From an optimization exercise on the open Yosys and OpenROAD flow, aimed at small area and a short achievable clock period; shortcuts taken in it are not production practice. Where RTL was checked, it was by simulation tests only, not by an equivalence proof against the original. Not every run is shown, and edits may drop behaviour that the tests do not exercise. For runs 2 and 3, only the layout was checked, not whether the RTL still works. No activity file was given, so power comes from the tool's default toggle rates.

**design.v**
```verilog
module CLA_4bit (
    input  logic [3:0]  a,
    input  logic [3:0]  b,
    input  logic        cin,
    output logic [3:0]  sum,
    output logic        o_p,
    output logic        o_g
);
    logic [3:0] w_g, w_p;
    logic [3:0] w_c;
    assign w_g = a & b;
    assign w_p = a ^ b;
        assign w_c[0] = cin;
        assign w_c[1] = w_g[0] | (w_p[0] & w_c[0]);
        assign w_c[2] = w_g[1] | (w_p[1] & w_g[0]) | (w_p[1] & w_p[0] & w_c[0]);
        assign w_c[3] = w_g[2] | (w_p[2] & w_g[1]) | (w_p[2] & w_p[1] & w_g[0]) | (w_p[2] & w_p[1] & w_p[0] & w_c[0]);
    assign sum = w_p ^ w_c;
    assign o_p = &w_p;
    assign o_g = w_g[3] | (w_p[3] & w_g[2]) | (w_p[3] & w_p[2] & w_g[1]) | (w_p[3] & w_p[2] & w_p[1] & w_g[0]) | (w_p[3] & w_p[2] & w_p[1] & w_p[0] & w_c[0]);
endmodule
module CLA_8bit(
    input  logic        i_carry,
    input  logic [7:0]  i_data_a,
    input  logic [7:0]  i_data_b,
    output logic [7:0]  o_sum,
    output logic        o_carry
);
    logic [1:0] w_P, w_G;
    logic w_C;
    CLA_4bit CLA_4BIT_UNIT_0 (
        .a      (i_data_a[3:0]),
        .b      (i_data_b[3:0]),
        .cin    (i_carry),
        .sum    (o_sum[3:0]),
        .o_p    (w_P[0]),
        .o_g    (w_G[0])
    );
    assign w_C = w_G[0] | (w_P[0] & i_carry);
    CLA_4bit CLA_4BIT_UNIT_1 (
        .a      (i_data_a[7:4]),
        .b      (i_data_b[7:4]),
        .cin    (w_C),
        .sum    (o_sum[7:4]),
        .o_p    (w_P[1]),
        .o_g    (w_G[1])
    );
    assign o_carry = w_G[1] | (w_P[1] & (w_G[0] | (w_P[0] & i_carry)));
endmodule
module CLA_28bit(
    input logic         i_carry,
    input logic [27:0]  i_data_a,
    input logic [27:0]  i_data_b,
    output logic [27:0] o_sum,
    output logic        o_carry
);
logic [7:0] w_c;
logic [6:0] w_p;
logic [6:0] w_g;
genvar i;
generate
    assign w_c[0] = i_carry;
    CLA_4bit CLA_4BIT_UNIT_0 (
        .a      (i_data_a[3:0]),
        .b      (i_data_b[3:0]),
        .cin    (w_c[0]),
        .sum    (o_sum[3:0]),
        .o_p    (w_p[0]),
        .o_g    (w_g[0])
    );
    assign w_c[1] = w_g[0] | (w_p[0] & w_c[0]);
    for (i = 1; i < 7; i = i + 1) begin : CLA_BLOCK_GEN
        CLA_4bit CLA_4BIT_UNIT_1 (
            .a      (i_data_a[(i*4)+3 : i*4]),
            .b      (i_data_b[(i*4)+3 : i*4]),
            .cin    (w_c[i]),
            .sum    (o_sum[(i*4)+3 : i*4]),
            .o_p    (w_p[i]),
            .o_g    (w_g[i])
        );        
        assign w_c[i+1] = w_g[i] | (w_p[i] & w_c[i]);
    end
endgenerate
assign o_carry = w_c[7];
endmodule
module COMP_2bit(
    input  logic [1:0] i_data_a,
    input  logic [1:0] i_data_b,
    output logic       o_less,
    output logic       o_equal
);
    assign o_less  = ((~(i_data_a[1] | i_data_a[0])) & i_data_b[0]) | (~i_data_a[0] & (i_data_b[1] & i_data_b[0])) | (~i_data_a[1] & i_data_b[1]);
    assign o_equal = ~|(i_data_a ^ i_data_b);
endmodule
module COMP_4bit(
    input  logic [3:0] i_data_a,
    input  logic [3:0] i_data_b,
    output logic       o_less,
    output logic       o_equal
);
    logic w_less_low, w_equal_low;
    logic w_less_high, w_equal_high;
    COMP_2bit u_low (
        .i_data_a (i_data_a[1:0]),
        .i_data_b (i_data_b[1:0]),
        .o_less   (w_less_low),
        .o_equal  (w_equal_low)
    );
    COMP_2bit u_high (
        .i_data_a (i_data_a[3:2]),
        .i_data_b (i_data_b[3:2]),
        .o_less   (w_less_high),
        .o_equal  (w_equal_high)
    );
    assign o_less  = w_less_high | (w_equal_high & w_less_low);
    assign o_equal = w_equal_high & w_equal_low;
endmodule
module COMP_8bit (
    input  logic [7:0] i_data_a,
    input  logic [7:0] i_data_b,
    output logic                 o_less
);
    logic w_less_low, w_equal_low;
    logic w_less_high, w_equal_high;
    COMP_4bit u_low (
        .i_data_a (i_data_a[3:0]),
        .i_data_b (i_data_b[3:0]),
        .o_less   (w_less_low),
        .o_equal  (w_equal_low)
    );
    COMP_4bit u_high (
        .i_data_a (i_data_a[7:4]),
        .i_data_b (i_data_b[7:4]),
        .o_less   (w_less_high),
        .o_equal  (w_equal_high)
    );
    assign o_less = w_less_high | (w_equal_high & w_less_low);
endmodule
module COMP_28bit (
    input  logic [27:0] i_data_a,
    input  logic [27:0] i_data_b,
    output logic                 o_less  
);
    logic w_less_0_0, w_less_0_1, w_less_0_2, w_less_0_3, w_less_0_4, w_less_0_5, w_less_0_6;
    logic w_equal_0_0, w_equal_0_1, w_equal_0_2, w_equal_0_3, w_equal_0_4, w_equal_0_5, w_equal_0_6;
    COMP_4bit u_i_data_0 (
        .i_data_a (i_data_a[3:0]),
        .i_data_b (i_data_b[3:0]),
        .o_less   (w_less_0_0),
        .o_equal  (w_equal_0_0)
    );
    COMP_4bit u_i_data_1 (
        .i_data_a (i_data_a[7:4]),
        .i_data_b (i_data_b[7:4]),
        .o_less   (w_less_0_1),
        .o_equal  (w_equal_0_1)
    );
    COMP_4bit u_i_data_2 (
        .i_data_a (i_data_a[11:8]),
        .i_data_b (i_data_b[11:8]),
        .o_less   (w_less_0_2),
        .o_equal  (w_equal_0_2)
    );
    COMP_4bit u_i_data_3 (
        .i_data_a (i_data_a[15:12]),
        .i_data_b (i_data_b[15:12]),
        .o_less   (w_less_0_3),
        .o_equal  (w_equal_0_3)
    );
    COMP_4bit u_i_data_4 (
        .i_data_a (i_data_a[19:16]),
        .i_data_b (i_data_b[19:16]),
        .o_less   (w_less_0_4),
        .o_equal  (w_equal_0_4)
    );
    COMP_4bit u_i_data_5 (
        .i_data_a (i_data_a[23:20]),
        .i_data_b (i_data_b[23:20]),
        .o_less   (w_less_0_5),
        .o_equal  (w_equal_0_5)
    );
    COMP_4bit u_i_data_6 (
        .i_data_a (i_data_a[27:24]),
        .i_data_b (i_data_b[27:24]),
        .o_less   (w_less_0_6),
        .o_equal  (w_equal_0_6)
    );
    assign o_less = w_less_0_6
                  | (w_equal_0_6 & w_less_0_5)
                  | (w_equal_0_6 & w_equal_0_5 & w_less_0_4)
                  | (w_equal_0_6 & w_equal_0_5 & w_equal_0_4 & w_less_0_3)
                  | (w_equal_0_6 & w_equal_0_5 & w_equal_0_4 & w_equal_0_3 & w_less_0_2)
                  | (w_equal_0_6 & w_equal_0_5 & w_equal_0_4 & w_equal_0_3 & w_equal_0_2 & w_less_0_1)
                  | (w_equal_0_6 & w_equal_0_5 & w_equal_0_4 & w_equal_0_3 & w_equal_0_2 & w_equal_0_1 & w_less_0_0);
endmodule
module EXP_swap (
    input logic [7:0]     i_data_a        ,
    input logic [7:0]     i_data_b        ,
    output logic                    o_compare       ,    
    output logic [7:0]    o_less_data     ,
    output logic [7:0]    o_greater_data  
);
COMP_8bit COMP_LESS_UNIT (
    .i_data_a       (i_data_a),
    .i_data_b       (i_data_b),
    .o_less         (o_compare)
);
always_comb begin
    o_less_data     = (o_compare) ? i_data_a : i_data_b;
    o_greater_data  = (o_compare) ? i_data_b : i_data_a;
end
endmodule
module EXP_sub (
    input logic [7:0]   i_data_a,
    input logic [7:0]   i_data_b,
    output logic [7:0]  o_sub        
);
logic [7:0] w_data_b;
assign w_data_b = ~(i_data_b);
CLA_8bit CLA_8BIT_UNIT (
    .i_carry    (1'b1),
    .i_data_a   (i_data_a),
    .i_data_b   (w_data_b),
    .o_sum      (o_sub),
    .o_carry    ()
);
endmodule
module MAN_swap (
    input logic [23:0]         i_man_a     ,
    input logic [23:0]         i_man_b     ,
    input logic                     i_compare   ,
    output logic [23:0]     o_man_max   ,
    output logic [23:0]     o_man_min   
);
assign o_man_max    = i_compare ? i_man_b : i_man_a;
assign o_man_min    = i_compare ? i_man_a : i_man_b;
endmodule
module MAN_swap_2 (
    input logic [27:0]         i_man_a     ,
    input logic [27:0]         i_man_b     ,
    input logic                     i_compare   ,
    output logic [27:0]     o_man_max   ,
    output logic [27:0]     o_man_min   
);
assign o_man_max    = i_compare ? i_man_b : i_man_a;
assign o_man_min    = i_compare ? i_man_a : i_man_b;
endmodule
module SHF_right_28bit (
    input  logic [4:0] i_shift_number,
    input  logic [27:0]  i_data, 
    output logic [27:0]  o_data
);
localparam  SIZE_SHIFT = 5 ;
localparam  SIZE_DATA  = 28;
    logic [SIZE_DATA-1:0] stage [SIZE_SHIFT:0];
    assign stage[0] = i_data;
    genvar i;
    generate
        for (i = 0; i < SIZE_SHIFT; i++) begin : GEN_SHIFT
            localparam SHIFT_AMT = (1 << i);
            always_comb begin
                if (i_shift_number[i])
                    stage[i+1] = { {SHIFT_AMT{1'b0}}, stage[i][SIZE_DATA-1:SHIFT_AMT] };
                else
                    stage[i+1] = stage[i];
            end
        end
    endgenerate
    assign o_data = stage[SIZE_SHIFT];
endmodule
module SHF_left_28bit (
    input  logic [4:0] i_shift_number,
    input  logic [27:0]  i_data, 
    output logic [27:0]  o_data
);
localparam  SIZE_DATA  = 28;
localparam  SIZE_SHIFT = 5 ;
    logic [SIZE_DATA-1:0] stage [SIZE_SHIFT:0];
    assign stage[0] = i_data;
    genvar i;
    generate
        for (i = 0; i < SIZE_SHIFT; i++) begin : GEN_SHIFT
            localparam SHIFT_AMT = (1 << i);
            always_comb begin
                if (i_shift_number[i])
                    stage[i+1] = { stage[i][SIZE_DATA-1-SHIFT_AMT:0], {SHIFT_AMT{1'b0}} };
                else
                    stage[i+1] = stage[i];
            end
        end
    endgenerate
    assign o_data = stage[SIZE_SHIFT];
endmodule
module SIGN_unit (
    input logic             i_add_sub       ,
    input logic             i_comp_man      ,
    input logic             i_sign_man_a    ,
    input logic             i_sign_man_b    ,
    output logic            o_sign_s        
);
assign o_sign_s = (~i_add_sub & i_sign_man_b & i_comp_man) | (i_add_sub & ~i_sign_man_b & i_comp_man) | (i_sign_man_a & ~i_comp_man);
endmodule
module MAN_ALU #(
    parameter NUM_OP    = 1 
)(
    input logic [NUM_OP-1:0]    i_fpu_op        ,
    input logic                 i_sign_a        ,
    input logic                 i_sign_b        ,
    input logic [27:0]  i_man_max       ,
    input logic [27:0]  i_man_min       ,
    output logic [27:0] o_man_alu       ,
    output logic                o_overflow       
);
logic w_i_carry;
logic [27:0] w_n_man_b;
logic [27:0] w_i_man_b;
logic w_overflow;
assign w_i_carry = i_fpu_op ? ~(i_sign_a ^ i_sign_b) : (i_sign_a ^ i_sign_b);
assign w_n_man_b = ~(i_man_min);
assign w_i_man_b = w_i_carry ? w_n_man_b : i_man_min;
CLA_28bit ALU_SUB_UNIT (
    .i_carry        (w_i_carry),
    .i_data_a       (i_man_max),
    .i_data_b       (w_i_man_b),
    .o_sum          (o_man_alu),
    .o_carry        (w_overflow)
);
assign o_overflow = w_i_carry ? 1'b0 : w_overflow;
endmodule
module LOPD_4bit(
    input logic [3:0]       i_data  ,
    output logic [1:0]      o_pos_one,
    output logic            o_zero_flag
);
assign o_zero_flag = ~(i_data[3]|i_data[2]|(i_data[1]|i_data[0])) ;
assign o_pos_one[1] = (i_data[0] | i_data[1])&(~i_data[2])&(~i_data[3]);
assign o_pos_one[0] = ((~i_data[3])&i_data[2]) | ((~i_data[3])&(~i_data[1])&(i_data[0]));
endmodule
module LOPD_8bit(
    input logic [7:0]       i_data  ,
    output logic [2:0]      o_pos_one,
    output logic            o_zero_flag
);
logic w_zero_flag_0;
logic [1:0] w_pos_one_0;
LOPD_4bit LOPD_4bit_unit_0 (
    .i_data         (i_data[3:0]),
    .o_pos_one      (w_pos_one_0),
    .o_zero_flag    (w_zero_flag_0)
);
logic w_zero_flag_1;
logic [1:0] w_pos_one_1;
LOPD_4bit LOPD_4bit_unit_1 (
    .i_data         (i_data[7:4]),
    .o_pos_one      (w_pos_one_1),
    .o_zero_flag    (w_zero_flag_1)
);
logic [2:0] w_o_pos_one;
assign o_zero_flag = w_zero_flag_0 & w_zero_flag_1;
assign w_o_pos_one[2] = w_zero_flag_1;
assign w_o_pos_one[1] = w_zero_flag_1 ? w_pos_one_0[1] : w_pos_one_1[1];
assign w_o_pos_one[0] = w_zero_flag_1 ? w_pos_one_0[0] : w_pos_one_1[0];
assign o_pos_one = o_zero_flag ? '0 : w_o_pos_one;
endmodule
module LOPD_16bit(
    input logic [15:0]       i_data  ,
    output logic [3:0]      o_pos_one,
    output logic            o_zero_flag
);
logic [2:0]         w_pos_one_0;  
logic               w_zero_flag_0;
LOPD_8bit LOPD_8bit_unit_0(
    .i_data         (i_data[7:0]),
    .o_pos_one      (w_pos_one_0),
    .o_zero_flag    (w_zero_flag_0)
);
logic [2:0]         w_pos_one_1;  
logic               w_zero_flag_1;
LOPD_8bit LOPD_8bit_unit_1(
    .i_data         (i_data[15:8]),
    .o_pos_one      (w_pos_one_1),
    .o_zero_flag    (w_zero_flag_1)
);
logic [3:0] w_o_pos_one;
assign o_zero_flag = w_zero_flag_0 & w_zero_flag_1;
assign w_o_pos_one[3] = w_zero_flag_1;
assign w_o_pos_one[2] = w_zero_flag_1 ? w_pos_one_0[2] : w_pos_one_1[2];
assign w_o_pos_one[1] = w_zero_flag_1 ? w_pos_one_0[1] : w_pos_one_1[1];
assign w_o_pos_one[0] = w_zero_flag_1 ? w_pos_one_0[0] : w_pos_one_1[0];
assign o_pos_one = o_zero_flag ? '0 : w_o_pos_one;
endmodule
module LOPD_24bit (
    input logic [23:0]     i_data          ,
    output logic [4:0]    o_one_position  ,
    output logic                    o_zero_flag      
);
logic [15:0]     LOPD16_i_data;
assign LOPD16_i_data = i_data[23:8];
logic [3:0]      LOPD16_o_pos_one;
logic            LOPD16_o_zero_flag;
LOPD_16bit LOPD_16bit_UNIT_MSB (
    .i_data             (LOPD16_i_data),
    .o_pos_one          (LOPD16_o_pos_one),
    .o_zero_flag        (LOPD16_o_zero_flag)
);
logic [7:0]      LOPD8_i_data;
assign LOPD8_i_data = i_data[7:0];
logic [2:0]      LOPD8_o_pos_one;
logic            LOPD8_o_zero_flag;
LOPD_8bit LOPD_8bit_UNIT_LSB (
    .i_data             (LOPD8_i_data),
    .o_pos_one          (LOPD8_o_pos_one),
    .o_zero_flag        (LOPD8_o_zero_flag)
);
logic [4:0]        w_o_one_position;
assign o_zero_flag         = LOPD16_o_zero_flag & LOPD8_o_zero_flag;
assign w_o_one_position[4] = LOPD16_o_zero_flag;
assign w_o_one_position[3] = LOPD16_o_zero_flag ? 1'b0               : LOPD16_o_pos_one[3];
assign w_o_one_position[2] = LOPD16_o_zero_flag ? LOPD8_o_pos_one[2] : LOPD16_o_pos_one[2];
assign w_o_one_position[1] = LOPD16_o_zero_flag ? LOPD8_o_pos_one[1] : LOPD16_o_pos_one[1];
assign w_o_one_position[0] = LOPD16_o_zero_flag ? LOPD8_o_pos_one[0] : LOPD16_o_pos_one[0];
assign o_one_position = o_zero_flag ? 5'b11111 : w_o_one_position;
endmodule
module EXP_adjust (
    input  logic                    i_overflow  ,
    input  logic                    i_underflow ,
    input  logic                    i_zero_flag ,
    input  logic [7:0]    i_lopd_value,
    input  logic [7:0]     i_exp_value ,
    output logic [7:0]     o_exp_result
);
logic [7:0] w_exp_result;
logic w_i_carry;
assign w_i_carry = ~(i_overflow | i_underflow);
logic [7:0] w_data_b;
assign w_data_b = i_overflow ? 8'b0000_0001 : (i_underflow ? '0 : ~(i_lopd_value));
CLA_8bit CLA_8BIT_UNIT (
    .i_carry    (w_i_carry),
    .i_data_a   (i_exp_value),
    .i_data_b   (w_data_b),
    .o_sum      (w_exp_result),
    .o_carry    ()
);
assign o_exp_result = i_zero_flag ? 8'h00 : w_exp_result;
endmodule
module NORMALIZATION_unit (
    input logic                     i_overflow      ,
    input logic                     i_zero_flag     ,
    input logic [4:0]     i_one_position  ,
    input logic [27:0]     i_mantissa      ,
    output logic [27:0]    o_mantissa       
);
logic [27:0] w_shift_left;
SHF_left_28bit  SHF_left_28bit_unit (
    .i_shift_number     (i_one_position),
    .i_data             (i_mantissa), 
    .o_data             (w_shift_left)
);
assign o_mantissa = i_zero_flag ? '0 : (i_overflow ? {1'b1, i_mantissa[27:1]} : (~i_mantissa[27] ? w_shift_left : i_mantissa) );
endmodule
module RND_add (
    input logic [23:0]     i_data  ,
    input logic                     i_carry ,
    output logic [23:0]    o_data  ,
    output logic                    o_carry  
);
    logic [23:0] w_carry;
    assign w_carry[0] = i_carry;
    genvar i;
    generate
        for (i = 1; i < 24; i++) begin : proc_propage_one
            assign w_carry[i] = (&i_data[i-1:0]) & w_carry[0];
        end
    endgenerate
    assign o_data = i_data ^ w_carry;
    assign o_carry = (&i_data) & w_carry[0];
endmodule
module ROUNDING_unit (
    input logic [27:0]          i_man           ,
    output logic [23:0]  o_man_result    ,
    output logic                        o_ov_flow       
);
localparam SIZE_MAN          = 28;
localparam SIZE_MAN_RESULT   = 24;
logic [SIZE_MAN_RESULT-1:0] w_man_temp;
assign w_man_temp = i_man[SIZE_MAN-1:SIZE_MAN-SIZE_MAN_RESULT];
logic w_guard_bit, w_round_bit, w_sticky_bit;
assign w_guard_bit = i_man[3];
assign w_round_bit = i_man[2];
assign w_sticky_bit= i_man[1] | i_man[0];
logic w_rounding_result;
assign w_rounding_result = (w_guard_bit & w_round_bit) | (w_round_bit & w_sticky_bit);
RND_add  INCREASE_ROUNDING (
    .i_data         (w_man_temp),
    .i_carry        (w_rounding_result),
    .o_data         (o_man_result),
    .o_carry        (o_ov_flow) 
);
endmodule
module PSC_unit(
    input logic                     i_add_sub   ,
    input logic                     i_sign_a    ,
    input logic [7:0]               i_exp_a     ,
    input logic [23:0]              i_man_a     ,
    input logic                     i_sign_b    ,
    input logic [7:0]               i_exp_b     ,
    input logic [23:0]              i_man_b     ,
    output logic                    o_sel_exp   ,
    output logic [1:0]              o_sel_man    
);
logic w_E_one_A, w_E_one_B;
logic w_M_zero_A, w_M_zero_B;
assign w_E_one_A    = &i_exp_a;
assign w_E_one_B    = &i_exp_b;
assign w_M_zero_A   = ~|i_man_a[22:0];
assign w_M_zero_B   = ~|i_man_b[22:0];
assign o_sel_exp = (~i_sign_b & w_E_one_B & ~w_M_zero_B) | (~i_sign_a & w_E_one_A & ~w_M_zero_A) | (w_E_one_A & w_M_zero_A & w_E_one_B & w_M_zero_B);
assign o_sel_man[1] = (~i_sign_b & w_E_one_B & ~w_M_zero_B) | (~i_sign_a & w_E_one_A & ~w_M_zero_A & ~i_sign_b) | (~i_add_sub & ~i_sign_a & w_E_one_A & ~w_M_zero_A & ~w_M_zero_B) | (~i_add_sub & ~i_sign_a & w_E_one_A & w_E_one_B & w_M_zero_B) | (~i_sign_a & w_E_one_A & ~w_M_zero_A & w_E_one_B) | (~i_sign_a & w_E_one_A & ~i_sign_b & w_E_one_B) | (i_add_sub & i_sign_a & w_E_one_A & w_M_zero_A & i_sign_b & w_E_one_B & w_M_zero_B);
assign o_sel_man[0] = (~i_add_sub & ~i_sign_a & w_E_one_A & w_M_zero_A & ~i_sign_b & w_E_one_B & w_M_zero_B) | (~i_add_sub & i_sign_a & w_E_one_A & w_M_zero_A & i_sign_b & w_E_one_B & w_M_zero_B) | (i_add_sub & ~i_sign_a & w_E_one_A & w_M_zero_A & i_sign_b & w_E_one_B & w_M_zero_B) | (i_add_sub & i_sign_a & w_E_one_A & w_M_zero_A & ~i_sign_b & w_E_one_B & w_M_zero_B);
endmodule
module FPU_unit #(
    parameter NUM_OP    = 1
)(
    input logic [NUM_OP-1:0]    i_add_sub       ,
    input logic [31:0]          i_32_a          ,
    input logic [31:0]          i_32_b          ,
    output logic [31:0]         o_32_s          ,
    output logic                o_ov_flag       ,
    output logic                o_un_flag        
);
logic w_sign_a, w_sign_b;
logic [7:0] w_exponent_a, w_exponent_b;
logic [23:0] w_mantissa_a, w_mantissa_b;
assign w_sign_a = i_32_a[31];
assign w_sign_b = i_32_b[31];
assign w_exponent_a = i_32_a[30:23];
assign w_exponent_b = i_32_b[30:23]; 
assign w_mantissa_a = {1'b1, i_32_a[22:0]};
assign w_mantissa_b = {1'b1, i_32_b[22:0]};
logic w_sign_result;
logic [7:0] w_exponent_result;
logic [23:0] w_mantissa_result;
logic w_EXPSWAP_compare;
logic [7:0] w_EXPSWAP_max, w_EXPSWAP_min;
logic [7:0] w_EXPSUB_diff_value;
logic [23:0] w_MAN_SWAP1_max, w_MAN_SWAP1_min;
logic [27:0] w_MAN_SHF_RIGHT_min, w_MAN_SHF_RIGHT_max;
logic w_MAN_COMP_28BIT_less;
logic w_MAN_PRE_SWAP_BY_MAN_compara;
logic [27:0] w_MAN_PRE_SWAP_BY_MAN_max,      w_MAN_PRE_SWAP_BY_MAN_min;
logic [27:0] w_MAN_ALU_man;
logic        w_MAN_ALU_overflow;
logic [4:0] w_LOPD_24BIT_one_position;
logic       w_LOPD_24BIT_zero_flag;
logic [7:0] w_EXP_ADJUST_result;
logic [27:0] w_NORMALIZATION_man;
logic [23:0] w_ROUNDING_man;
logic        w_ROUNDING_ov_flow;
logic                    PSC_o_sel_exp;
logic [1:0]              PSC_o_sel_man;
EXP_swap EXP_SWAP_UNIT (
    .i_data_a           (w_exponent_a),
    .i_data_b           (w_exponent_b),
    .o_compare          (w_EXPSWAP_compare),    
    .o_less_data        (w_EXPSWAP_min),
    .o_greater_data     (w_EXPSWAP_max) 
);
EXP_sub  EXP_SUB_UNIT(
    .i_data_a           (w_EXPSWAP_max),
    .i_data_b           (w_EXPSWAP_min),
    .o_sub              (w_EXPSUB_diff_value)
);
 MAN_swap MAN_PRE_SWAP_BY_EXPONENT_UNIT (
    .i_man_a            (w_mantissa_a),
    .i_man_b            (w_mantissa_b),
    .i_compare          (w_EXPSWAP_compare),
    .o_man_max          (w_MAN_SWAP1_max),
    .o_man_min          (w_MAN_SWAP1_min)
);
assign w_MAN_SHF_RIGHT_max = {w_MAN_SWAP1_max, 4'b0};
SHF_right_28bit  SHF_RIGHT_28BIT_UNIT (
    .i_shift_number     (w_EXPSUB_diff_value[4:0]),
    .i_data             ({w_MAN_SWAP1_min, 4'b0}), 
    .o_data             (w_MAN_SHF_RIGHT_min)
);
COMP_28bit MAN_COMP_28BIT_UNIT (
    .i_data_a           (w_MAN_SHF_RIGHT_max),
    .i_data_b           (w_MAN_SHF_RIGHT_min),
    .o_less             (w_MAN_COMP_28BIT_less)
);
assign w_MAN_PRE_SWAP_BY_MAN_compara = w_MAN_COMP_28BIT_less;
MAN_swap_2  MAN_PRE_SWAP_BY_MAN_UNIT (
    .i_man_a            (w_MAN_SHF_RIGHT_max),   
    .i_man_b            (w_MAN_SHF_RIGHT_min),   
    .i_compare          (w_MAN_PRE_SWAP_BY_MAN_compara),
    .o_man_max          (w_MAN_PRE_SWAP_BY_MAN_max),
    .o_man_min          (w_MAN_PRE_SWAP_BY_MAN_min)
);
SIGN_unit SIGN_OUT(
    .i_add_sub       (i_add_sub),
    .i_comp_man      (w_MAN_COMP_28BIT_less | w_EXPSWAP_compare),
    .i_sign_man_a    (w_sign_a),
    .i_sign_man_b    (w_sign_b),
    .o_sign_s        (w_sign_result) 
);
MAN_ALU #(
    .NUM_OP         (NUM_OP)
) MAN_ALU_UNIT (
    .i_fpu_op           (i_add_sub),
    .i_sign_a           (w_sign_a),
    .i_sign_b           (w_sign_b),
    .i_man_max          (w_MAN_PRE_SWAP_BY_MAN_max),
    .i_man_min          (w_MAN_PRE_SWAP_BY_MAN_min),
    .o_man_alu          (w_MAN_ALU_man),
    .o_overflow         (w_MAN_ALU_overflow)
);
LOPD_24bit LOPD_24BIT_UNIT (
    .i_data             (w_MAN_ALU_man[27:4]),
    .o_one_position     (w_LOPD_24BIT_one_position),
    .o_zero_flag        (w_LOPD_24BIT_zero_flag)
);
EXP_adjust EXP_ADJUST_UNIT (
    .i_overflow         (o_ov_flag),
    .i_underflow        (w_MAN_ALU_man[27]),
    .i_zero_flag        (w_LOPD_24BIT_zero_flag),
    .i_lopd_value       ({3'b0, w_LOPD_24BIT_one_position}),
    .i_exp_value        (w_EXPSWAP_max),
    .o_exp_result       (w_EXP_ADJUST_result)
);
NORMALIZATION_unit NORMALIZATION_UNIT (
    .i_overflow         (w_MAN_ALU_overflow),
    .i_zero_flag        (w_LOPD_24BIT_zero_flag),
    .i_one_position     (w_LOPD_24BIT_one_position),
    .i_mantissa         (w_MAN_ALU_man),
    .o_mantissa         (w_NORMALIZATION_man) 
);
ROUNDING_unit ROUNDING_UNIT (
    .i_man              (w_NORMALIZATION_man),
    .o_man_result       (w_ROUNDING_man),
    .o_ov_flow          (w_ROUNDING_ov_flow)
);
PSC_unit PSC_UNIT(
    .i_add_sub          (i_add_sub),
    .i_sign_a           (w_sign_a),
    .i_exp_a            (w_exponent_a),
    .i_man_a            (w_mantissa_a),
    .i_sign_b           (w_sign_b),
    .i_exp_b            (w_exponent_b),
    .i_man_b            (w_mantissa_b),
    .o_sel_exp          (PSC_o_sel_exp),
    .o_sel_man          (PSC_o_sel_man) 
);
assign w_exponent_result = PSC_o_sel_exp ? 8'hFF : w_EXP_ADJUST_result; 
Mux_4_to_1 SEL_MANTISSA_FOR_RESULT (
    .i_sel          (PSC_o_sel_man),
    .i_data_00      (w_ROUNDING_man),
    .i_data_01      (24'h000000),
    .i_data_10      (24'h000001),
    .i_data_11      (w_ROUNDING_man),
    .o_data         (w_mantissa_result) 
);
assign o_32_s = {w_sign_result, w_exponent_result, w_mantissa_result[22:0]};
assign o_ov_flag = w_MAN_ALU_overflow | w_ROUNDING_ov_flow;
assign o_un_flag = ~w_MAN_ALU_man[27];
endmodule
module Mux_4_to_1 (
    input logic [1:0]               i_sel    ,
    input logic [23:0]     i_data_00,
    input logic [23:0]     i_data_01,
    input logic [23:0]     i_data_10,
    input logic [23:0]     i_data_11,
    output logic [23:0]    o_data    
);
logic [23:0] w_o_data;
always_comb begin : proc_mux_4_to_1
    case (i_sel)
        2'b00: 
            w_o_data = i_data_00;
        2'b01:
            w_o_data = i_data_01;
        2'b10:
            w_o_data = i_data_10;
        2'b11:
            w_o_data = i_data_11; 
        default: 
            w_o_data = i_data_00;
    endcase
end
assign o_data = w_o_data;
endmodule
module FPU_top  #(
    parameter NUM_OP    = 1
)(
    input logic                 i_clk           ,
    input logic                 i_rst_n         ,
    input logic [NUM_OP-1:0]    i_add_sub       ,
    input logic [31:0]          i_32_a          ,
    input logic [31:0]          i_32_b          ,
    output logic [31:0]         o_32_s          ,
    output logic                o_ov_flag       ,
    output logic                o_un_flag        
);
logic [NUM_OP-1:0]    w_i_add_sub;
logic [31:0]          w_i_32_a;
logic [31:0]          w_i_32_b;
logic [31:0]          w_o_32_s;    
logic                 w_o_ov_flag;
logic                 w_o_un_flag;
always_ff @( posedge i_clk or negedge i_rst_n ) begin : proc_est_time
    if(~i_rst_n) begin
        w_i_add_sub         <= '0;
        w_i_32_a            <= '0;
        w_i_32_b            <= '0;
        o_32_s              <= '0;
        o_ov_flag           <= '0;
        o_un_flag           <= '0;
    end else begin
        w_i_add_sub         <= i_add_sub;
        w_i_32_a            <= i_32_a;
        w_i_32_b            <= i_32_b;
        o_32_s              <= w_o_32_s;
        o_ov_flag           <= w_o_ov_flag;
        o_un_flag           <= w_o_un_flag;
    end
end
FPU_unit #(
    .NUM_OP      (NUM_OP)
) FPU_UNIT (
    .i_add_sub          (w_i_add_sub),
    .i_32_a             (w_i_32_a),
    .i_32_b             (w_i_32_b),
    .o_32_s             (w_o_32_s),
    .o_ov_flag          (w_o_ov_flag),
    .o_un_flag          (w_o_un_flag) 
);
endmodule
```
**run.sh**
```bash
#!/bin/bash
# synth_recipe.tcl (not shown) runs the flow's synth.tcl, then flattens the netlist and writes it again
# the make line also repeats each setting of config.mk as NAME=value (left out here)
make -C /OpenROAD-flow-scripts/flow DESIGN_CONFIG=/design/flow/config.mk WORK_HOME=/design/flow/orfs CLKGATE_MAP_FILE= SYNTH_SCRIPT=/design/flow/synth_recipe.tcl finish
```
**config.mk**
```make
export PLATFORM = sky130hd
export DESIGN_NAME = FPU_top
export DESIGN_NICKNAME = FPU_top
export VERILOG_FILES = /design/flow/design.v
export SDC_FILE = /design/flow/constraint.sdc
export NUM_CORES = 4
export LEC_CHECK = 0
export CAP_MARGIN = 20
export CORE_MARGIN = 2
export CORE_UTILIZATION = 40
export PLACE_DENSITY = 0.6
export SLEW_MARGIN = 20
```
**constraint.sdc**
```tcl
create_clock -name core_clock -period 15.0 [get_ports {i_clk}]
set_input_delay 3.0000 -clock core_clock [delete_from_list [all_inputs] [get_ports {i_clk}]]
set_output_delay 3.0000 -clock core_clock [all_outputs]
set_load 0.01 [all_outputs]
```
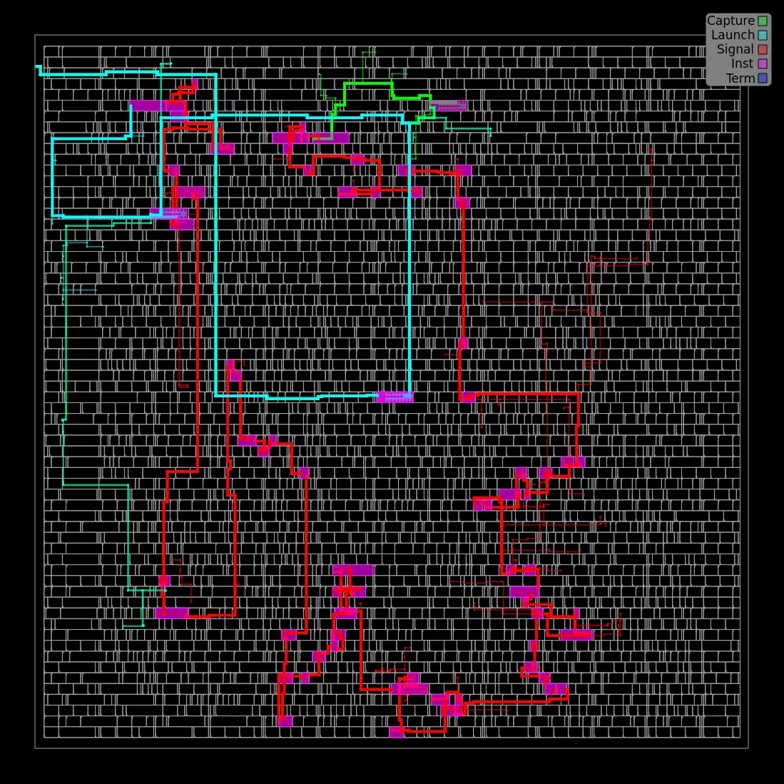
Fig. 1. Path with the least slack (run 1).
post-route minimum period: 14.41 ns
post-route non-filler standard cell count: 2,210
final worst slack: 0.593 ns

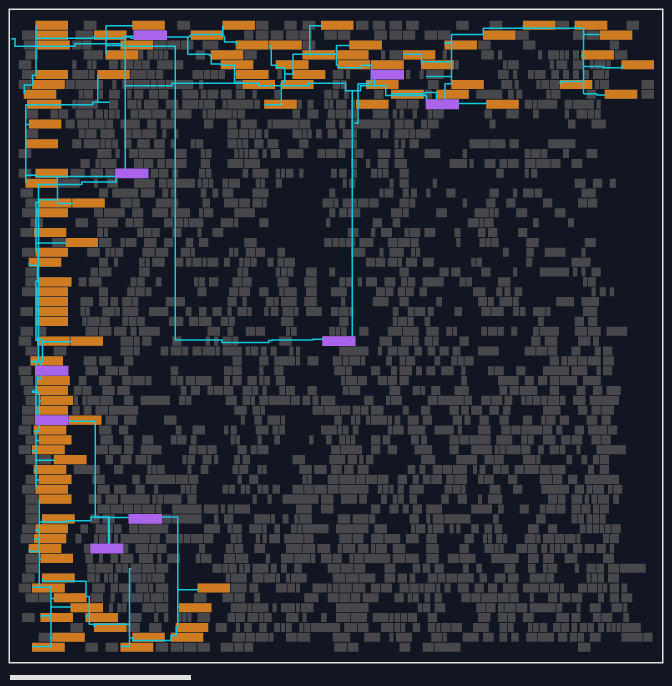
Fig. 2. Clock network drawn from the DEF (run 1).
Scale bar: 50 um.
[purple] clock drivers | count: 9
[cyan] clock wires | length: 1,380 um
[orange] flip-flops | count: 99
flops lie	widely spread

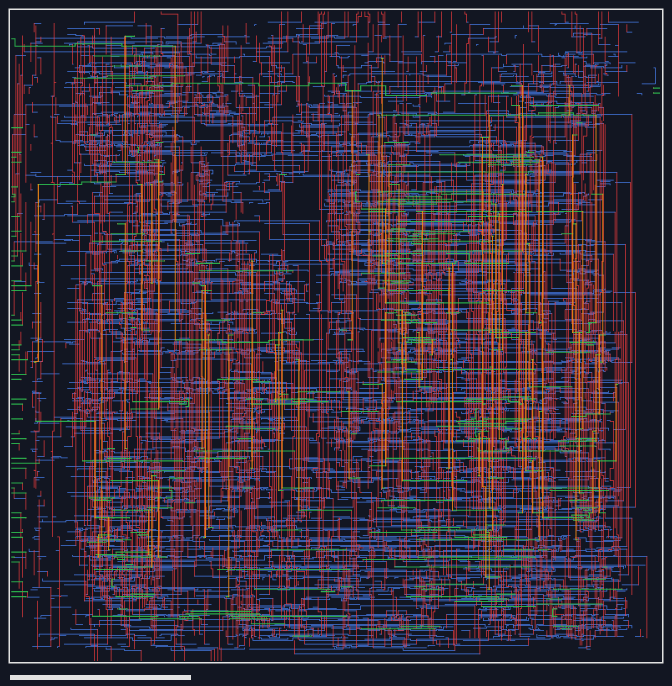
Fig. 3. Routed metal, one colour a layer (run 1).
Scale bar: 50 um.
colour	layer	wire length
green	metal 3	3,010 um
orange	metal 4	3,050 um
red	metal 2	25.5 mm
blue	metal 1	22.6 mm

==> report_table.html, run 1 <==
<table>
<tr><th>Metric</th><th>Value</th></tr>
<tr><th colspan="2">Worst setup path</th></tr>
<tr><td>Arrival time reported for the critical path endpoint</td><td>roughly 15 ns</td></tr>
<tr><td>Startpoint kind of the worst setup timing path</td><td>register</td></tr>
<tr><td>Highest-delay cell along the critical path</td><td>sky130_fd_sc_hd__or4_4</td></tr>
<tr><td>Delay contributed by the slowest stage of the critical path</td><td>~0.56 ns</td></tr>
<tr><td>Crit. End Element</td><td>register</td></tr>
<tr><td>Maximum fanout count along the critical path</td><td>8</td></tr>
<tr><td>R2R Setup Slk</td><td>0.59 ns</td></tr>
<tr><td>Critical path type</td><td>reg2reg</td></tr>
<tr><td>Most numerous cell on the critical path</td><td>sky130_fd_sc_hd__buf_4</td></tr>
<tr><td>Critical path data required time</td><td>15.30 ns</td></tr>
<tr><th colspan="2">CTS</th></tr>
<tr><td>Cts-stage hold buffer count</td><td>0</td></tr>
<tr><td>Worst-path clk slew</td><td>0.07 ns</td></tr>
<tr><td>Clock latency at the later pin of the worst-skew pair</td><td>0.38 ns</td></tr>
<tr><td>Number of H-tree branching levels</td><td>3</td></tr>
<tr><td>CTS tree</td><td>yes</td></tr>
<tr><td>CTS root buffer</td><td>sky130_fd_sc_hd__clkbuf_16</td></tr>
<tr><td>Clock Sinks</td><td>between 90 and 100</td></tr>
<tr><td>Number of buffers added by the clock tree synthesis step</td><td>9</td></tr>
<tr><td>Max Root-Sink Buffers</td><td>2</td></tr>
<tr><th colspan="2">GRT</th></tr>
<tr><td>Maximum number of pins on one net before global-route repair</td><td>68</td></tr>
<tr><td>Number of antenna violations at the first check in global routing</td><td>0</td></tr>
<tr><td>First-pass GRT wire length</td><td>80,600 um</td></tr>
<tr><td>Number of global-route vias before repair</td><td>13,200</td></tr>
<tr><td>Final global-route overflow total</td><td>0</td></tr>
<tr><td>GRT Overall Usage</td><td>about a third</td></tr>
<tr><th colspan="2">Final layout</th></tr>
<tr><td>Fill cells</td><td>a little under 3,000</td></tr>
<tr><td>Antenna diodes</td><td>0</td></tr>
<tr><td>Fraction of final layout cells sized beyond drive strength 1</td><td>23.3%</td></tr>
<tr><td>Final Cell Area</td><td>roughly 16,000 sq um</td></tr>
<tr><td>Final-stage net count</td><td>1,932</td></tr>
<tr><td>Multi-input combinational cell area</td><td>just under 10,000 sq um</td></tr>
<tr><td>Layout Area Growth over Synthesis</td><td>31.7%</td></tr>
<tr><td>Sequential standard cell area</td><td>2480 sq um</td></tr>
<tr><th colspan="2">Pwr</th></tr>
<tr><td>Total power divided by cell area</td><td>about 270 nW/um^2</td></tr>
<tr><td>Max IR drop VDD</td><td>112 uV</td></tr>
<tr><td>Design Power</td><td>4.36 mW</td></tr>
<tr><td>Pleak</td><td>~7.1 nW</td></tr>
<tr><th colspan="2">Timing</th></tr>
<tr><td>Setup-failing EPs final</td><td>0</td></tr>
<tr><td>Clk_skew</td><td>0.0134 ns</td></tr>
<tr><td>Slew at the pin with the worst max-slew slack</td><td>1.22 ns</td></tr>
<tr><td>Fmax achieved</td><td>69.4 MHz</td></tr>
<tr><td>Portion of the clock cycle consumed by the worst path in the final layout</td><td>96.0%</td></tr>
<tr><td>Max-Slew Margin vs Limit</td><td>between 10% and 20%</td></tr>
<tr><td>Worst hold margin</td><td>0.761 ns</td></tr>
<tr><td>Number of hold-slack violations in the final timing report</td><td>0</td></tr>
<tr><td>Final Slew Violations</td><td>0</td></tr>
<tr><th colspan="2">Worst hold path</th></tr>
<tr><td>Worst Hold Class</td><td>reg2reg</td></tr>
<tr><th colspan="2">Floorplan</th></tr>
<tr><td>Starting utilization of the core area</td><td>40.4%</td></tr>
<tr><td>Number of placement rows</td><td>64</td></tr>
<tr><td>Y dimension of the die</td><td>180 um</td></tr>
<tr><td># IOs</td><td>about 100</td></tr>
<tr><td>Die Span X</td><td>~180 um</td></tr>
<tr><td>Floorplan Core Area</td><td>30,500 sq um</td></tr>
<tr><td>Die Footprint</td><td>32,300 sq um</td></tr>
<tr><th colspan="2">Drt</th></tr>
<tr><td>Vias after detailed routing</td><td>13,700</td></tr>
<tr><td>Average via count per standard cell</td><td>6.21</td></tr>
<tr><td>Detailed-route wire length</td><td>54,200 um</td></tr>
<tr><td>Total DRC errors in the routed layout</td><td>0</td></tr>
<tr><td>Average wire per cell in the routed design</td><td>24.5 um</td></tr>
<tr><td>Initial DRC Count</td><td>roughly 1,100</td></tr>
<tr><td>Number of iterations in the first detailed-routing pass</td><td>6</td></tr>
<tr><td>Post-route ant nets</td><td>0</td></tr>
<tr><th colspan="2">Yosys</th></tr>
<tr><td>Simple-gate area share of the yosys netlist</td><td>19.8%</td></tr>
<tr><td>Net count after synthesis</td><td>1,665</td></tr>
<tr><td>Synth async-reset ratio</td><td>100%</td></tr>
<tr><td>Number of distinct standard cells referenced by the synthesized netlist</td><td>105</td></tr>
<tr><td>Compound-Gate Fraction of Synth Area</td><td>26.7%</td></tr>
<tr><td>Synthesized area per cell</td><td>8.00 sq um</td></tr>
<tr><td>Number of warning messages in the yosys log</td><td>7</td></tr>
<tr><td>Most instantiated flip-flop cell in the synthesis netlist</td><td>sky130_fd_sc_hd__dfrtp_1</td></tr>
<tr><td>Mux cell area share after synthesis</td><td>14.7%</td></tr>
<tr><td>Area of the mapped netlist</td><td>12,300 sq um</td></tr>
<tr><td>Combinational family with the most area after synthesis</td><td>compound AO/OA/AOI/OAI gates</td></tr>
<tr><td>Adder and majority cell fraction of the synthesized area</td><td>6.25%</td></tr>
<tr><td>Synth Area in XOR/XNOR</td><td>under 10%</td></tr>
<tr><td>Fraction of the yosys area taken by sequential cells</td><td>20.1%</td></tr>
<tr><td>Total of flip-flops plus latches after synthesis</td><td>99</td></tr>
<tr><td>Number of instances in the synthesized netlist</td><td>1,542</td></tr>
<tr><td>Number of enable-type register cells in the synthesized netlist</td><td>0</td></tr>
<tr><th colspan="2">Run</th></tr>
<tr><td>Max-capacitance violation count</td><td>0</td></tr>
<tr><th colspan="2">Placed design</th></tr>
<tr><td>Port bufs</td><td>100</td></tr>
<tr><td>Routability Congestion</td><td>0.981</td></tr>
<tr><td>Setup slack after placement</td><td>-0.243 ns</td></tr>
<tr><td>Area after detailed placement</td><td>about 15,000 sq um</td></tr>
<tr><td>Detailed placement HPWL</td><td>~44,000 um</td></tr>
<tr><th colspan="2">Outcome</th></tr>
<tr><td>Result of the run</td><td>finished clean</td></tr>
</table>
run 1: cells by family after synthesis:
family	Yosys count
buffers and inverters	132
adder cells (fa/ha/maj)	57
AO/OA/AOI/OAI	471
flip-flops	99
AND/OR/NAND/NOR	509
multiplexers	166
XOR/XNOR	108
run 1: where the power goes:
group | internal (mW) | switching (mW) | leakage (nW)
clock network | 0.135 | 0.107 | 0.146
registers | 0.333 | 0.0247 | 1.16
logic | 1.51 | 2.25 | 5.78
total | 1.98 | 2.38 | 7.08
run 1: flip-flops by register name (all words and copies together), names as in the netlist:
register,flops
o_ov_flag,1
o_un_flag,1
w_i_32_b,32
o_32_s,32
w_i_32_a,32
w_i_add_sub,1
run 1: what timing repair did:
action,CTS,global route
pin swaps,2,45
resized for setup,18,112
endpoints found under the setup margin,4,9
gates cloned,1,2
hold endpoints to repair,0,0
setup buffers,6,35
run 1: final cells by class:
| class | count | area share [%] |
|---|---|---|
| repair buffers | 334 | 17.9 |
| clock buffers | 10 | 1.47 |
| well taps | 396 | 3.05 |
| inverters | 53 | 1.22 |
| multi-input cells | 1312 | 60.7 |
| clock inverters | 6 | 0.439 |
| flip-flops and latches | 99 | 15.2 |
run 1: per-layer routing:
layer / wire (um) / part of all wire, % / vias up / track usage (%)
met1: 22600 / 42 / 6628 / 41.2
li1: - / - / 6306 / -
met2: 25500 / 47 / 624 / 54.4
met4: 3050 / 5.6 / 0 / 16.6
met5: 0 / 0 / - / 0
met3: 3010 / 5.6 / 157 / 3.14
run 1: Yosys cell counts, types with 17 or more instances:
master	count	area [sq um]
sky130_fd_sc_hd__nand2_1	157	589
sky130_fd_sc_hd__mux2i_1	137	1370
sky130_fd_sc_hd__nor2_1	121	454
sky130_fd_sc_hd__a21oi_1	104	521
sky130_fd_sc_hd__dfrtp_1	99	2480
sky130_fd_sc_hd__o21ai_0	87	435
sky130_fd_sc_hd__xnor2_1	78	683
sky130_fd_sc_hd__inv_1	53	199
sky130_fd_sc_hd__nand3_1	50	250
sky130_fd_sc_hd__ha_1	48	601
sky130_fd_sc_hd__clkbuf_1	40	150
sky130_fd_sc_hd__nor3_1	38	190
sky130_fd_sc_hd__a211oi_1	36	270
sky130_fd_sc_hd__a31oi_1	27	169
sky130_fd_sc_hd__xor2_1	27	236
sky130_fd_sc_hd__buf_2	23	115
sky130_fd_sc_hd__a21o_1	22	165
sky130_fd_sc_hd__nand2b_1	21	131
sky130_fd_sc_hd__o211ai_1	20	150
sky130_fd_sc_hd__and3_1	19	119
sky130_fd_sc_hd__nor4_1	17	106
run 1: cell usage in the layout (no fill, tap or decap), types with 34 or more instances in the layout:
cell type,n
sky130_fd_sc_hd__buf_4,219
sky130_fd_sc_hd__nand2_1,152
sky130_fd_sc_hd__nor3_1,34
sky130_fd_sc_hd__a21oi_1,94
sky130_fd_sc_hd__dfrtp_1,98
sky130_fd_sc_hd__inv_1,52
sky130_fd_sc_hd__mux2i_1,124
sky130_fd_sc_hd__nor2_1,115
sky130_fd_sc_hd__clkdlybuf4s50_1,99
sky130_fd_sc_hd__ha_1,48
sky130_fd_sc_hd__o21ai_0,76
sky130_fd_sc_hd__nand3_1,49
sky130_fd_sc_hd__xnor2_1,75
run 1: metrics by stage:
step / util, % / std cells / TNS (ns)
global placement: 49.1 / 2150 / -0.0523
detailed placement: 49.1 / 2150 / -0.636
CTS: 50.6 / 2173 / 0
floorplan: - / 1542 / 0
global route: 53.3 / 2210 / -0.175
finish: 53.3 / 2210 / 0
run 1: final timing paths:
kind | end | cells after the start | startpoint
worst min-delay path | o_32_s[31]$_DFF_PN0_ | 1 | w_i_32_a[31]$_DFF_PN0_
min in group asynchronous | o_32_s[12]$_DFF_PN0_ | 1 | i_rst_n
max in group asynchronous | w_i_32_a[24]$_DFF_PN0_ | 2 | i_rst_n
worst max register to register | o_32_s[27]$_DFF_PN0_ | 67 | w_i_32_a[28]$_DFF_PN0_
worst max-delay path | o_32_s[27]$_DFF_PN0_ | 67 | w_i_32_a[28]$_DFF_PN0_
worst min register to register | o_32_s[31]$_DFF_PN0_ | 1 | w_i_32_a[31]$_DFF_PN0_
run 1: critical path: cells and delay by family (launching register included):
family                     cells  cell delay [ns]
muxes                          2             0.77
adders and majority gates      5             1.61
DFF                            1             0.37
AOI/OAI and AO/OA             36             6.81
buffers and inverters          9             1.40
and+or+nand+nor               15             3.37
Fig. 4: run 1, the metal 2 layer
Scale bar: 50 um. Cells faint in the background.
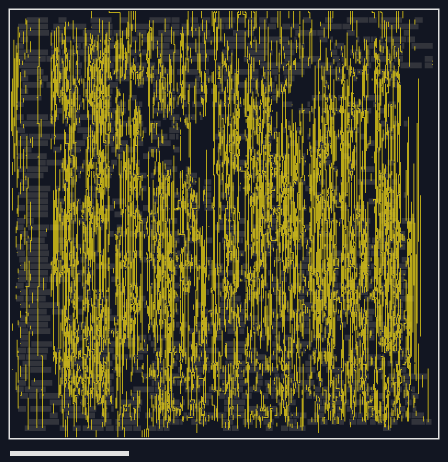

==> run 2: changes to the inputs <==
--- a/design.v
+++ b/design.v
@@ -697,39 +697,114 @@
     input logic [31:0]          i_32_b          ,
     output logic [31:0]         o_32_s          ,
     output logic                o_ov_flag       ,
-    output logic                o_un_flag        
+    output logic                o_un_flag
 );
-logic [NUM_OP-1:0]    w_i_add_sub;
-logic [31:0]          w_i_32_a;
-logic [31:0]          w_i_32_b;
-logic [31:0]          w_o_32_s;    
-logic                 w_o_ov_flag;
-logic                 w_o_un_flag;
-always_ff @( posedge i_clk or negedge i_rst_n ) begin : proc_est_time
+logic        w_sa, w_sb, w_sbe, w_eff_sub;
+logic [7:0]  w_ea, w_eb;
+logic [22:0] w_fa, w_fb;
+logic [8:0]  w_dab;
+logic [7:0]  w_dba;
+logic        w_exp_lt;
+logic [4:0]  w_shamt;
+logic        w_sh0, w_f_lt, w_f_gt, w_take_b, w_sign;
+logic [7:0]  w_emax;
+logic [22:0] w_big, w_small;
+logic        w_sel_exp;
+logic [1:0]  w_sel_man;
+assign w_sa = i_32_a[31];
+assign w_sb = i_32_b[31];
+assign w_ea = i_32_a[30:23];
+assign w_eb = i_32_b[30:23];
+assign w_fa = i_32_a[22:0];
+assign w_fb = i_32_b[22:0];
+assign w_sbe     = w_sb ^ i_add_sub[0];
+assign w_eff_sub = w_sa ^ w_sbe;
+assign w_dab    = {1'b0, w_ea} - {1'b0, w_eb};
+assign w_dba    = w_eb - w_ea;
+assign w_exp_lt = w_dab[8];
+assign w_shamt  = w_exp_lt ? w_dba[4:0] : w_dab[4:0];
+assign w_emax   = w_exp_lt ? w_eb : w_ea;
+assign w_sh0    = ~|w_shamt;
+assign w_f_lt   = w_fa < w_fb;
+assign w_f_gt   = w_fb < w_fa;
+assign w_take_b = w_exp_lt ? ~(w_sh0 & w_f_gt) : (w_sh0 & w_f_lt);
+assign w_big    = w_take_b ? w_fb : w_fa;
+assign w_small  = w_take_b ? w_fa : w_fb;
+assign w_sign   = (w_exp_lt | (w_sh0 & w_f_lt)) ? w_sbe : w_sa;
+PSC_unit PSC_UNIT(
+    .i_add_sub          (i_add_sub[0]),
+    .i_sign_a           (w_sa),
+    .i_exp_a            (w_ea),
+    .i_man_a            ({1'b1, w_fa}),
+    .i_sign_b           (w_sb),
+    .i_exp_b            (w_eb),
+    .i_man_b            ({1'b1, w_fb}),
+    .o_sel_exp          (w_sel_exp),
+    .o_sel_man          (w_sel_man)
+);
+logic [22:0] r_big, r_small;
+logic [4:0]  r_shamt;
+logic [7:0]  r_emax;
+logic        r_sign, r_eff_sub, r_sel_exp;
+logic [1:0]  r_sel_man;
+always_ff @( posedge i_clk ) begin
+    r_big       <= w_big;
+    r_small     <= w_small;
+    r_shamt     <= w_shamt;
+    r_emax      <= w_emax;
+    r_sign      <= w_sign;
+    r_eff_sub   <= w_eff_sub;
+    r_sel_exp   <= w_sel_exp;
+    r_sel_man   <= w_sel_man;
+end
+logic [27:0] w_A, w_B, w_R;
+logic        w_cout, w_ov;
+logic [4:0]  w_lz;
+logic        w_zero;
+logic [27:0] w_N;
+logic [23:0] w_M;
+logic        w_rnd, w_rnd_ov, w_ov_flag;
+logic [22:0] w_man;
+logic [7:0]  w_exp;
+assign w_A = {1'b1, r_big, 4'b0};
+assign w_B = {1'b1, r_small, 4'b0} >> r_shamt;
+assign {w_cout, w_R} = r_eff_sub ? ({1'b0, w_A} - {1'b0, w_B}) : ({1'b0, w_A} + {1'b0, w_B});
+assign w_ov = ~r_eff_sub & w_cout;
+always_comb begin
+    w_lz = 5'd31;
+    for (int i = 4; i < 28; i++)
+        if (w_R[i]) w_lz = 5'(27 - i);
+end
+assign w_zero = ~|w_R[27:4];
+assign w_N = w_zero ? 28'b0 : (w_ov ? {1'b1, w_R[27:1]} : (w_R << w_lz));
+assign w_M      = w_N[27:4];
+assign w_rnd    = w_N[2] & (w_N[3] | w_N[1] | w_N[0]);
+assign w_rnd_ov = w_rnd & (&w_M);
+assign w_ov_flag = w_ov | w_rnd_ov;
+assign w_exp = w_sel_exp_r(r_sel_exp, w_zero, w_ov_flag, r_emax, w_lz);
+function automatic [7:0] w_sel_exp_r(input logic sel, input logic zero, input logic ov,
+                                     input logic [7:0] emax, input logic [4:0] lz);
+    if (sel)       w_sel_exp_r = 8'hFF;
+    else if (zero) w_sel_exp_r = 8'h00;
+    else if (ov)   w_sel_exp_r = emax + 8'd1;
+    else           w_sel_exp_r = emax - {3'b0, lz};
+endfunction
+always_comb begin
+    case (r_sel_man)
+        2'b01:   w_man = 23'd0;
+        2'b10:   w_man = 23'd1;
+        default: w_man = w_M[22:0] + {22'd0, w_rnd};
+    endcase
+end
+always_ff @( posedge i_clk or negedge i_rst_n ) begin
     if(~i_rst_n) begin
-        w_i_add_sub         <= '0;
-        w_i_32_a            <= '0;
-        w_i_32_b            <= '0;
         o_32_s              <= '0;
         o_ov_flag           <= '0;
         o_un_flag           <= '0;
     end else begin
-        w_i_add_sub         <= i_add_sub;
-        w_i_32_a            <= i_32_a;
-        w_i_32_b            <= i_32_b;
-        o_32_s              <= w_o_32_s;
-        o_ov_flag           <= w_o_ov_flag;
-        o_un_flag           <= w_o_un_flag;
+        o_32_s              <= {r_sign, w_exp, w_man};
+        o_ov_flag           <= w_ov_flag;
+        o_un_flag           <= ~w_R[27];
     end
 end
-FPU_unit #(
-    .NUM_OP      (NUM_OP)
-) FPU_UNIT (
-    .i_add_sub          (w_i_add_sub),
-    .i_32_a             (w_i_32_a),
-    .i_32_b             (w_i_32_b),
-    .o_32_s             (w_o_32_s),
-    .o_ov_flag          (w_o_ov_flag),
-    .o_un_flag          (w_o_un_flag) 
-);
 endmodule
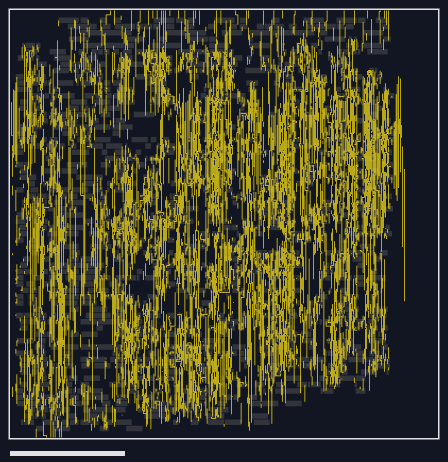
Fig. 5. The metal 2 layer (run 2).
Scale bar: 50 um. Cells faint in the background.
main direction	vertical
nets with wire on the layer	1,593
longest straight run	78.5 um
share of all routed wire	44%
wire length on this layer	22.8 mm

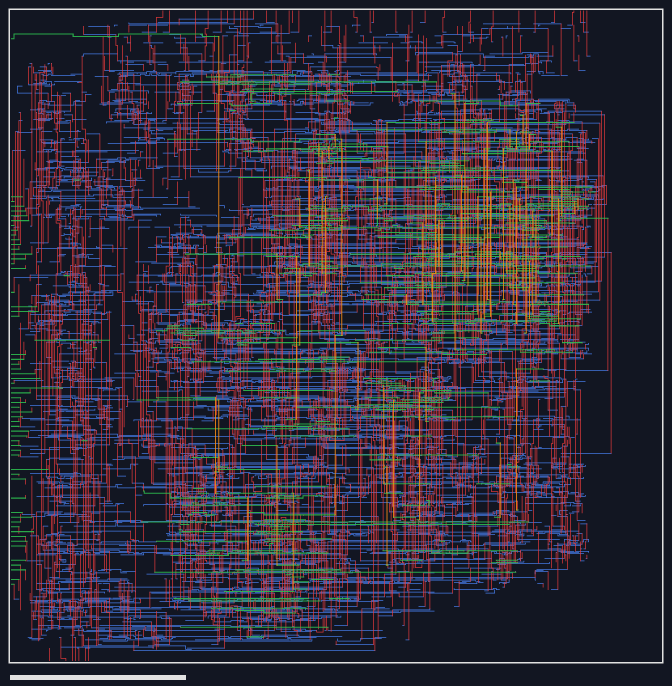
Fig. 6. Routed metal, one colour a layer (run 2).
Scale bar: 50 um.
average wire per cell in the routed design: 24.1 um
vias after detailed routing: 14,000
GRT Overall Usage: 30.4%

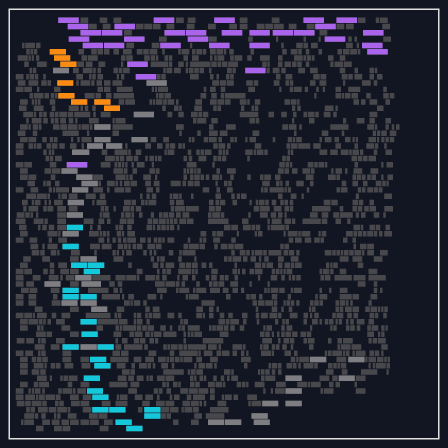
Fig. 7. Sequential cells grouped by signal name (run 2).
Other sequential cells in the stronger grey, the rest of the logic in the fainter grey.
colour	netlist name	sequential cells	where
purple	o_32_s	32	a horizontal strip, top
orange	r_emax	8	north-west
cyan	r_small	23	south-west
not coloured	35

==> report_table.html, run 2 <==
<table>
<tr><th>Metric</th><th>Value</th></tr>
<tr><th colspan="2">Worst setup path</th></tr>
<tr><td>Critical path data required time</td><td>15.25 ns (-0.05 ns)</td></tr>
<tr><td>Delay contributed by the slowest stage of the critical path</td><td>0.78 ns (+0.22 ns)</td></tr>
<tr><td>Arrival time reported for the critical path endpoint</td><td>12.20 ns (-2.50 ns)</td></tr>
<tr><td>Bufs and invs on worst path</td><td>3 (-6)</td></tr>
<tr><td>Highest-delay cell along the critical path</td><td>sky130_fd_sc_hd__mux2i_1</td></tr>
<tr><td>Crit. End Element</td><td>register</td></tr>
<tr><td>Critical path origin</td><td>r_shamt[2]$_DFF_P_</td></tr>
<tr><td>Maximum fanout count along the critical path</td><td>26 (+18)</td></tr>
<tr><td>Cell class contributing the biggest share of worst-path delay</td><td>compound AO/OA/AOI/OAI gates</td></tr>
<tr><th colspan="2">Yosys</th></tr>
<tr><td>Number of enable-type register cells in the synthesized netlist</td><td>0 (unchanged)</td></tr>
<tr><td>Most instantiated flip-flop cell in the synthesis netlist</td><td>sky130_fd_sc_hd__dfxtp_1</td></tr>
<tr><td>Synthesized area per cell</td><td>7.81 sq um (-2.4%)</td></tr>
<tr><td>Area of the mapped netlist</td><td>13,200 sq um (+6.6%)</td></tr>
<tr><td>Count leader, synth</td><td>sky130_fd_sc_hd__a21oi_1</td></tr>
<tr><td>Net count after synthesis</td><td>1,850 (+11%)</td></tr>
<tr><td>Share of the synthesized area in the top cell type</td><td>9.74% (-10 points)</td></tr>
<tr><td>Fraction of the yosys area taken by sequential cells</td><td>16.2% (-3.9 points)</td></tr>
<tr><td>Number of instances in the synthesized netlist</td><td>1,684 (+9.2%)</td></tr>
<tr><td>Total of flip-flops plus latches after synthesis</td><td>98 (-1.0%)</td></tr>
<tr><td>Number of warning messages in the yosys log</td><td>1 (-6)</td></tr>
<tr><td>Top area cells in the synthesized netlist</td><td>sky130_fd_sc_hd__dfxtp_1 9.7%, sky130_fd_sc_hd__ha_1 9.0%, sky130_fd_sc_hd__dfrtp_1 6.5%</td></tr>
<tr><td>Top post-synthesis cells by count</td><td>123 x sky130_fd_sc_hd__a21oi_1, 121 x sky130_fd_sc_hd__nand2_1, 111 x sky130_fd_sc_hd__nor2_1</td></tr>
<tr><th colspan="2">Timing</th></tr>
<tr><td>Number of hold-slack violations in the final timing report</td><td>0 (unchanged)</td></tr>
<tr><td>Post-route minimum period</td><td>11.95 ns (-2.46 ns)</td></tr>
<tr><td>Final Slew Violations</td><td>0 (unchanged)</td></tr>
<tr><td>Max-Slew Margin vs Limit</td><td>31.2% (+13 points)</td></tr>
<tr><td>Total Neg Setup Slack</td><td>0 ns (unchanged)</td></tr>
<tr><th colspan="2">GRT</th></tr>
<tr><td>Maximum number of pins on one net before global-route repair</td><td>58 (-15%)</td></tr>
<tr><td>First-pass GRT wire length</td><td>80,000 um (-0.71%)</td></tr>
<tr><td>Number of antenna violations at the first check in global routing</td><td>0 (unchanged)</td></tr>
<tr><td>Number of global-route vias before repair</td><td>13,300 (+0.28%)</td></tr>
<tr><th colspan="2">Final layout</th></tr>
<tr><td>Fraction of final layout cells sized beyond drive strength 1</td><td>11.1% (-12 points)</td></tr>
<tr><td>Antenna diodes</td><td>0 (unchanged)</td></tr>
<tr><td>Regs by FF count</td><td>o_32_s x32, r_big x23, r_small x23</td></tr>
<tr><td>Largest Register</td><td>o_32_s</td></tr>
<tr><td>Fill cells</td><td>3,276 (+12%)</td></tr>
<tr><td>Layout Area Growth over Synthesis</td><td>11.4%</td></tr>
<tr><td>Final-stage net count</td><td>1,877 (-2.8%)</td></tr>
<tr><th colspan="2">Floorplan</th></tr>
<tr><td>Y dimension of the die</td><td>185 um (+3.2%)</td></tr>
<tr><td># IOs</td><td>101 (unchanged)</td></tr>
<tr><td>Die Footprint</td><td>34,300 sq um (+6.4%)</td></tr>
<tr><td>Number of placement rows</td><td>66 (+3.1%)</td></tr>
<tr><td>Die Span X</td><td>185 um (+3.2%)</td></tr>
<tr><td>Starting utilization of the core area</td><td>40.5% (+0.083 points)</td></tr>
<tr><th colspan="2">Drt</th></tr>
<tr><td>Detailed-route wire length</td><td>51,900 um (-4.1%)</td></tr>
<tr><td>Total DRC errors in the routed layout</td><td>0 (unchanged)</td></tr>
<tr><td>Post-route ant nets</td><td>0 (unchanged)</td></tr>
<tr><td>Number of iterations in the first detailed-routing pass</td><td>6 (unchanged)</td></tr>
<tr><th colspan="2">Placed design</th></tr>
<tr><td>Area after detailed placement</td><td>14,300 sq um (-4.4%)</td></tr>
<tr><td>Port bufs</td><td>100 (unchanged)</td></tr>
<tr><td>Number of placed instances, taps included</td><td>2,142 (-0.37%)</td></tr>
<tr><td>Routability Congestion</td><td>1.02 (+3.9%)</td></tr>
<tr><th colspan="2">Pwr</th></tr>
<tr><td>Total power divided by cell area</td><td>237 nW/um^2 (-12%)</td></tr>
<tr><td>Max IR drop VDD</td><td>87.5 uV (-22%)</td></tr>
<tr><th colspan="2">Outcome</th></tr>
<tr><td>Result of the run</td><td>finished clean</td></tr>
<tr><th colspan="2">Worst hold path</th></tr>
<tr><td>Worst Hold Class</td><td>reg2reg</td></tr>
<tr><td>Hold Path Origin</td><td>r_sign$_DFF_P_</td></tr>
<tr><th colspan="2">CTS</th></tr>
<tr><td>Number of gates resized after cts</td><td>0 (-18)</td></tr>
<tr><td>Worst-path clk slew</td><td>0.07 ns (about the same)</td></tr>
<tr><td>CTS tree</td><td>yes</td></tr>
<tr><td>Number of buffers added by the clock tree synthesis step</td><td>9 (unchanged)</td></tr>
<tr><td>Clock Sinks</td><td>98 (-1.0%)</td></tr>
<tr><td>Post-CTS setup buffer count</td><td>0 (-6)</td></tr>
<tr><td>Max Root-Sink Buffers</td><td>2 (unchanged)</td></tr>
</table>
[run 2: layer usage]
metal	GRT usage, %	up-vias	routed length [um]
li1	-	6404	-
met1	42.3	6746	22700
met2	47.6	750	22800
met3	5.35	137	4830
met4	9.81	0	1670
met5	0	-	0
[run 2: power breakdown]
group	internal (mW)	total [mW]	switching [mW]
Combinational	1.02	2.83	1.82
Sequential	0.339	0.379	0.0393
Clock	0.134	0.253	0.118
[run 2: area by class of cell]
cell class	instances	area (sq um)	share of cell area (%)
Tap cell	442	553	3.77
Multi-Input combinational cell	1382	10100	69.1
Inverter	104	395	2.70
Timing Repair Buffer	116	1120	7.62
Sequential cell	98	2140	14.6
Clock buffer	9	225	1.54
Clock inverter	7	95.1	0.649
[run 2: metrics by stage]
| step | power (mW) | hold slack (ns) | setup slack, ns |
|---|---|---|---|
| finish | 3.47 | 0.331 | 3.05 |
| global route | 3.68 | 0.350 | 2.44 |
| CTS | 3.38 | 0.334 | 3.22 |
| detailed placement | 3.11 | 0.324 | 3.24 |
| global placement | 3.13 | 0.318 | 3.21 |
| floorplan | 2.28 | 0.316 | 5.70 |
[run 2: path summary, 6_finish.rpt]
check / slack (ns) / to / cells past startpoint
hold / removal: 0.33 / o_32_s[31]$_DFF_PN0_ / 0
setup / recovery: 3.05 / o_32_s[30]$_DFF_PN0_ / 36
min in group asynchronous: 2.70 / o_32_s[5]$_DFF_PN0_ / 1
hold reg to reg: 0.33 / o_32_s[31]$_DFF_PN0_ / 0
setup reg to reg: 3.05 / o_32_s[30]$_DFF_PN0_ / 36
max in group asynchronous: 11.79 / o_32_s[31]$_DFF_PN0_ / 1
[run 2: logic make-up after synthesis]
group	share of synthesized area (%)
DFF	16.2
and+or+nand+nor	21.8
buffers and inverters	6.95
xor gates and xnor gates	2.98
AOI/OAI and AO/OA	29.9
adders and majority gates	9.65
muxes	12.6
[run 2: worst reg2reg max path: cells and delay by family (launching register included)]
family,cells,cell delay [ns]
xor+xnor,1,0.28
compound gates,16,4.59
flops,1,0.66
simple gates,12,3.04
buf+inv,3,1.15
mux,2,1.33
fa+ha+maj,2,0.80
Fig. 8: run 2, wires at chosen ports, followed through buffers
Scale bar: 50 um.
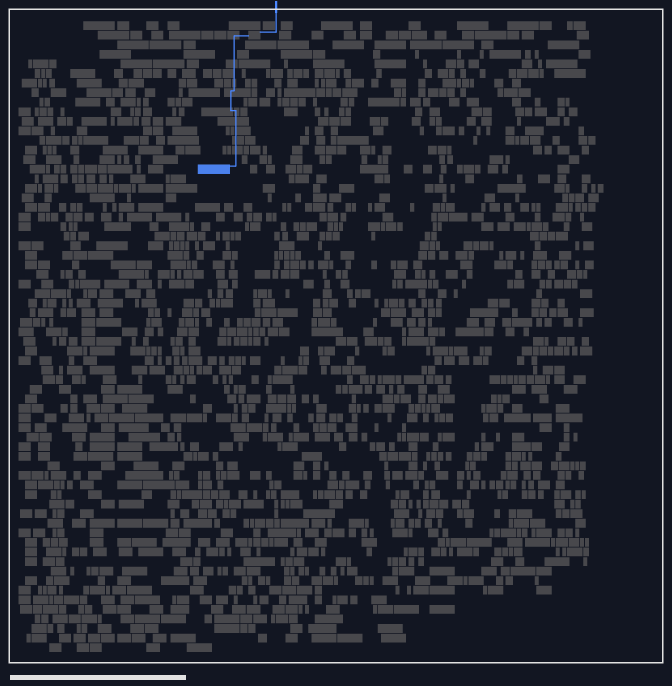

==> run 3: changes to the inputs <==
--- a/config.mk
+++ b/config.mk
@@ -5,8 +5,10 @@
 export SDC_FILE = /design/flow/constraint.sdc
 export NUM_CORES = 4
 export LEC_CHECK = 0
+export ABC_CLOCK_PERIOD_IN_PS = 8000
 export CAP_MARGIN = 20
 export CORE_MARGIN = 2
 export CORE_UTILIZATION = 40
 export PLACE_DENSITY = 0.6
+export SETUP_SLACK_MARGIN = 5
 export SLEW_MARGIN = 20
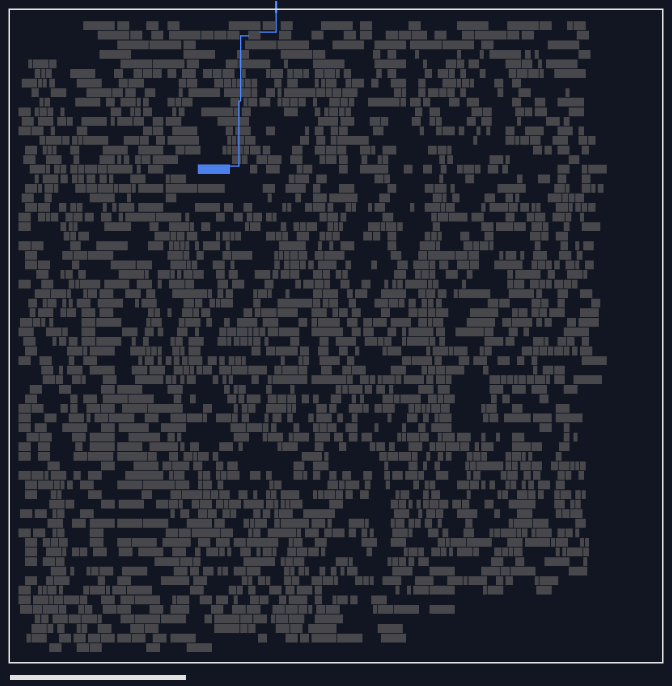
Fig. 9. Wires at chosen ports, followed through buffers (run 3).
Scale bar: 50 um.
colour	port	direction	end cells	buffers	wire
blue	o_un_flag	output	1	1	53.3 um

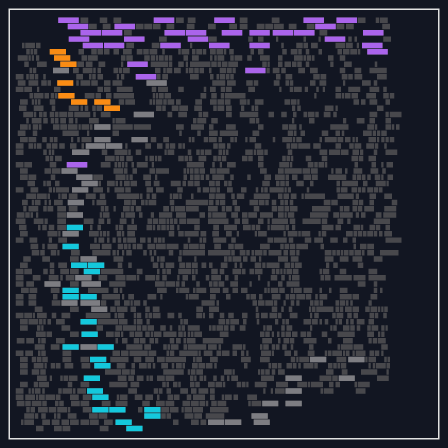
Fig. 10. Sequential cells grouped by signal name (run 3).
Other sequential cells in the stronger grey, the rest of the logic in the fainter grey.
colour	netlist name	sequential cells	where
orange	r_emax	8	north-west
cyan	r_small	23	south-west
purple	o_32_s	32	a horizontal strip, top
not coloured	35

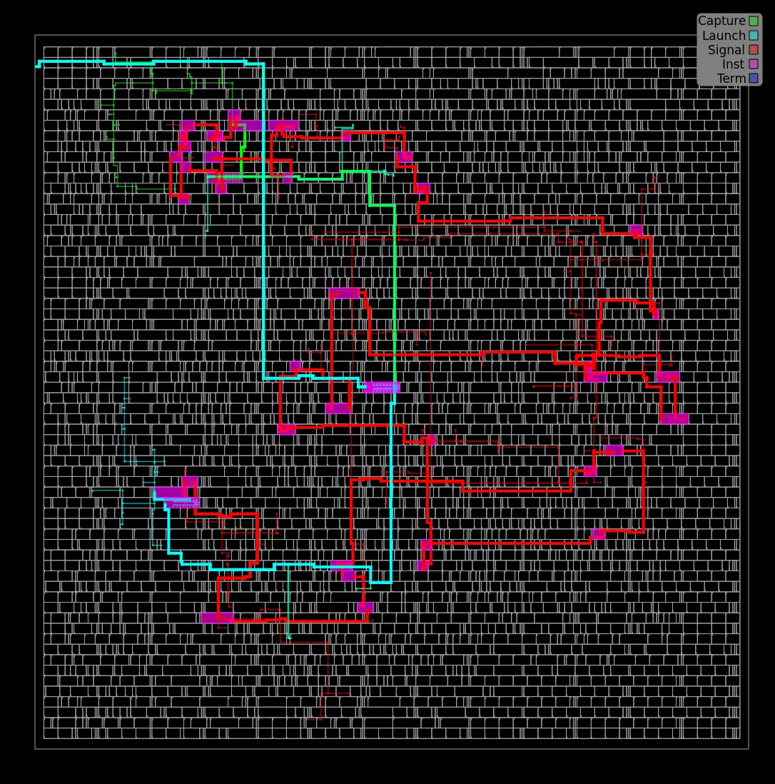
Fig. 11. Path with the least slack (run 3).
fraction of the core area covered by cells at the end of the flow: 49.5%
post-route minimum period: 9.72 ns
post-route non-filler standard cell count: 2,227
Total Neg Setup Slack: 0 ns

==> report_table.html, run 3 <==
<table>
<tr><th>Metric</th><th>Value</th></tr>
<tr><th colspan="2">CTS</th></tr>
<tr><td>CTS tree</td><td>yes</td></tr>
<tr><td>Clock Sinks</td><td>98 (unchanged)</td></tr>
<tr><td>Number of buffers added by the clock tree synthesis step</td><td>9 (unchanged)</td></tr>
<tr><td>Max Root-Sink Buffers</td><td>2 (unchanged)</td></tr>
<tr><td>Worst-path clk slew</td><td>0.07 ns (about the same)</td></tr>
<tr><th colspan="2">Drt</th></tr>
<tr><td>Total DRC errors in the routed layout</td><td>0 (unchanged)</td></tr>
<tr><td>Length of routed met2 wiring</td><td>24,100 um (+5.8%)</td></tr>
<tr><td>Met3 Routed Length</td><td>5730 um (+19%)</td></tr>
<tr><td>Number of iterations in the first detailed-routing pass</td><td>9 (+3)</td></tr>
<tr><td>Post-route ant nets</td><td>0 (unchanged)</td></tr>
<tr><td>Wl on met1</td><td>22,900 um (+0.87%)</td></tr>
<tr><td>Detailed-route wire length</td><td>54,500 um (+5.0%)</td></tr>
<tr><td>Top Metal Used</td><td>met4</td></tr>
<tr><td>Vias after detailed routing</td><td>14,400 (+2.9%)</td></tr>
<tr><td>Average wire per cell in the routed design</td><td>24.5 um (+1.7%)</td></tr>
<tr><th colspan="2">Placed design</th></tr>
<tr><td>Setup slack after placement</td><td>3.24 ns (unchanged)</td></tr>
<tr><td>Number of placed instances, taps included</td><td>2,142 (unchanged)</td></tr>
<tr><td>Area after detailed placement</td><td>14,300 sq um (unchanged)</td></tr>
<tr><td>Port bufs</td><td>100 (unchanged)</td></tr>
<tr><td>Routability Congestion</td><td>1.02 (unchanged)</td></tr>
<tr><th colspan="2">GRT</th></tr>
<tr><td>GRT Overall Usage</td><td>31.2% (+0.78 points)</td></tr>
<tr><td>Maximum number of pins on one net before global-route repair</td><td>58 (unchanged)</td></tr>
<tr><td>Number of antenna violations at the first check in global routing</td><td>0 (unchanged)</td></tr>
<tr><td>Number of global-route vias before repair</td><td>13,500 (+2.0%)</td></tr>
<tr><td>First-pass GRT wire length</td><td>82,000 um (+2.5%)</td></tr>
<tr><th colspan="2">Yosys</th></tr>
<tr><td>Number of instances in the synthesized netlist</td><td>1,684 (unchanged)</td></tr>
<tr><td>Share of the synthesized area in the top cell type</td><td>9.74% (unchanged)</td></tr>
<tr><td>Total of flip-flops plus latches after synthesis</td><td>98 (unchanged)</td></tr>
<tr><td>Fraction of the yosys area taken by sequential cells</td><td>16.2% (unchanged)</td></tr>
<tr><td>Cell type contributing the most total cell area after synthesis</td><td>sky130_fd_sc_hd__dfxtp_1</td></tr>
<tr><td>Number of enable-type register cells in the synthesized netlist</td><td>0 (unchanged)</td></tr>
<tr><td>Most instantiated flip-flop cell in the synthesis netlist</td><td>sky130_fd_sc_hd__dfxtp_1</td></tr>
<tr><td>Number of warning messages in the yosys log</td><td>1 (unchanged)</td></tr>
<tr><td>Area of the mapped netlist</td><td>13,200 sq um (unchanged)</td></tr>
<tr><td>Count leader, synth</td><td>sky130_fd_sc_hd__a21oi_1</td></tr>
<tr><td>Synthesized area per cell</td><td>7.81 sq um (unchanged)</td></tr>
<tr><td>Top area cells in the synthesized netlist</td><td>sky130_fd_sc_hd__dfxtp_1 9.7%, sky130_fd_sc_hd__ha_1 9.0%, sky130_fd_sc_hd__dfrtp_1 6.5%</td></tr>
<tr><td>Net count after synthesis</td><td>1,850 (unchanged)</td></tr>
<tr><td>Top post-synthesis cells by count</td><td>123 x sky130_fd_sc_hd__a21oi_1, 121 x sky130_fd_sc_hd__nand2_1, 111 x sky130_fd_sc_hd__nor2_1</td></tr>
<tr><th colspan="2">Pwr</th></tr>
<tr><td>Pint</td><td>1.73 mW (+16%)</td></tr>
<tr><td>Total power divided by cell area</td><td>242 nW/um^2 (+2.4%)</td></tr>
<tr><td>Part of the total power dissipated in combinational logic</td><td>83.9% (+2.1 points)</td></tr>
<tr><td>Part of the power in the clock network</td><td>6.5% (-0.8 points)</td></tr>
<tr><td>Max IR drop VDD</td><td>102 uV (+16%)</td></tr>
<tr><td>Net load switching power</td><td>2.16 mW (+9.4%)</td></tr>
<tr><td>Design Power</td><td>3.89 mW (+12%)</td></tr>
<tr><td>Sequential share of power</td><td>9.7% (-1.2 points)</td></tr>
<tr><th colspan="2">Final layout</th></tr>
<tr><td>Fraction of final layout cells sized beyond drive strength 1</td><td>20.7% (+9.6 points)</td></tr>
<tr><td>Most frequent cells in the layout</td><td>116 x sky130_fd_sc_hd__nand2_1, 110 x sky130_fd_sc_hd__a21oi_1, 106 x sky130_fd_sc_hd__nor2_1, 99 x sky130_fd_sc_hd__clkdlybuf4s50_1, 97 x sky130_fd_sc_hd__inv_1</td></tr>
<tr><td>Largest Register</td><td>o_32_s</td></tr>
<tr><td>Antenna diodes</td><td>0 (unchanged)</td></tr>
<tr><td>Layout Area Growth over Synthesis</td><td>22.2%</td></tr>
<tr><td>Final-stage net count</td><td>1,946 (+3.7%)</td></tr>
<tr><td>Regs by FF count</td><td>o_32_s x32, r_big x23, r_small x23</td></tr>
<tr><td>Final Cell Area</td><td>16,100 sq um</td></tr>
<tr><th colspan="2">Timing</th></tr>
<tr><td>Max-Slew Margin vs Limit</td><td>26.2% (-5.0 points)</td></tr>
<tr><td>Final Slew Violations</td><td>0 (unchanged)</td></tr>
<tr><td>Final worst slack</td><td>5.28 ns (+2.23 ns)</td></tr>
<tr><td>Worst hold margin</td><td>0.331 ns (-0.000117 ns)</td></tr>
<tr><td>Number of hold-slack violations in the final timing report</td><td>0 (unchanged)</td></tr>
<tr><td>Fmax achieved</td><td>103 MHz</td></tr>
<tr><th colspan="2">Worst setup path</th></tr>
<tr><td>Delay contributed by the slowest stage of the critical path</td><td>0.66 ns (-0.12 ns)</td></tr>
<tr><td>Cell class contributing the biggest share of worst-path delay</td><td>compound AO/OA/AOI/OAI gates</td></tr>
<tr><td>Maximum fanout count along the critical path</td><td>20 (-23%)</td></tr>
<tr><td>Critical path data required time</td><td>15.25 ns (about the same)</td></tr>
<tr><td>R2R Setup Slk</td><td>5.28 ns (+2.23 ns)</td></tr>
<tr><td>Arrival time reported for the critical path endpoint</td><td>9.97 ns (-2.23 ns)</td></tr>
<tr><td>Critical path origin</td><td>r_shamt[0]$_DFF_P_</td></tr>
<tr><td>Crit. End Element</td><td>register</td></tr>
<tr><td>Highest-delay cell along the critical path</td><td>sky130_fd_sc_hd__a221oi_1</td></tr>
<tr><td>Bufs and invs on worst path</td><td>4 (+1)</td></tr>
<tr><th colspan="2">Floorplan</th></tr>
<tr><td>Die Footprint</td><td>34,300 sq um (unchanged)</td></tr>
<tr><td>Y dimension of the die</td><td>185 um (unchanged)</td></tr>
<tr><td>Floorplan Core Area</td><td>32,500 sq um</td></tr>
<tr><td># IOs</td><td>101 (unchanged)</td></tr>
<tr><td>Die Span X</td><td>185 um (unchanged)</td></tr>
<tr><th colspan="2">Worst hold path</th></tr>
<tr><td>Hold Path Origin</td><td>r_sign$_DFF_P_</td></tr>
<tr><td>Worst Hold Class</td><td>reg2reg</td></tr>
<tr><th colspan="2">Run</th></tr>
<tr><td>Max-capacitance violation count</td><td>0</td></tr>
<tr><th colspan="2">Outcome</th></tr>
<tr><td>Result of the run</td><td>finished clean</td></tr>
</table>
run 3: changes by cell type in the layout (fill, tap and decap cells not counted), sizes merged:
cell,delta
clkinv,+1
clkbuf,+2
inv,-2
clkinvlp,+2
buf,+66
run 3: per-layer routing:
layer	global-route usage [%]	vias to the layer above
met5	0	-
met4	9.71	0
met3	5.56	148
met2	49.2	863
met1	43.1	6891
li1	-	6543
run 3: kinds of logic after synthesis:
group / Yosys count / share of synthesized area, %
and+or+nand+nor: 544 / 21.8
muxes: 139 / 12.6
adders and majority gates: 99 / 9.65
buffers and inverters: 204 / 6.95
AOI/OAI and AO/OA: 557 / 29.9
xor gates and xnor gates: 43 / 2.98
DFF: 98 / 16.2
run 3: what timing repair did:
| item | CTS | global route |
|---|---|---|
| hold endpoints to repair | 0 | 0 |
| hold buffers | 0 | 0 |
| resized for setup | 82 | 98 |
| setup endpoints to repair | 7 | 1 |
| pin swaps | 9 | 35 |
| gates cloned | 1 | 2 |
| buffers inserted | 24 | 42 |
run 3: worst reg2reg max path: cells and delay by family, from the launching register on:
kind                       cells  cell delay, ns
AOI/OAI and AO/OA             18            4.25
xor gates and xnor gates       1            0.28
adders and majority gates      2            0.55
buffers and inverters          4            0.66
DFF                            1            0.46
muxes                          2            0.88
and+or+nand+nor               10            2.51
run 3: path summary, 6_finish.rpt:
check	end	cells after the start
setup / recovery	o_32_s[30]$_DFF_PN0_	37
hold / removal	o_32_s[31]$_DFF_PN0_	0
setup reg to reg	o_32_s[30]$_DFF_PN0_	37
hold reg to reg	o_32_s[31]$_DFF_PN0_	0
max in group asynchronous	o_32_s[31]$_DFF_PN0_	1
min in group asynchronous	o_32_s[5]$_DFF_PN0_	1
run 3: power groups by stage:
stage / Combinational, mW / Sequential (mW) / Clock (mW)
2_1_floorplan: 1.89 / 0.394 / 0
3_3_place_gp: 2.75 / 0.382 / 0
3_5_place_dp: 2.72 / 0.385 / 0
4_1_cts: 2.89 / 0.377 / 0.259
5_1_grt: 3.45 / 0.383 / 0.267
6_report: 3.27 / 0.376 / 0.252
run 3: cell type report:
| cell class | count | area [sq um] |
|---|---|---|
| fill | 3162 | 16400 |
| multi-input combinational | 1382 | 10900 |
| sequential | 98 | 2140 |
| timing repair buffer | 184 | 1770 |
| tap | 442 | 553 |
| inverter | 104 | 425 |
| clock buffer | 9 | 225 |
| clock inverter | 7 | 95.1 |
| timing repair inverter | 1 | 6.26 |
Fig. 12: run 3, routed metal, one colour a layer
Scale bar: 50 um.
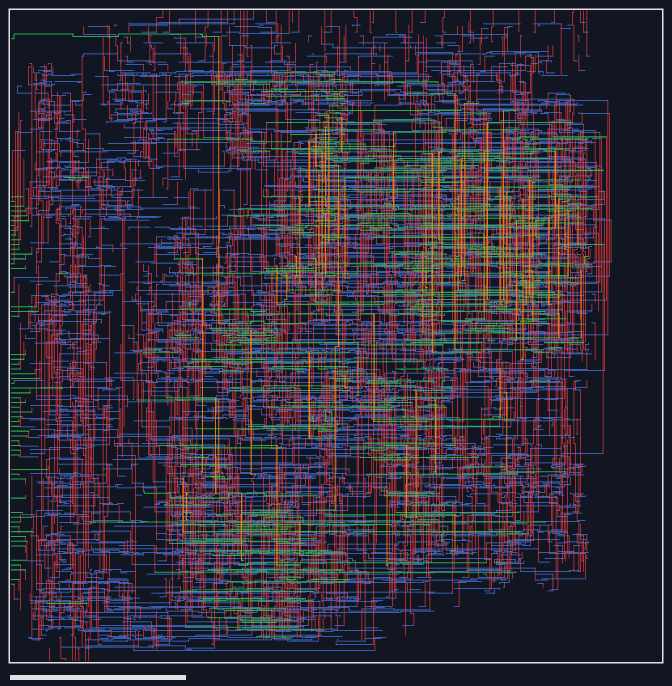

==> run 4: changes to the inputs <==
--- a/design.v
+++ b/design.v
@@ -703,10 +703,10 @@
 logic [7:0]  w_ea, w_eb;
 logic [22:0] w_fa, w_fb;
 logic [8:0]  w_dab;
-logic [7:0]  w_dba;
+logic [4:0]  w_dba;
 logic        w_exp_lt;
 logic [4:0]  w_shamt;
-logic        w_sh0, w_f_lt, w_f_gt, w_take_b, w_sign;
+logic        w_sh0, w_f_lt, w_f_gt, w_swap2, w_sign, w_near;
 logic [7:0]  w_emax;
 logic [22:0] w_big, w_small;
 logic        w_sel_exp;
@@ -720,17 +720,18 @@
 assign w_sbe     = w_sb ^ i_add_sub[0];
 assign w_eff_sub = w_sa ^ w_sbe;
 assign w_dab    = {1'b0, w_ea} - {1'b0, w_eb};
-assign w_dba    = w_eb - w_ea;
+assign w_dba    = w_eb[4:0] - w_ea[4:0];
 assign w_exp_lt = w_dab[8];
-assign w_shamt  = w_exp_lt ? w_dba[4:0] : w_dab[4:0];
+assign w_shamt  = w_exp_lt ? w_dba : w_dab[4:0];
 assign w_emax   = w_exp_lt ? w_eb : w_ea;
-assign w_sh0    = ~|w_shamt;
+assign w_sh0    = (w_ea[4:0] == w_eb[4:0]);
 assign w_f_lt   = w_fa < w_fb;
 assign w_f_gt   = w_fb < w_fa;
-assign w_take_b = w_exp_lt ? ~(w_sh0 & w_f_gt) : (w_sh0 & w_f_lt);
-assign w_big    = w_take_b ? w_fb : w_fa;
-assign w_small  = w_take_b ? w_fa : w_fb;
+assign w_big    = w_exp_lt ? w_fb : w_fa;
+assign w_small  = w_exp_lt ? w_fa : w_fb;
+assign w_swap2  = w_eff_sub & w_sh0 & (w_exp_lt ? w_f_gt : w_f_lt);
 assign w_sign   = (w_exp_lt | (w_sh0 & w_f_lt)) ? w_sbe : w_sa;
+assign w_near   = w_eff_sub & ~|w_shamt[4:1];
 PSC_unit PSC_UNIT(
     .i_add_sub          (i_add_sub[0]),
     .i_sign_a           (w_sa),
@@ -745,7 +746,7 @@
 logic [22:0] r_big, r_small;
 logic [4:0]  r_shamt;
 logic [7:0]  r_emax;
-logic        r_sign, r_eff_sub, r_sel_exp;
+logic        r_sign, r_eff_sub, r_swap2, r_near, r_sel_exp;
 logic [1:0]  r_sel_man;
 always_ff @( posedge i_clk ) begin
     r_big       <= w_big;
@@ -754,57 +755,114 @@
     r_emax      <= w_emax;
     r_sign      <= w_sign;
     r_eff_sub   <= w_eff_sub;
+    r_swap2     <= w_swap2;
+    r_near      <= w_near;
     r_sel_exp   <= w_sel_exp;
     r_sel_man   <= w_sel_man;
 end
-logic [27:0] w_A, w_B, w_R;
-logic        w_cout, w_ov;
-logic [4:0]  w_lz;
-logic        w_zero;
-logic [27:0] w_N;
-logic [23:0] w_M;
-logic        w_rnd, w_rnd_ov, w_ov_flag;
-logic [22:0] w_man;
-logic [7:0]  w_exp;
+logic [27:0] w_A, w_Bf;
+logic [27:0] w_sh [5:0];
+logic [27:0] w_Rf, w_Nf;
+logic        w_coutf, w_ovf, w_zerof, w_rndf, w_rnd_ovf;
+logic [7:0]  w_expf;
 assign w_A = {1'b1, r_big, 4'b0};
-assign w_B = {1'b1, r_small, 4'b0} >> r_shamt;
-assign {w_cout, w_R} = r_eff_sub ? ({1'b0, w_A} - {1'b0, w_B}) : ({1'b0, w_A} + {1'b0, w_B});
-assign w_ov = ~r_eff_sub & w_cout;
+assign w_sh[0] = {1'b1, r_small, 4'b0} ^ {28{r_eff_sub}};
+genvar gi;
+generate
+    for (gi = 0; gi < 5; gi++) begin : GEN_RSHIFT
+        assign w_sh[gi+1] = r_shamt[gi] ? {{(1<<gi){r_eff_sub}}, w_sh[gi][27:(1<<gi)]} : w_sh[gi];
+    end
+endgenerate
+assign w_Bf = w_sh[5];
+assign {w_coutf, w_Rf} = {1'b0, w_A} + {1'b0, w_Bf} + {28'd0, r_eff_sub};
+assign w_ovf   = ~r_eff_sub & w_coutf;
+assign w_zerof = ~|w_Rf[27:4];
+assign w_Nf = w_ovf ? {1'b1, w_Rf[27:1]} : (w_Rf[27] ? w_Rf : {w_Rf[26:0], 1'b0});
+assign w_rndf    = ~w_zerof & w_Nf[2] & (w_Nf[3] | w_Nf[1] | w_Nf[0]);
+assign w_rnd_ovf = w_rndf & (&w_Nf[27:4]);
 always_comb begin
-    w_lz = 5'd31;
-    for (int i = 4; i < 28; i++)
-        if (w_R[i]) w_lz = 5'(27 - i);
+    if (w_zerof)                  w_expf = 8'h00;
+    else if (w_ovf | w_rnd_ovf)   w_expf = r_emax + 8'd1;
+    else if (w_Rf[27])            w_expf = r_emax;
+    else                          w_expf = r_emax - 8'd1;
 end
-assign w_zero = ~|w_R[27:4];
-assign w_N = w_zero ? 28'b0 : (w_ov ? {1'b1, w_R[27:1]} : (w_R << w_lz));
-assign w_M      = w_N[27:4];
-assign w_rnd    = w_N[2] & (w_N[3] | w_N[1] | w_N[0]);
-assign w_rnd_ov = w_rnd & (&w_M);
-assign w_ov_flag = w_ov | w_rnd_ov;
-assign w_exp = w_sel_exp_r(r_sel_exp, w_zero, w_ov_flag, r_emax, w_lz);
-function automatic [7:0] w_sel_exp_r(input logic sel, input logic zero, input logic ov,
-                                     input logic [7:0] emax, input logic [4:0] lz);
-    if (sel)       w_sel_exp_r = 8'hFF;
-    else if (zero) w_sel_exp_r = 8'h00;
-    else if (ov)   w_sel_exp_r = emax + 8'd1;
-    else           w_sel_exp_r = emax - {3'b0, lz};
-endfunction
+logic [27:0] w_Bn, w_Sn, w_Rn, w_Nn;
+logic [4:0]  w_lz;
+logic        w_zeron;
+logic [7:0]  w_expn;
+assign w_Bn = r_shamt[0] ? {1'b0, 1'b1, r_small, 3'b0} : {1'b1, r_small, 4'b0};
+assign w_Sn = w_A + ~w_Bn + {27'd0, ~r_swap2};
+assign w_Rn = w_Sn ^ {28{r_swap2}};
+logic [31:0] w_lzd_in;
+assign w_lzd_in = {w_Rn[27:4], 8'hFF};
+logic [15:0] w_v1;  logic [15:0] w_p1;
+logic [7:0]  w_v2;  logic [1:0]  w_p2 [7:0];
+logic [3:0]  w_v3;  logic [2:0]  w_p3 [3:0];
+logic [1:0]  w_v4;  logic [3:0]  w_p4 [1:0];
+generate
+    for (gi = 0; gi < 16; gi++) begin : GEN_LZ1
+        assign w_v1[gi] = w_lzd_in[2*gi+1] | w_lzd_in[2*gi];
+        assign w_p1[gi] = ~w_lzd_in[2*gi+1];
+    end
+    for (gi = 0; gi < 8; gi++) begin : GEN_LZ2
+        assign w_v2[gi] = w_v1[2*gi+1] | w_v1[2*gi];
+        assign w_p2[gi] = w_v1[2*gi+1] ? {1'b0, w_p1[2*gi+1]} : {1'b1, w_p1[2*gi]};
+    end
+    for (gi = 0; gi < 4; gi++) begin : GEN_LZ3
+        assign w_v3[gi] = w_v2[2*gi+1] | w_v2[2*gi];
+        assign w_p3[gi] = w_v2[2*gi+1] ? {1'b0, w_p2[2*gi+1]} : {1'b1, w_p2[2*gi]};
+    end
+    for (gi = 0; gi < 2; gi++) begin : GEN_LZ4
+        assign w_v4[gi] = w_v3[2*gi+1] | w_v3[2*gi];
+        assign w_p4[gi] = w_v3[2*gi+1] ? {1'b0, w_p3[2*gi+1]} : {1'b1, w_p3[2*gi]};
+    end
+endgenerate
+assign w_lz    = w_v4[1] ? {1'b0, w_p4[1]} : {1'b1, w_p4[0]};
+assign w_zeron = ~|w_Rn[27:4];
+logic [27:0] w_ls [5:0];
+assign w_ls[5] = w_Rn;
+generate
+    for (gi = 4; gi >= 0; gi--) begin : GEN_LSHIFT
+        assign w_ls[gi] = w_lz[gi] ? {w_ls[gi+1][27-(1<<gi):0], {(1<<gi){1'b0}}} : w_ls[gi+1];
+    end
+endgenerate
+assign w_Nn = w_ls[0];
+assign w_expn = w_zeron ? 8'h00 : (r_emax - {3'b0, w_lz});
+logic [22:0] w_man_pre;
+logic        w_rnd_sel, w_ov_flag, w_un_flag;
+logic [7:0]  w_exp;
 always_comb begin
     case (r_sel_man)
-        2'b01:   w_man = 23'd0;
-        2'b10:   w_man = 23'd1;
-        default: w_man = w_M[22:0] + {22'd0, w_rnd};
+        2'b01:   begin w_man_pre = 23'd0; w_rnd_sel = 1'b0;  end
+        2'b10:   begin w_man_pre = 23'd1; w_rnd_sel = 1'b0;  end
+        default: begin
+            w_man_pre = r_near ? w_Nn[26:4] : w_Nf[26:4];
+            w_rnd_sel = ~r_near & w_rndf;
+        end
     endcase
 end
+assign w_exp     = r_sel_exp ? 8'hFF : (r_near ? w_expn : w_expf);
+assign w_ov_flag = ~r_near & (w_ovf | w_rnd_ovf);
+assign w_un_flag = r_near ? ~w_Rn[27] : ~w_Rf[27];
+logic        q_sign, q_rnd;
+logic [7:0]  q_exp;
+logic [22:0] q_man;
 always_ff @( posedge i_clk or negedge i_rst_n ) begin
     if(~i_rst_n) begin
-        o_32_s              <= '0;
+        q_sign              <= '0;
+        q_exp               <= '0;
+        q_man               <= '0;
+        q_rnd               <= '0;
         o_ov_flag           <= '0;
         o_un_flag           <= '0;
     end else begin
-        o_32_s              <= {r_sign, w_exp, w_man};
+        q_sign              <= r_sign;
+        q_exp               <= w_exp;
+        q_man               <= w_man_pre;
+        q_rnd               <= w_rnd_sel;
         o_ov_flag           <= w_ov_flag;
-        o_un_flag           <= ~w_R[27];
+        o_un_flag           <= w_un_flag;
     end
 end
+assign o_32_s = {q_sign, q_exp, q_man + {22'd0, q_rnd}};
 endmodule
--- a/config.mk
+++ b/config.mk
@@ -5,10 +5,8 @@
 export SDC_FILE = /design/flow/constraint.sdc
 export NUM_CORES = 4
 export LEC_CHECK = 0
-export ABC_CLOCK_PERIOD_IN_PS = 8000
 export CAP_MARGIN = 20
 export CORE_MARGIN = 2
 export CORE_UTILIZATION = 40
 export PLACE_DENSITY = 0.6
-export SETUP_SLACK_MARGIN = 5
 export SLEW_MARGIN = 20
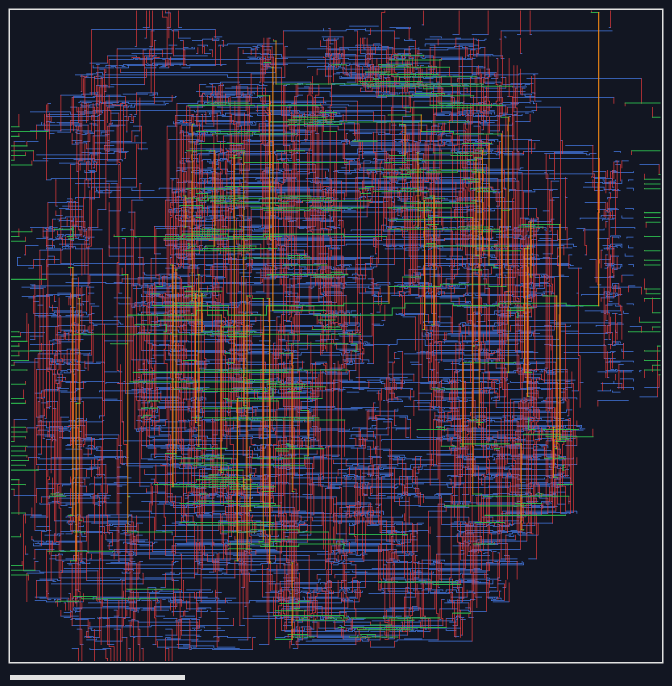
Fig. 13. Routed metal, one colour a layer (run 4).
Scale bar: 50 um.
vias after detailed routing: 13,800
GRT Overall Usage: 28.1%
average wire per cell in the routed design: 21.7 um
detailed-route wire length: 48,400 um

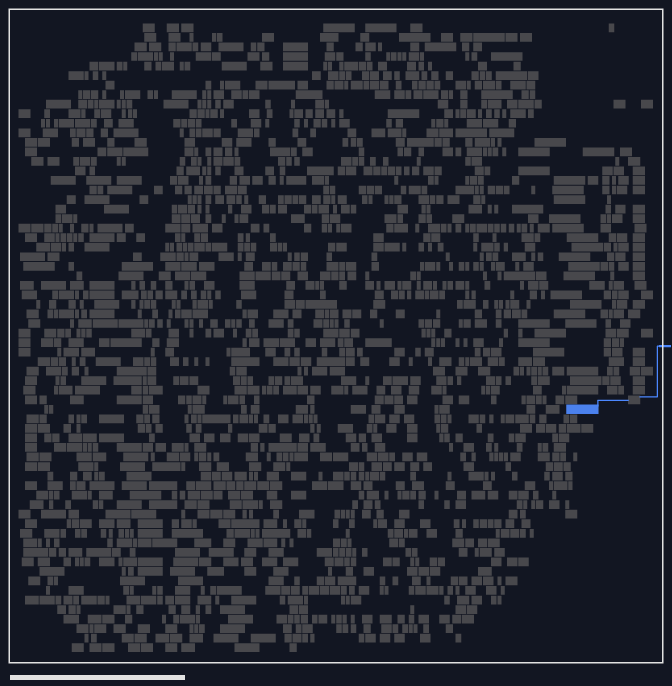
Fig. 14. Wires at chosen ports, followed through buffers (run 4).
Scale bar: 50 um.
# IOs: 101
port bufs: 100

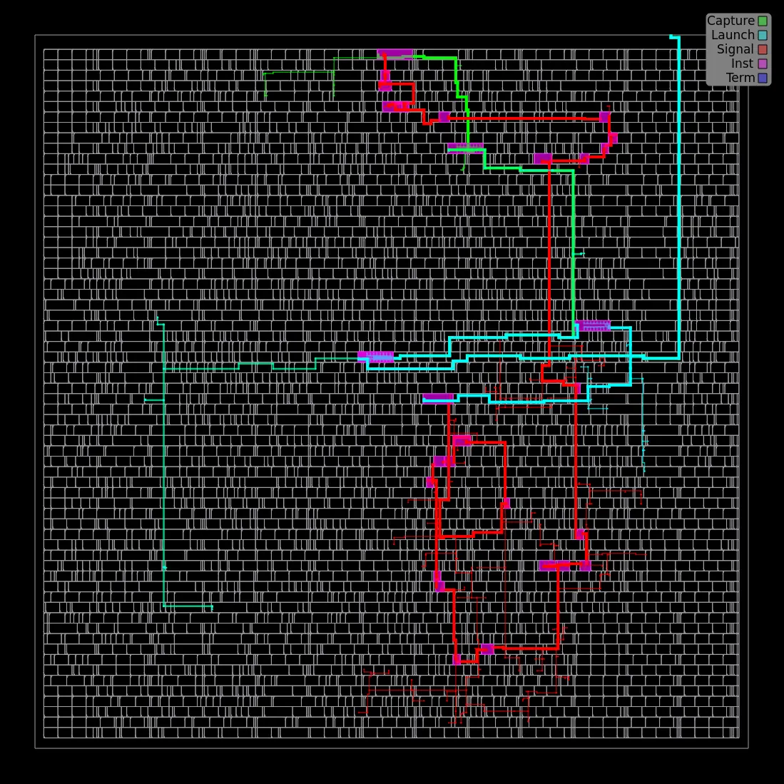
Fig. 15. Path with the least slack (run 4).
final worst slack: 7.50 ns
post-route non-filler standard cell count: 2,233
post-route minimum period: 7.50 ns

==> report_table.html, run 4 <==
<table>
<tr><th>Metric</th><th>Value</th></tr>
<tr><th colspan="2">Outcome</th></tr>
<tr><td>Result of the run</td><td>finished clean</td></tr>
<tr><th colspan="2">Worst setup path</th></tr>
<tr><td>Arrival time reported for the critical path endpoint</td><td>7.75 ns (-2.22 ns)</td></tr>
<tr><td>Startpoint kind of the worst setup timing path</td><td>register</td></tr>
<tr><td>Critical path type</td><td>reg2reg</td></tr>
<tr><td>Maximum fanout count along the critical path</td><td>41 (+110%)</td></tr>
<tr><td>Critical path data required time</td><td>15.25 ns (about the same)</td></tr>
<tr><td>Crit. End Element</td><td>register</td></tr>
<tr><th colspan="2">Final layout</th></tr>
<tr><td>Fraction of the core area covered by cells at the end of the flow</td><td>45.2% (-4.3 points)</td></tr>
<tr><td>Regs by FF count</td><td>q_man x23, r_big x23, r_small x23</td></tr>
<tr><td>Most common library cell in the layout ignoring fill and taps</td><td>sky130_fd_sc_hd__nand2_1</td></tr>
<tr><td>Final-stage net count</td><td>1,949 (+0.15%)</td></tr>
<tr><td>Layout Area Growth over Synthesis</td><td>11.0%</td></tr>
<tr><td>Fraction of final layout cells sized beyond drive strength 1</td><td>7.26% (-13 points)</td></tr>
<tr><td>Most frequent cells in the layout</td><td>182 x sky130_fd_sc_hd__nand2_1, 139 x sky130_fd_sc_hd__o21ai_0, 122 x sky130_fd_sc_hd__nor2_1, 121 x sky130_fd_sc_hd__a21oi_1, 99 x sky130_fd_sc_hd__clkdlybuf4s50_1</td></tr>
<tr><th colspan="2">Yosys</th></tr>
<tr><td>Number of warning messages in the yosys log</td><td>6 (+5)</td></tr>
<tr><td>Synth Area in XOR/XNOR</td><td>8.06% (+5.1 points)</td></tr>
<tr><td>Top post-synthesis cells by count</td><td>182 x sky130_fd_sc_hd__nand2_1, 139 x sky130_fd_sc_hd__o21ai_0, 122 x sky130_fd_sc_hd__nor2_1</td></tr>
<tr><td>Count leader, synth</td><td>sky130_fd_sc_hd__nand2_1</td></tr>
<tr><td>Most instantiated flip-flop cell in the synthesis netlist</td><td>sky130_fd_sc_hd__dfxtp_1</td></tr>
<tr><td>Net count after synthesis</td><td>1,933 (+4.5%)</td></tr>
<tr><td>Cell type contributing the most total cell area after synthesis</td><td>sky130_fd_sc_hd__dfxtp_1</td></tr>
<tr><td>Number of enable-type register cells in the synthesized netlist</td><td>0 (unchanged)</td></tr>
<tr><td>Number of distinct standard cells referenced by the synthesized netlist</td><td>between 100 and 150</td></tr>
<tr><td>Synth async-reset ratio</td><td>34.7%</td></tr>
<tr><td>Share of the synthesized area in the top cell type</td><td>9.97% (+0.23 points)</td></tr>
<tr><td>Total of flip-flops plus latches after synthesis</td><td>101 (+3.1%)</td></tr>
<tr><td>Synthesized area per cell</td><td>7.49 sq um (-4.1%)</td></tr>
<tr><td>Number of instances in the synthesized netlist</td><td>1,769 (+5.0%)</td></tr>
<tr><td>Top area cells in the synthesized netlist</td><td>sky130_fd_sc_hd__dfxtp_1 10%, sky130_fd_sc_hd__ha_1 8.9%, sky130_fd_sc_hd__dfrtp_1 6.6%</td></tr>
<tr><td>Adder and majority cell fraction of the synthesized area</td><td>9.33% (-0.31 points)</td></tr>
<tr><td>Simple-gate area share of the yosys netlist</td><td>22.4% (+0.68 points)</td></tr>
<tr><td>Combinational family with the most area after synthesis</td><td>compound AO/OA/AOI/OAI gates</td></tr>
<tr><td>Mux cell area share after synthesis</td><td>10.3% (-2.3 points)</td></tr>
<tr><td>Compound-Gate Fraction of Synth Area</td><td>27.2% (-2.7 points)</td></tr>
<tr><td>Area of the mapped netlist</td><td>13,200 sq um (+0.72%)</td></tr>
<tr><td>Fraction of the yosys area taken by sequential cells</td><td>16.6% (+0.37 points)</td></tr>
<tr><th colspan="2">CTS</th></tr>
<tr><td>Post-CTS setup buffer count</td><td>0 (-100%)</td></tr>
<tr><td>Max Root-Sink Buffers</td><td>2 (unchanged)</td></tr>
<tr><td>Worst-path clk slew</td><td>0.08 ns (about the same)</td></tr>
<tr><td>Clock Sinks</td><td>101 (+3.1%)</td></tr>
<tr><td>Number of H-tree branching levels</td><td>3</td></tr>
<tr><td>Clock latency at the later pin of the worst-skew pair</td><td>0.38 ns</td></tr>
<tr><td>Number of buffers added by the clock tree synthesis step</td><td>9 (unchanged)</td></tr>
<tr><td>CTS tree</td><td>yes</td></tr>
<tr><td>Cts-stage hold buffer count</td><td>0 (unchanged)</td></tr>
<tr><td>CTS root buffer</td><td>sky130_fd_sc_hd__clkbuf_16</td></tr>
<tr><td>Number of gates resized after cts</td><td>0 (-100%)</td></tr>
<tr><th colspan="2">Timing</th></tr>
<tr><td>Max-Slew Margin vs Limit</td><td>32.9% (+6.7 points)</td></tr>
<tr><td>Fmax achieved</td><td>133 MHz (+30%)</td></tr>
<tr><td>Setup-failing EPs final</td><td>0</td></tr>
<tr><td>RSZ-0062 raised after global routing</td><td>false</td></tr>
<tr><td>Slew at the pin with the worst max-slew slack</td><td>slightly below 1 ns</td></tr>
<tr><td>Final Slew Violations</td><td>0 (unchanged)</td></tr>
<tr><td>Clk_skew</td><td>0.0153 ns</td></tr>
<tr><td>Number of hold-slack violations in the final timing report</td><td>0 (unchanged)</td></tr>
<tr><td>Portion of the clock cycle consumed by the worst path in the final layout</td><td>50.0%</td></tr>
<tr><td>Total Neg Setup Slack</td><td>0 ns (unchanged)</td></tr>
<tr><th colspan="2">GRT</th></tr>
<tr><td>Number of antenna violations at the first check in global routing</td><td>0 (unchanged)</td></tr>
<tr><td>Maximum number of pins on one net before global-route repair</td><td>94 (+62%)</td></tr>
<tr><td>Final global-route overflow total</td><td>0</td></tr>
<tr><td>Number of global-route vias before repair</td><td>12,800 (-5.0%)</td></tr>
<tr><td>First-pass GRT wire length</td><td>74,600 um (-9.0%)</td></tr>
<tr><th colspan="2">Floorplan</th></tr>
<tr><td>Starting utilization of the core area</td><td>40.7%</td></tr>
<tr><td>Floorplan Core Area</td><td>32,500 sq um (+0.25%)</td></tr>
<tr><td>Number of placement rows</td><td>66</td></tr>
<tr><td>Die Footprint</td><td>34,600 sq um (+0.71%)</td></tr>
<tr><td>Die Span X</td><td>186 um (+0.35%)</td></tr>
<tr><td>Y dimension of the die</td><td>186 um (+0.35%)</td></tr>
<tr><th colspan="2">Pwr</th></tr>
<tr><td>Max IR drop VDD</td><td>83.5 uV (-18%)</td></tr>
<tr><td>Total power divided by cell area</td><td>197 nW/um^2 (-19%)</td></tr>
<tr><td>Design Power</td><td>2.90 mW (-26%)</td></tr>
<tr><td>Pleak</td><td>6.08 nW</td></tr>
<tr><th colspan="2">Placed design</th></tr>
<tr><td>Routability Congestion</td><td>0.994 (-2.5%)</td></tr>
<tr><td>Detailed placement HPWL</td><td>39,000 um</td></tr>
<tr><th colspan="2">Drt</th></tr>
<tr><td>Total DRC errors in the routed layout</td><td>0 (unchanged)</td></tr>
<tr><td>Number of iterations in the first detailed-routing pass</td><td>5 (-4)</td></tr>
<tr><td>Average via count per standard cell</td><td>6.20</td></tr>
<tr><td>Initial DRC Count</td><td>between 1,000 and 1,500</td></tr>
<tr><td>Post-route ant nets</td><td>0 (unchanged)</td></tr>
<tr><th colspan="2">Run</th></tr>
<tr><td>Max-capacitance violation count</td><td>0 (unchanged)</td></tr>
<tr><th colspan="2">Worst hold path</th></tr>
<tr><td>Worst Hold Class</td><td>reg2reg</td></tr>
</table>
[run 4: cell count changes in the layout (fill, tap and decap cells not counted), moves of 19 or more]
cell / delta
sky130_fd_sc_hd__xnor2_1: +72
sky130_fd_sc_hd__nand2_1: +66
sky130_fd_sc_hd__buf_4: -60
sky130_fd_sc_hd__o21ai_0: +57
sky130_fd_sc_hd__mux2_2: -32
sky130_fd_sc_hd__mux2i_1: +21
sky130_fd_sc_hd__nand3_1: +20
sky130_fd_sc_hd__a21o_1: +19
[run 4: worst paths after layout]
check / from / endpoint / slack, ns / depth (start not counted)
setup / recovery: r_swap2$_DFF_P_ / q_exp[7]$_DFF_PN0_ / 7.50 / 25
hold / removal: r_sign$_DFF_P_ / q_sign$_DFF_PN0_ / 0.34 / 0
setup reg to reg: r_swap2$_DFF_P_ / q_exp[7]$_DFF_PN0_ / 7.50 / 25
hold reg to reg: r_sign$_DFF_P_ / q_sign$_DFF_PN0_ / 0.34 / 0
max in group asynchronous: i_rst_n / q_man[12]$_DFF_PN0_ / 11.67 / 1
min in group asynchronous: i_rst_n / q_exp[3]$_DFF_PN0_ / 2.75 / 1
[run 4: routing by layer]
layer / global-route usage (%) / up-vias / share of wire [%] / routed length (um)
met4: 11.9 / 0 / 4.2 / 2020
li1: - / 6550 / - / -
met5: 1.63 / - / 0 / 0
met2: 44.6 / 672 / 44 / 21500
met1: 38.0 / 6507 / 44 / 21300
met3: 3.58 / 106 / 7.3 / 3550
[run 4: area by class of cell]
class | instances | area [sq um]
fillers | 3313 | 17800
multi-input cells | 1479 | 10300
flip-flops and latches | 101 | 2200
repair buffers | 112 | 1090
well taps | 442 | 553
inverters | 82 | 308
clock buffers | 10 | 239
clock inverters | 6 | 51.3
diodes | 1 | 2.50
[run 4: power breakdown]
part           internal, mW  leakage [nW]  switching (mW)
logic                 0.832          4.97            1.42
clock network         0.120         0.147           0.114
registers             0.341         0.968          0.0704
total                  1.29          6.08            1.61
[run 4: cell families (layout without fill, tap and decap cells)]
kind of cell | Yosys count | count (layout)
AOI/OAI and AO/OA | 546 | 546
adders and majority gates | 97 | 97
DFF | 101 | 101
xor gates and xnor gates | 121 | 121
and+or+nand+nor | 597 | 597
muxes | 118 | 118
other | 0 | 1
buffers and inverters | 189 | 210
[run 4: critical path, stage by stage (launching register included)]
cell	delay (ns)
sky130_fd_sc_hd__dfxtp_2	1.00
sky130_fd_sc_hd__inv_1	0.35
sky130_fd_sc_hd__ha_1	0.33
sky130_fd_sc_hd__a21o_1	0.18
sky130_fd_sc_hd__a21o_1	0.17
sky130_fd_sc_hd__a21oi_1	0.21
sky130_fd_sc_hd__o21ai_0	0.10
sky130_fd_sc_hd__a31oi_1	0.45
sky130_fd_sc_hd__o21ai_0	0.20
sky130_fd_sc_hd__xnor2_1	0.48
sky130_fd_sc_hd__nand4bb_1	0.28
sky130_fd_sc_hd__o2111ai_1	0.79
sky130_fd_sc_hd__o21bai_1	0.22
sky130_fd_sc_hd__nand3_1	0.47
sky130_fd_sc_hd__inv_2	0.40
sky130_fd_sc_hd__ha_1	0.24
sky130_fd_sc_hd__nor2b_1	0.05
sky130_fd_sc_hd__o21ai_0	0.14
sky130_fd_sc_hd__nand2b_1	0.10
sky130_fd_sc_hd__a21o_1	0.22
sky130_fd_sc_hd__a21o_1	0.21
sky130_fd_sc_hd__nor3_1	0.18
sky130_fd_sc_hd__xnor2_1	0.14
sky130_fd_sc_hd__o21ai_0	0.11
sky130_fd_sc_hd__a221oi_1	0.26
sky130_fd_sc_hd__nand2b_1	0.08
[run 4: metrics by stage]
stage               worst slack, ns  cells  hold WS [ns]  cell area (sq um)
floorplan                      8.80   1769         0.316              13200
global placement               7.59   2216         0.324              14400
detailed placement             7.56   2216         0.323              14400
CTS                            7.53   2232         0.337              14700
global route                   6.84   2232         0.343              14700
finish                         7.50   2233         0.335              14700
Fig. 16: run 4, the metal 2 layer
Scale bar: 50 um. Cells faint in the background.
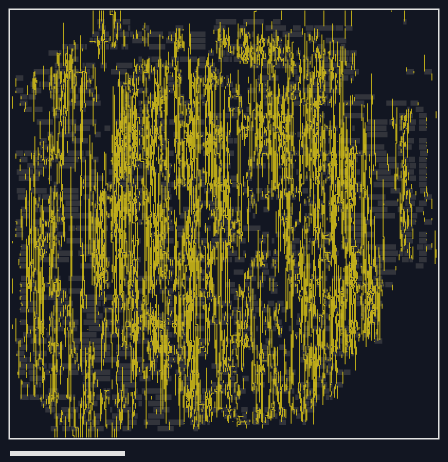

==> run 5: changes to the inputs <==
--- a/config.mk
+++ b/config.mk
@@ -5,6 +5,7 @@
 export SDC_FILE = /design/flow/constraint.sdc
 export NUM_CORES = 4
 export LEC_CHECK = 0
+export ABC_AREA = 1
 export CAP_MARGIN = 20
 export CORE_MARGIN = 2
 export CORE_UTILIZATION = 40
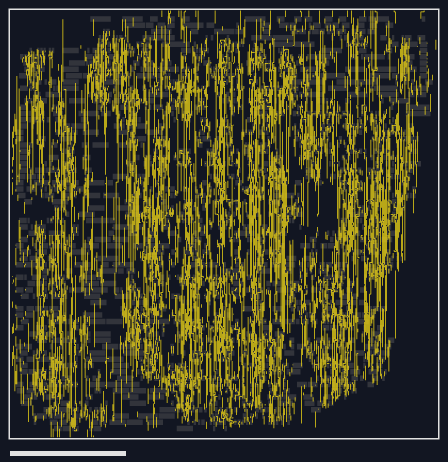
Fig. 17. The metal 2 layer (run 5).
Scale bar: 50 um. Cells faint in the background.
wire length on this layer	21.1 mm
share of all routed wire	44%

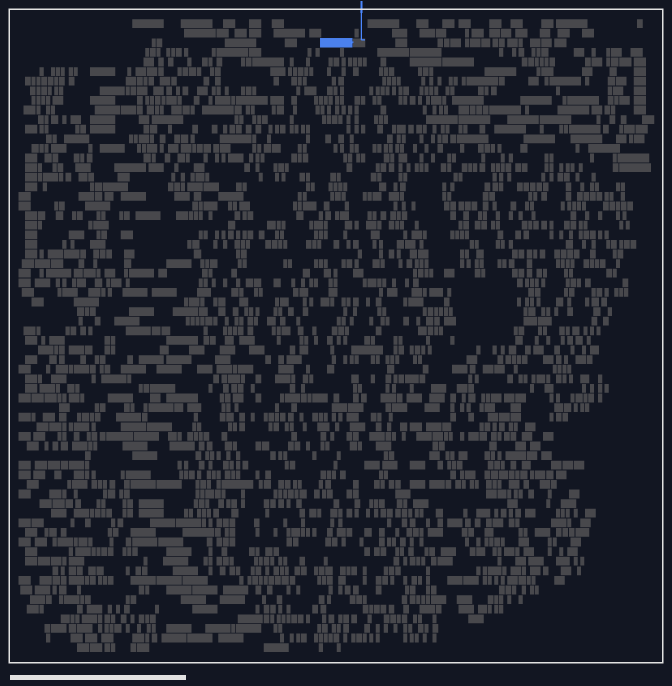
Fig. 18. Wires at chosen ports, followed through buffers (run 5).
Scale bar: 50 um.
colour	port	direction	end cells	buffers	wire
blue	o_un_flag	output	1	1	9.90 um

==> report_table.html, run 5 <==
<table>
<tr><th>Metric</th><th>Value</th></tr>
<tr><th colspan="2">Final layout</th></tr>
<tr><td>Final-stage net count</td><td>2,443 (+25%)</td></tr>
<tr><td>Final Cell Area</td><td>14,500 sq um (-1.1%)</td></tr>
<tr><td>Regs by FF count</td><td>q_man x23, r_big x23, r_small x23</td></tr>
<tr><td>Most frequent cells in the layout</td><td>648 x sky130_fd_sc_hd__nand2_1, 270 x sky130_fd_sc_hd__nand3_1, 239 x sky130_fd_sc_hd__inv_1, 212 x sky130_fd_sc_hd__nor2_1, 165 x sky130_fd_sc_hd__o21ai_0</td></tr>
<tr><td>Fraction of final layout cells sized beyond drive strength 1</td><td>3.55% (-3.7 points)</td></tr>
<tr><td>Multi-input combinational cell area</td><td>9510 sq um (-7.4%)</td></tr>
<tr><td>Antenna diodes</td><td>0 (-1)</td></tr>
<tr><td>Fill cells</td><td>3,569 (+7.7%)</td></tr>
<tr><td>Most common library cell in the layout ignoring fill and taps</td><td>sky130_fd_sc_hd__nand2_1</td></tr>
<tr><td>Sequential standard cell area</td><td>2200 sq um (-0.17%)</td></tr>
<tr><td>Layout Area Growth over Synthesis</td><td>11.3%</td></tr>
<tr><th colspan="2">Yosys</th></tr>
<tr><td>Area of the mapped netlist</td><td>13,100 sq um (-1.4%)</td></tr>
<tr><td>Synth async-reset ratio</td><td>34.7% (unchanged)</td></tr>
<tr><td>Adder and majority cell fraction of the synthesized area</td><td>9.46% (+0.13 points)</td></tr>
<tr><td>Net count after synthesis</td><td>2,407 (+25%)</td></tr>
<tr><td>Top area cells in the synthesized netlist</td><td>sky130_fd_sc_hd__nand2_1 19%, sky130_fd_sc_hd__nand3_1 10%, sky130_fd_sc_hd__dfxtp_1 10%</td></tr>
<tr><td>Number of distinct standard cells referenced by the synthesized netlist</td><td>57 (-44%)</td></tr>
<tr><td>Mux cell area share after synthesis</td><td>0.306% (-10 points)</td></tr>
<tr><td>Total of flip-flops plus latches after synthesis</td><td>101 (unchanged)</td></tr>
<tr><td>Compound-Gate Fraction of Synth Area</td><td>15.9% (-11 points)</td></tr>
<tr><td>Top post-synthesis cells by count</td><td>649 x sky130_fd_sc_hd__nand2_1, 270 x sky130_fd_sc_hd__nand3_1, 239 x sky130_fd_sc_hd__inv_1</td></tr>
<tr><td>Synthesized area per cell</td><td>5.83 sq um (-22%)</td></tr>
<tr><td>Number of instances in the synthesized netlist</td><td>2,243 (+27%)</td></tr>
<tr><td>Most instantiated flip-flop cell in the synthesis netlist</td><td>sky130_fd_sc_hd__dfxtp_1</td></tr>
<tr><td>Share of the synthesized area in the top cell type</td><td>18.6% (+8.7 points)</td></tr>
<tr><td>Number of enable-type register cells in the synthesized netlist</td><td>0 (unchanged)</td></tr>
<tr><td>Number of warning messages in the yosys log</td><td>6 (unchanged)</td></tr>
<tr><td>Count leader, synth</td><td>sky130_fd_sc_hd__nand2_1</td></tr>
<tr><td>Synth Area in XOR/XNOR</td><td>6.36% (-1.7 points)</td></tr>
<tr><td>Fraction of the yosys area taken by sequential cells</td><td>16.8% (+0.23 points)</td></tr>
<tr><td>Cell type contributing the most total cell area after synthesis</td><td>sky130_fd_sc_hd__nand2_1</td></tr>
<tr><td>Combinational family with the most area after synthesis</td><td>simple AND/OR/NAND/NOR gates</td></tr>
<tr><td>Simple-gate area share of the yosys netlist</td><td>40.7% (+18 points)</td></tr>
<tr><th colspan="2">Worst setup path</th></tr>
<tr><td>Critical path, cell by cell</td><td>ha_1 &gt; ha_1 &gt; nand3_1 &gt; nand3b_1 &gt; nor3_1 &gt; inv_1 &gt; nor4_1 &gt; nand3_1 &gt; nor2_1 &gt; nand3_1 &gt; xnor2_1 &gt; clkdlybuf4s50_1</td></tr>
<tr><td>R2R Setup Slk</td><td>8.68 ns (+1.18 ns)</td></tr>
<tr><td>Critical path data required time</td><td>12.00 ns (-3.25 ns)</td></tr>
<tr><td>Delay contributed by the slowest stage of the critical path</td><td>0.55 ns (-0.45 ns)</td></tr>
<tr><td>Bufs and invs on worst path</td><td>2 (unchanged)</td></tr>
<tr><td>Crit. End Element</td><td>primary output</td></tr>
<tr><td>Cell class contributing the biggest share of worst-path delay</td><td>simple AND/OR/NAND/NOR gates</td></tr>
<tr><td>Highest-delay cell along the critical path</td><td>sky130_fd_sc_hd__clkdlybuf4s50_1</td></tr>
<tr><td>Worst-case reg-to-reg path depth</td><td>34 (+36%)</td></tr>
<tr><td>Most numerous cell on the critical path</td><td>sky130_fd_sc_hd__nand3_1</td></tr>
<tr><td>R2r startpoint</td><td>r_shamt[0]$_DFF_P_</td></tr>
<tr><td>Critical path type</td><td>reg2out</td></tr>
<tr><td>Maximum fanout count along the critical path</td><td>4 (-90%)</td></tr>
<tr><td>Arrival time reported for the critical path endpoint</td><td>3.41 ns (-4.34 ns)</td></tr>
<tr><td>Endpoint of the worst-slack reg-to-reg timing path</td><td>q_exp[6]$_DFF_PN0_</td></tr>
<tr><td>Startpoint kind of the worst setup timing path</td><td>register</td></tr>
<tr><th colspan="2">Timing</th></tr>
<tr><td>Max-Slew Margin vs Limit</td><td>33.8% (+0.98 points)</td></tr>
<tr><td>RSZ-0062 raised after global routing</td><td>false</td></tr>
<tr><td>Total Neg Setup Slack</td><td>0 ns (unchanged)</td></tr>
<tr><td>Portion of the clock cycle consumed by the worst path in the final layout</td><td>42.8% (-7.2 points)</td></tr>
<tr><td>Final Slew Violations</td><td>0 (unchanged)</td></tr>
<tr><td>Fmax achieved</td><td>156 MHz (+17%)</td></tr>
<tr><td>Clk_skew</td><td>0.00963 ns (-0.00563 ns)</td></tr>
<tr><td>Slew at the pin with the worst max-slew slack</td><td>0.991 ns (-0.00316 ns)</td></tr>
<tr><td>Setup-failing EPs final</td><td>0 (unchanged)</td></tr>
<tr><td>Number of hold-slack violations in the final timing report</td><td>0 (unchanged)</td></tr>
<tr><th colspan="2">Floorplan</th></tr>
<tr><td>Y dimension of the die</td><td>185 um (-0.67%)</td></tr>
<tr><td>Number of placement rows</td><td>66 (unchanged)</td></tr>
<tr><td>Starting utilization of the core area</td><td>40.4% (-0.35 points)</td></tr>
<tr><td>Die Footprint</td><td>34,100 sq um (-1.3%)</td></tr>
<tr><td># IOs</td><td>101 (unchanged)</td></tr>
<tr><td>Floorplan Core Area</td><td>32,400 sq um (-0.51%)</td></tr>
<tr><td>Die Span X</td><td>185 um (-0.67%)</td></tr>
<tr><th colspan="2">GRT</th></tr>
<tr><td>Number of antenna violations at the first check in global routing</td><td>0 (unchanged)</td></tr>
<tr><td>Final global-route overflow total</td><td>0 (unchanged)</td></tr>
<tr><td>Number of global-route vias before repair</td><td>13,900 (+8.0%)</td></tr>
<tr><td>First-pass GRT wire length</td><td>75,000 um (+0.61%)</td></tr>
<tr><td>Maximum number of pins on one net before global-route repair</td><td>88 (-6.4%)</td></tr>
<tr><td>GRT Overall Usage</td><td>28.2% (+0.16 points)</td></tr>
<tr><th colspan="2">Worst hold path</th></tr>
<tr><td>Worst Hold Class</td><td>reg2reg</td></tr>
<tr><td>Worst hold path cell count</td><td>0 (unchanged)</td></tr>
<tr><td>Worst hold endpoint</td><td>q_sign$_DFF_PN0_</td></tr>
<tr><td>Hold Path Origin</td><td>r_sign$_DFF_P_</td></tr>
<tr><th colspan="2">CTS</th></tr>
<tr><td>Max Root-Sink Buffers</td><td>2 (unchanged)</td></tr>
<tr><td>Post-CTS setup buffer count</td><td>0 (unchanged)</td></tr>
<tr><td>Cts-stage hold buffer count</td><td>0 (unchanged)</td></tr>
<tr><td>Clock Sinks</td><td>101 (unchanged)</td></tr>
<tr><td>Number of gates resized after cts</td><td>0 (unchanged)</td></tr>
<tr><td>CTS root buffer</td><td>sky130_fd_sc_hd__clkbuf_16</td></tr>
<tr><td>Worst-path clk slew</td><td>0.07 ns (about the same)</td></tr>
<tr><td>Number of buffers added by the clock tree synthesis step</td><td>9 (unchanged)</td></tr>
<tr><td>Clock latency at the later pin of the worst-skew pair</td><td>0.37 ns (about the same)</td></tr>
<tr><td>CTS tree</td><td>yes</td></tr>
<tr><td>Number of H-tree branching levels</td><td>3 (unchanged)</td></tr>
<tr><th colspan="2">Drt</th></tr>
<tr><td>Vias after detailed routing</td><td>14,900 (+7.6%)</td></tr>
<tr><td>Total DRC errors in the routed layout</td><td>0 (unchanged)</td></tr>
<tr><td>Number of iterations in the first detailed-routing pass</td><td>7 (+2)</td></tr>
<tr><td>Average wire per cell in the routed design</td><td>17.5 um (-19%)</td></tr>
<tr><td>Detailed-route wire length</td><td>47,700 um (-1.5%)</td></tr>
<tr><td>Average via count per standard cell</td><td>5.46 (-12%)</td></tr>
<tr><td>Initial DRC Count</td><td>1,337 (-4.6%)</td></tr>
<tr><td>Post-route ant nets</td><td>0 (unchanged)</td></tr>
<tr><th colspan="2">Placed design</th></tr>
<tr><td>Setup slack after placement</td><td>8.83 ns (+1.28 ns)</td></tr>
<tr><td>Port bufs</td><td>100 (unchanged)</td></tr>
<tr><td>Detailed placement HPWL</td><td>39,600 um (+1.7%)</td></tr>
<tr><td>Routability Congestion</td><td>0.998 (+0.40%)</td></tr>
<tr><td>Area after detailed placement</td><td>14,300 sq um (-1.0%)</td></tr>
<tr><th colspan="2">Pwr</th></tr>
<tr><td>Total power divided by cell area</td><td>197 nW/um^2 (about the same)</td></tr>
<tr><td>Max IR drop VDD</td><td>80.3 uV (-3.8%)</td></tr>
<tr><td>Design Power</td><td>2.87 mW (-1.0%)</td></tr>
<tr><td>Pleak</td><td>7.19 nW (+18%)</td></tr>
<tr><th colspan="2">Outcome</th></tr>
<tr><td>Result of the run</td><td>finished clean</td></tr>
<tr><th colspan="2">Run</th></tr>
<tr><td>Max-capacitance violation count</td><td>0 (unchanged)</td></tr>
</table>
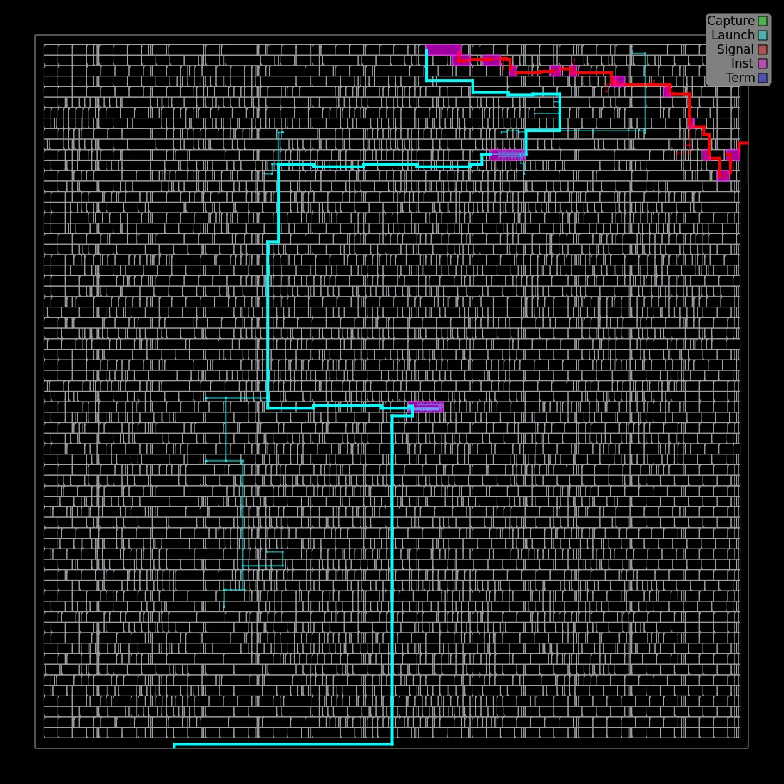
Fig. 19. Path with the least slack (run 5).
post-route non-filler standard cell count: 2,726
fraction of the core area covered by cells at the end of the flow: 44.9%
post-route minimum period: 6.41 ns
final worst slack: 8.59 ns

==> run 5: cell count changes after synthesis, sizes merged, moves of 61 or more <==
| cell | delta |
|---|---|
| mux2i | -68 |
| xnor2 | -61 |
| nand3 | +215 |
| nand2 | +478 |
| nor2 | +94 |
| inv | +172 |
==> run 5: worst max-delay path by stage <==
stage | to | cells after the start | start
2_1_floorplan | o_32_s[20] | 11 | q_rnd$_DFF_PN0_
3_3_place_gp | r_near$_DFF_P_ | 12 | i_32_a[23]
3_5_place_dp | r_near$_DFF_P_ | 12 | i_32_a[23]
4_1_cts | o_32_s[20] | 12 | q_man[0]$_DFF_PN0_
5_1_grt | q_exp[3]$_DFF_PN0_ | 34 | r_shamt[0]$_DFF_P_
6_report | o_32_s[20] | 12 | q_rnd$_DFF_PN0_
==> run 5: worst reg2reg max path: cells and delay by family, from the launching register on <==
kind,cells,cell delay [ns]
adder cells (fa/ha/maj),1,0.31
flip-flops,1,0.32
AND/OR/NAND/NOR,22,2.84
AO/OA/AOI/OAI,5,1.26
buffers and inverters,6,1.49
==> run 5: kinds of logic (layout without fill, tap and decap cells) <==
kind of cell               after synthesis  after routing
muxes                                    4              4
and+or+nand+nor                       1241           1241
AOI/OAI and AO/OA                      371            371
adders and majority gates               97             97
DFF                                    101            101
buffers and inverters                  335            376
xor gates and xnor gates                94             94
==> run 5: routing by layer <==
metal  up-vias  GRT usage [%]  wire [um]
met5         -              0          0
met4         0           9.75       1570
met3        88           3.26       2880
met2       496           45.7      21100
met1      6848           38.7      22100
li1       7460              -          -
==> run 5: layout make-up <==
type                       count  share of cell area [%]
sequential                   101                    15.1
clock inverter                 7                   0.387
clock buffer                   9                    1.55
timing repair buffer         108                    7.26
inverter                     252                    6.51
multi-input combinational   1807                    65.4
tap                          442                    3.80
==> run 5: through the flow <==
stage	utilization, %	hold WS [ns]	cells
global placement	44.0	0.329	2710
CTS	44.9	0.340	2726
global route	44.9	0.341	2726
finish	44.9	0.336	2726
floorplan	-	0.316	2243
detailed placement	44.0	0.331	2710
==> run 5: report_power, final <==
part           internal [mW]  switching [mW]
sequential             0.346          0.0751
clock                  0.114           0.112
combinational          0.736            1.49

==> what the ideal ports hide <==
In the flow no input, the clock included, has a driving cell. The finished layouts below were timed again as built, in two steps. Step 1 assumes that a clkbuf_16 drives the clock port and a buf_2 every other input. Step 2 also shifts input and output timing later by t, the mid clock arrival at the registers, as if the neighbouring blocks saw the same clock. Three values: ideal ports, drivers, drivers and shift; two values: the first two.
| run | shift t [ns] | setup WS [ns] | cell pins on the clock port's net |
|---|---|---|---|
| run 1 | 0.426 | 0.593 / 0.593 / 0.593 | 1 |
| run 2 | 0.414 | 3.049 / 3.049 / 3.049 | 1 |
| run 3 | 0.418 | 5.284 / 5.284 / 5.284 | 1 |
| run 4 | 0.421 | 7.505 / 7.505 / 7.505 | 1 |
| run 5 | 0.411 | 8.587 / 8.541 / 8.678 | 1 |
After both steps setup and hold are still met in every run listed.
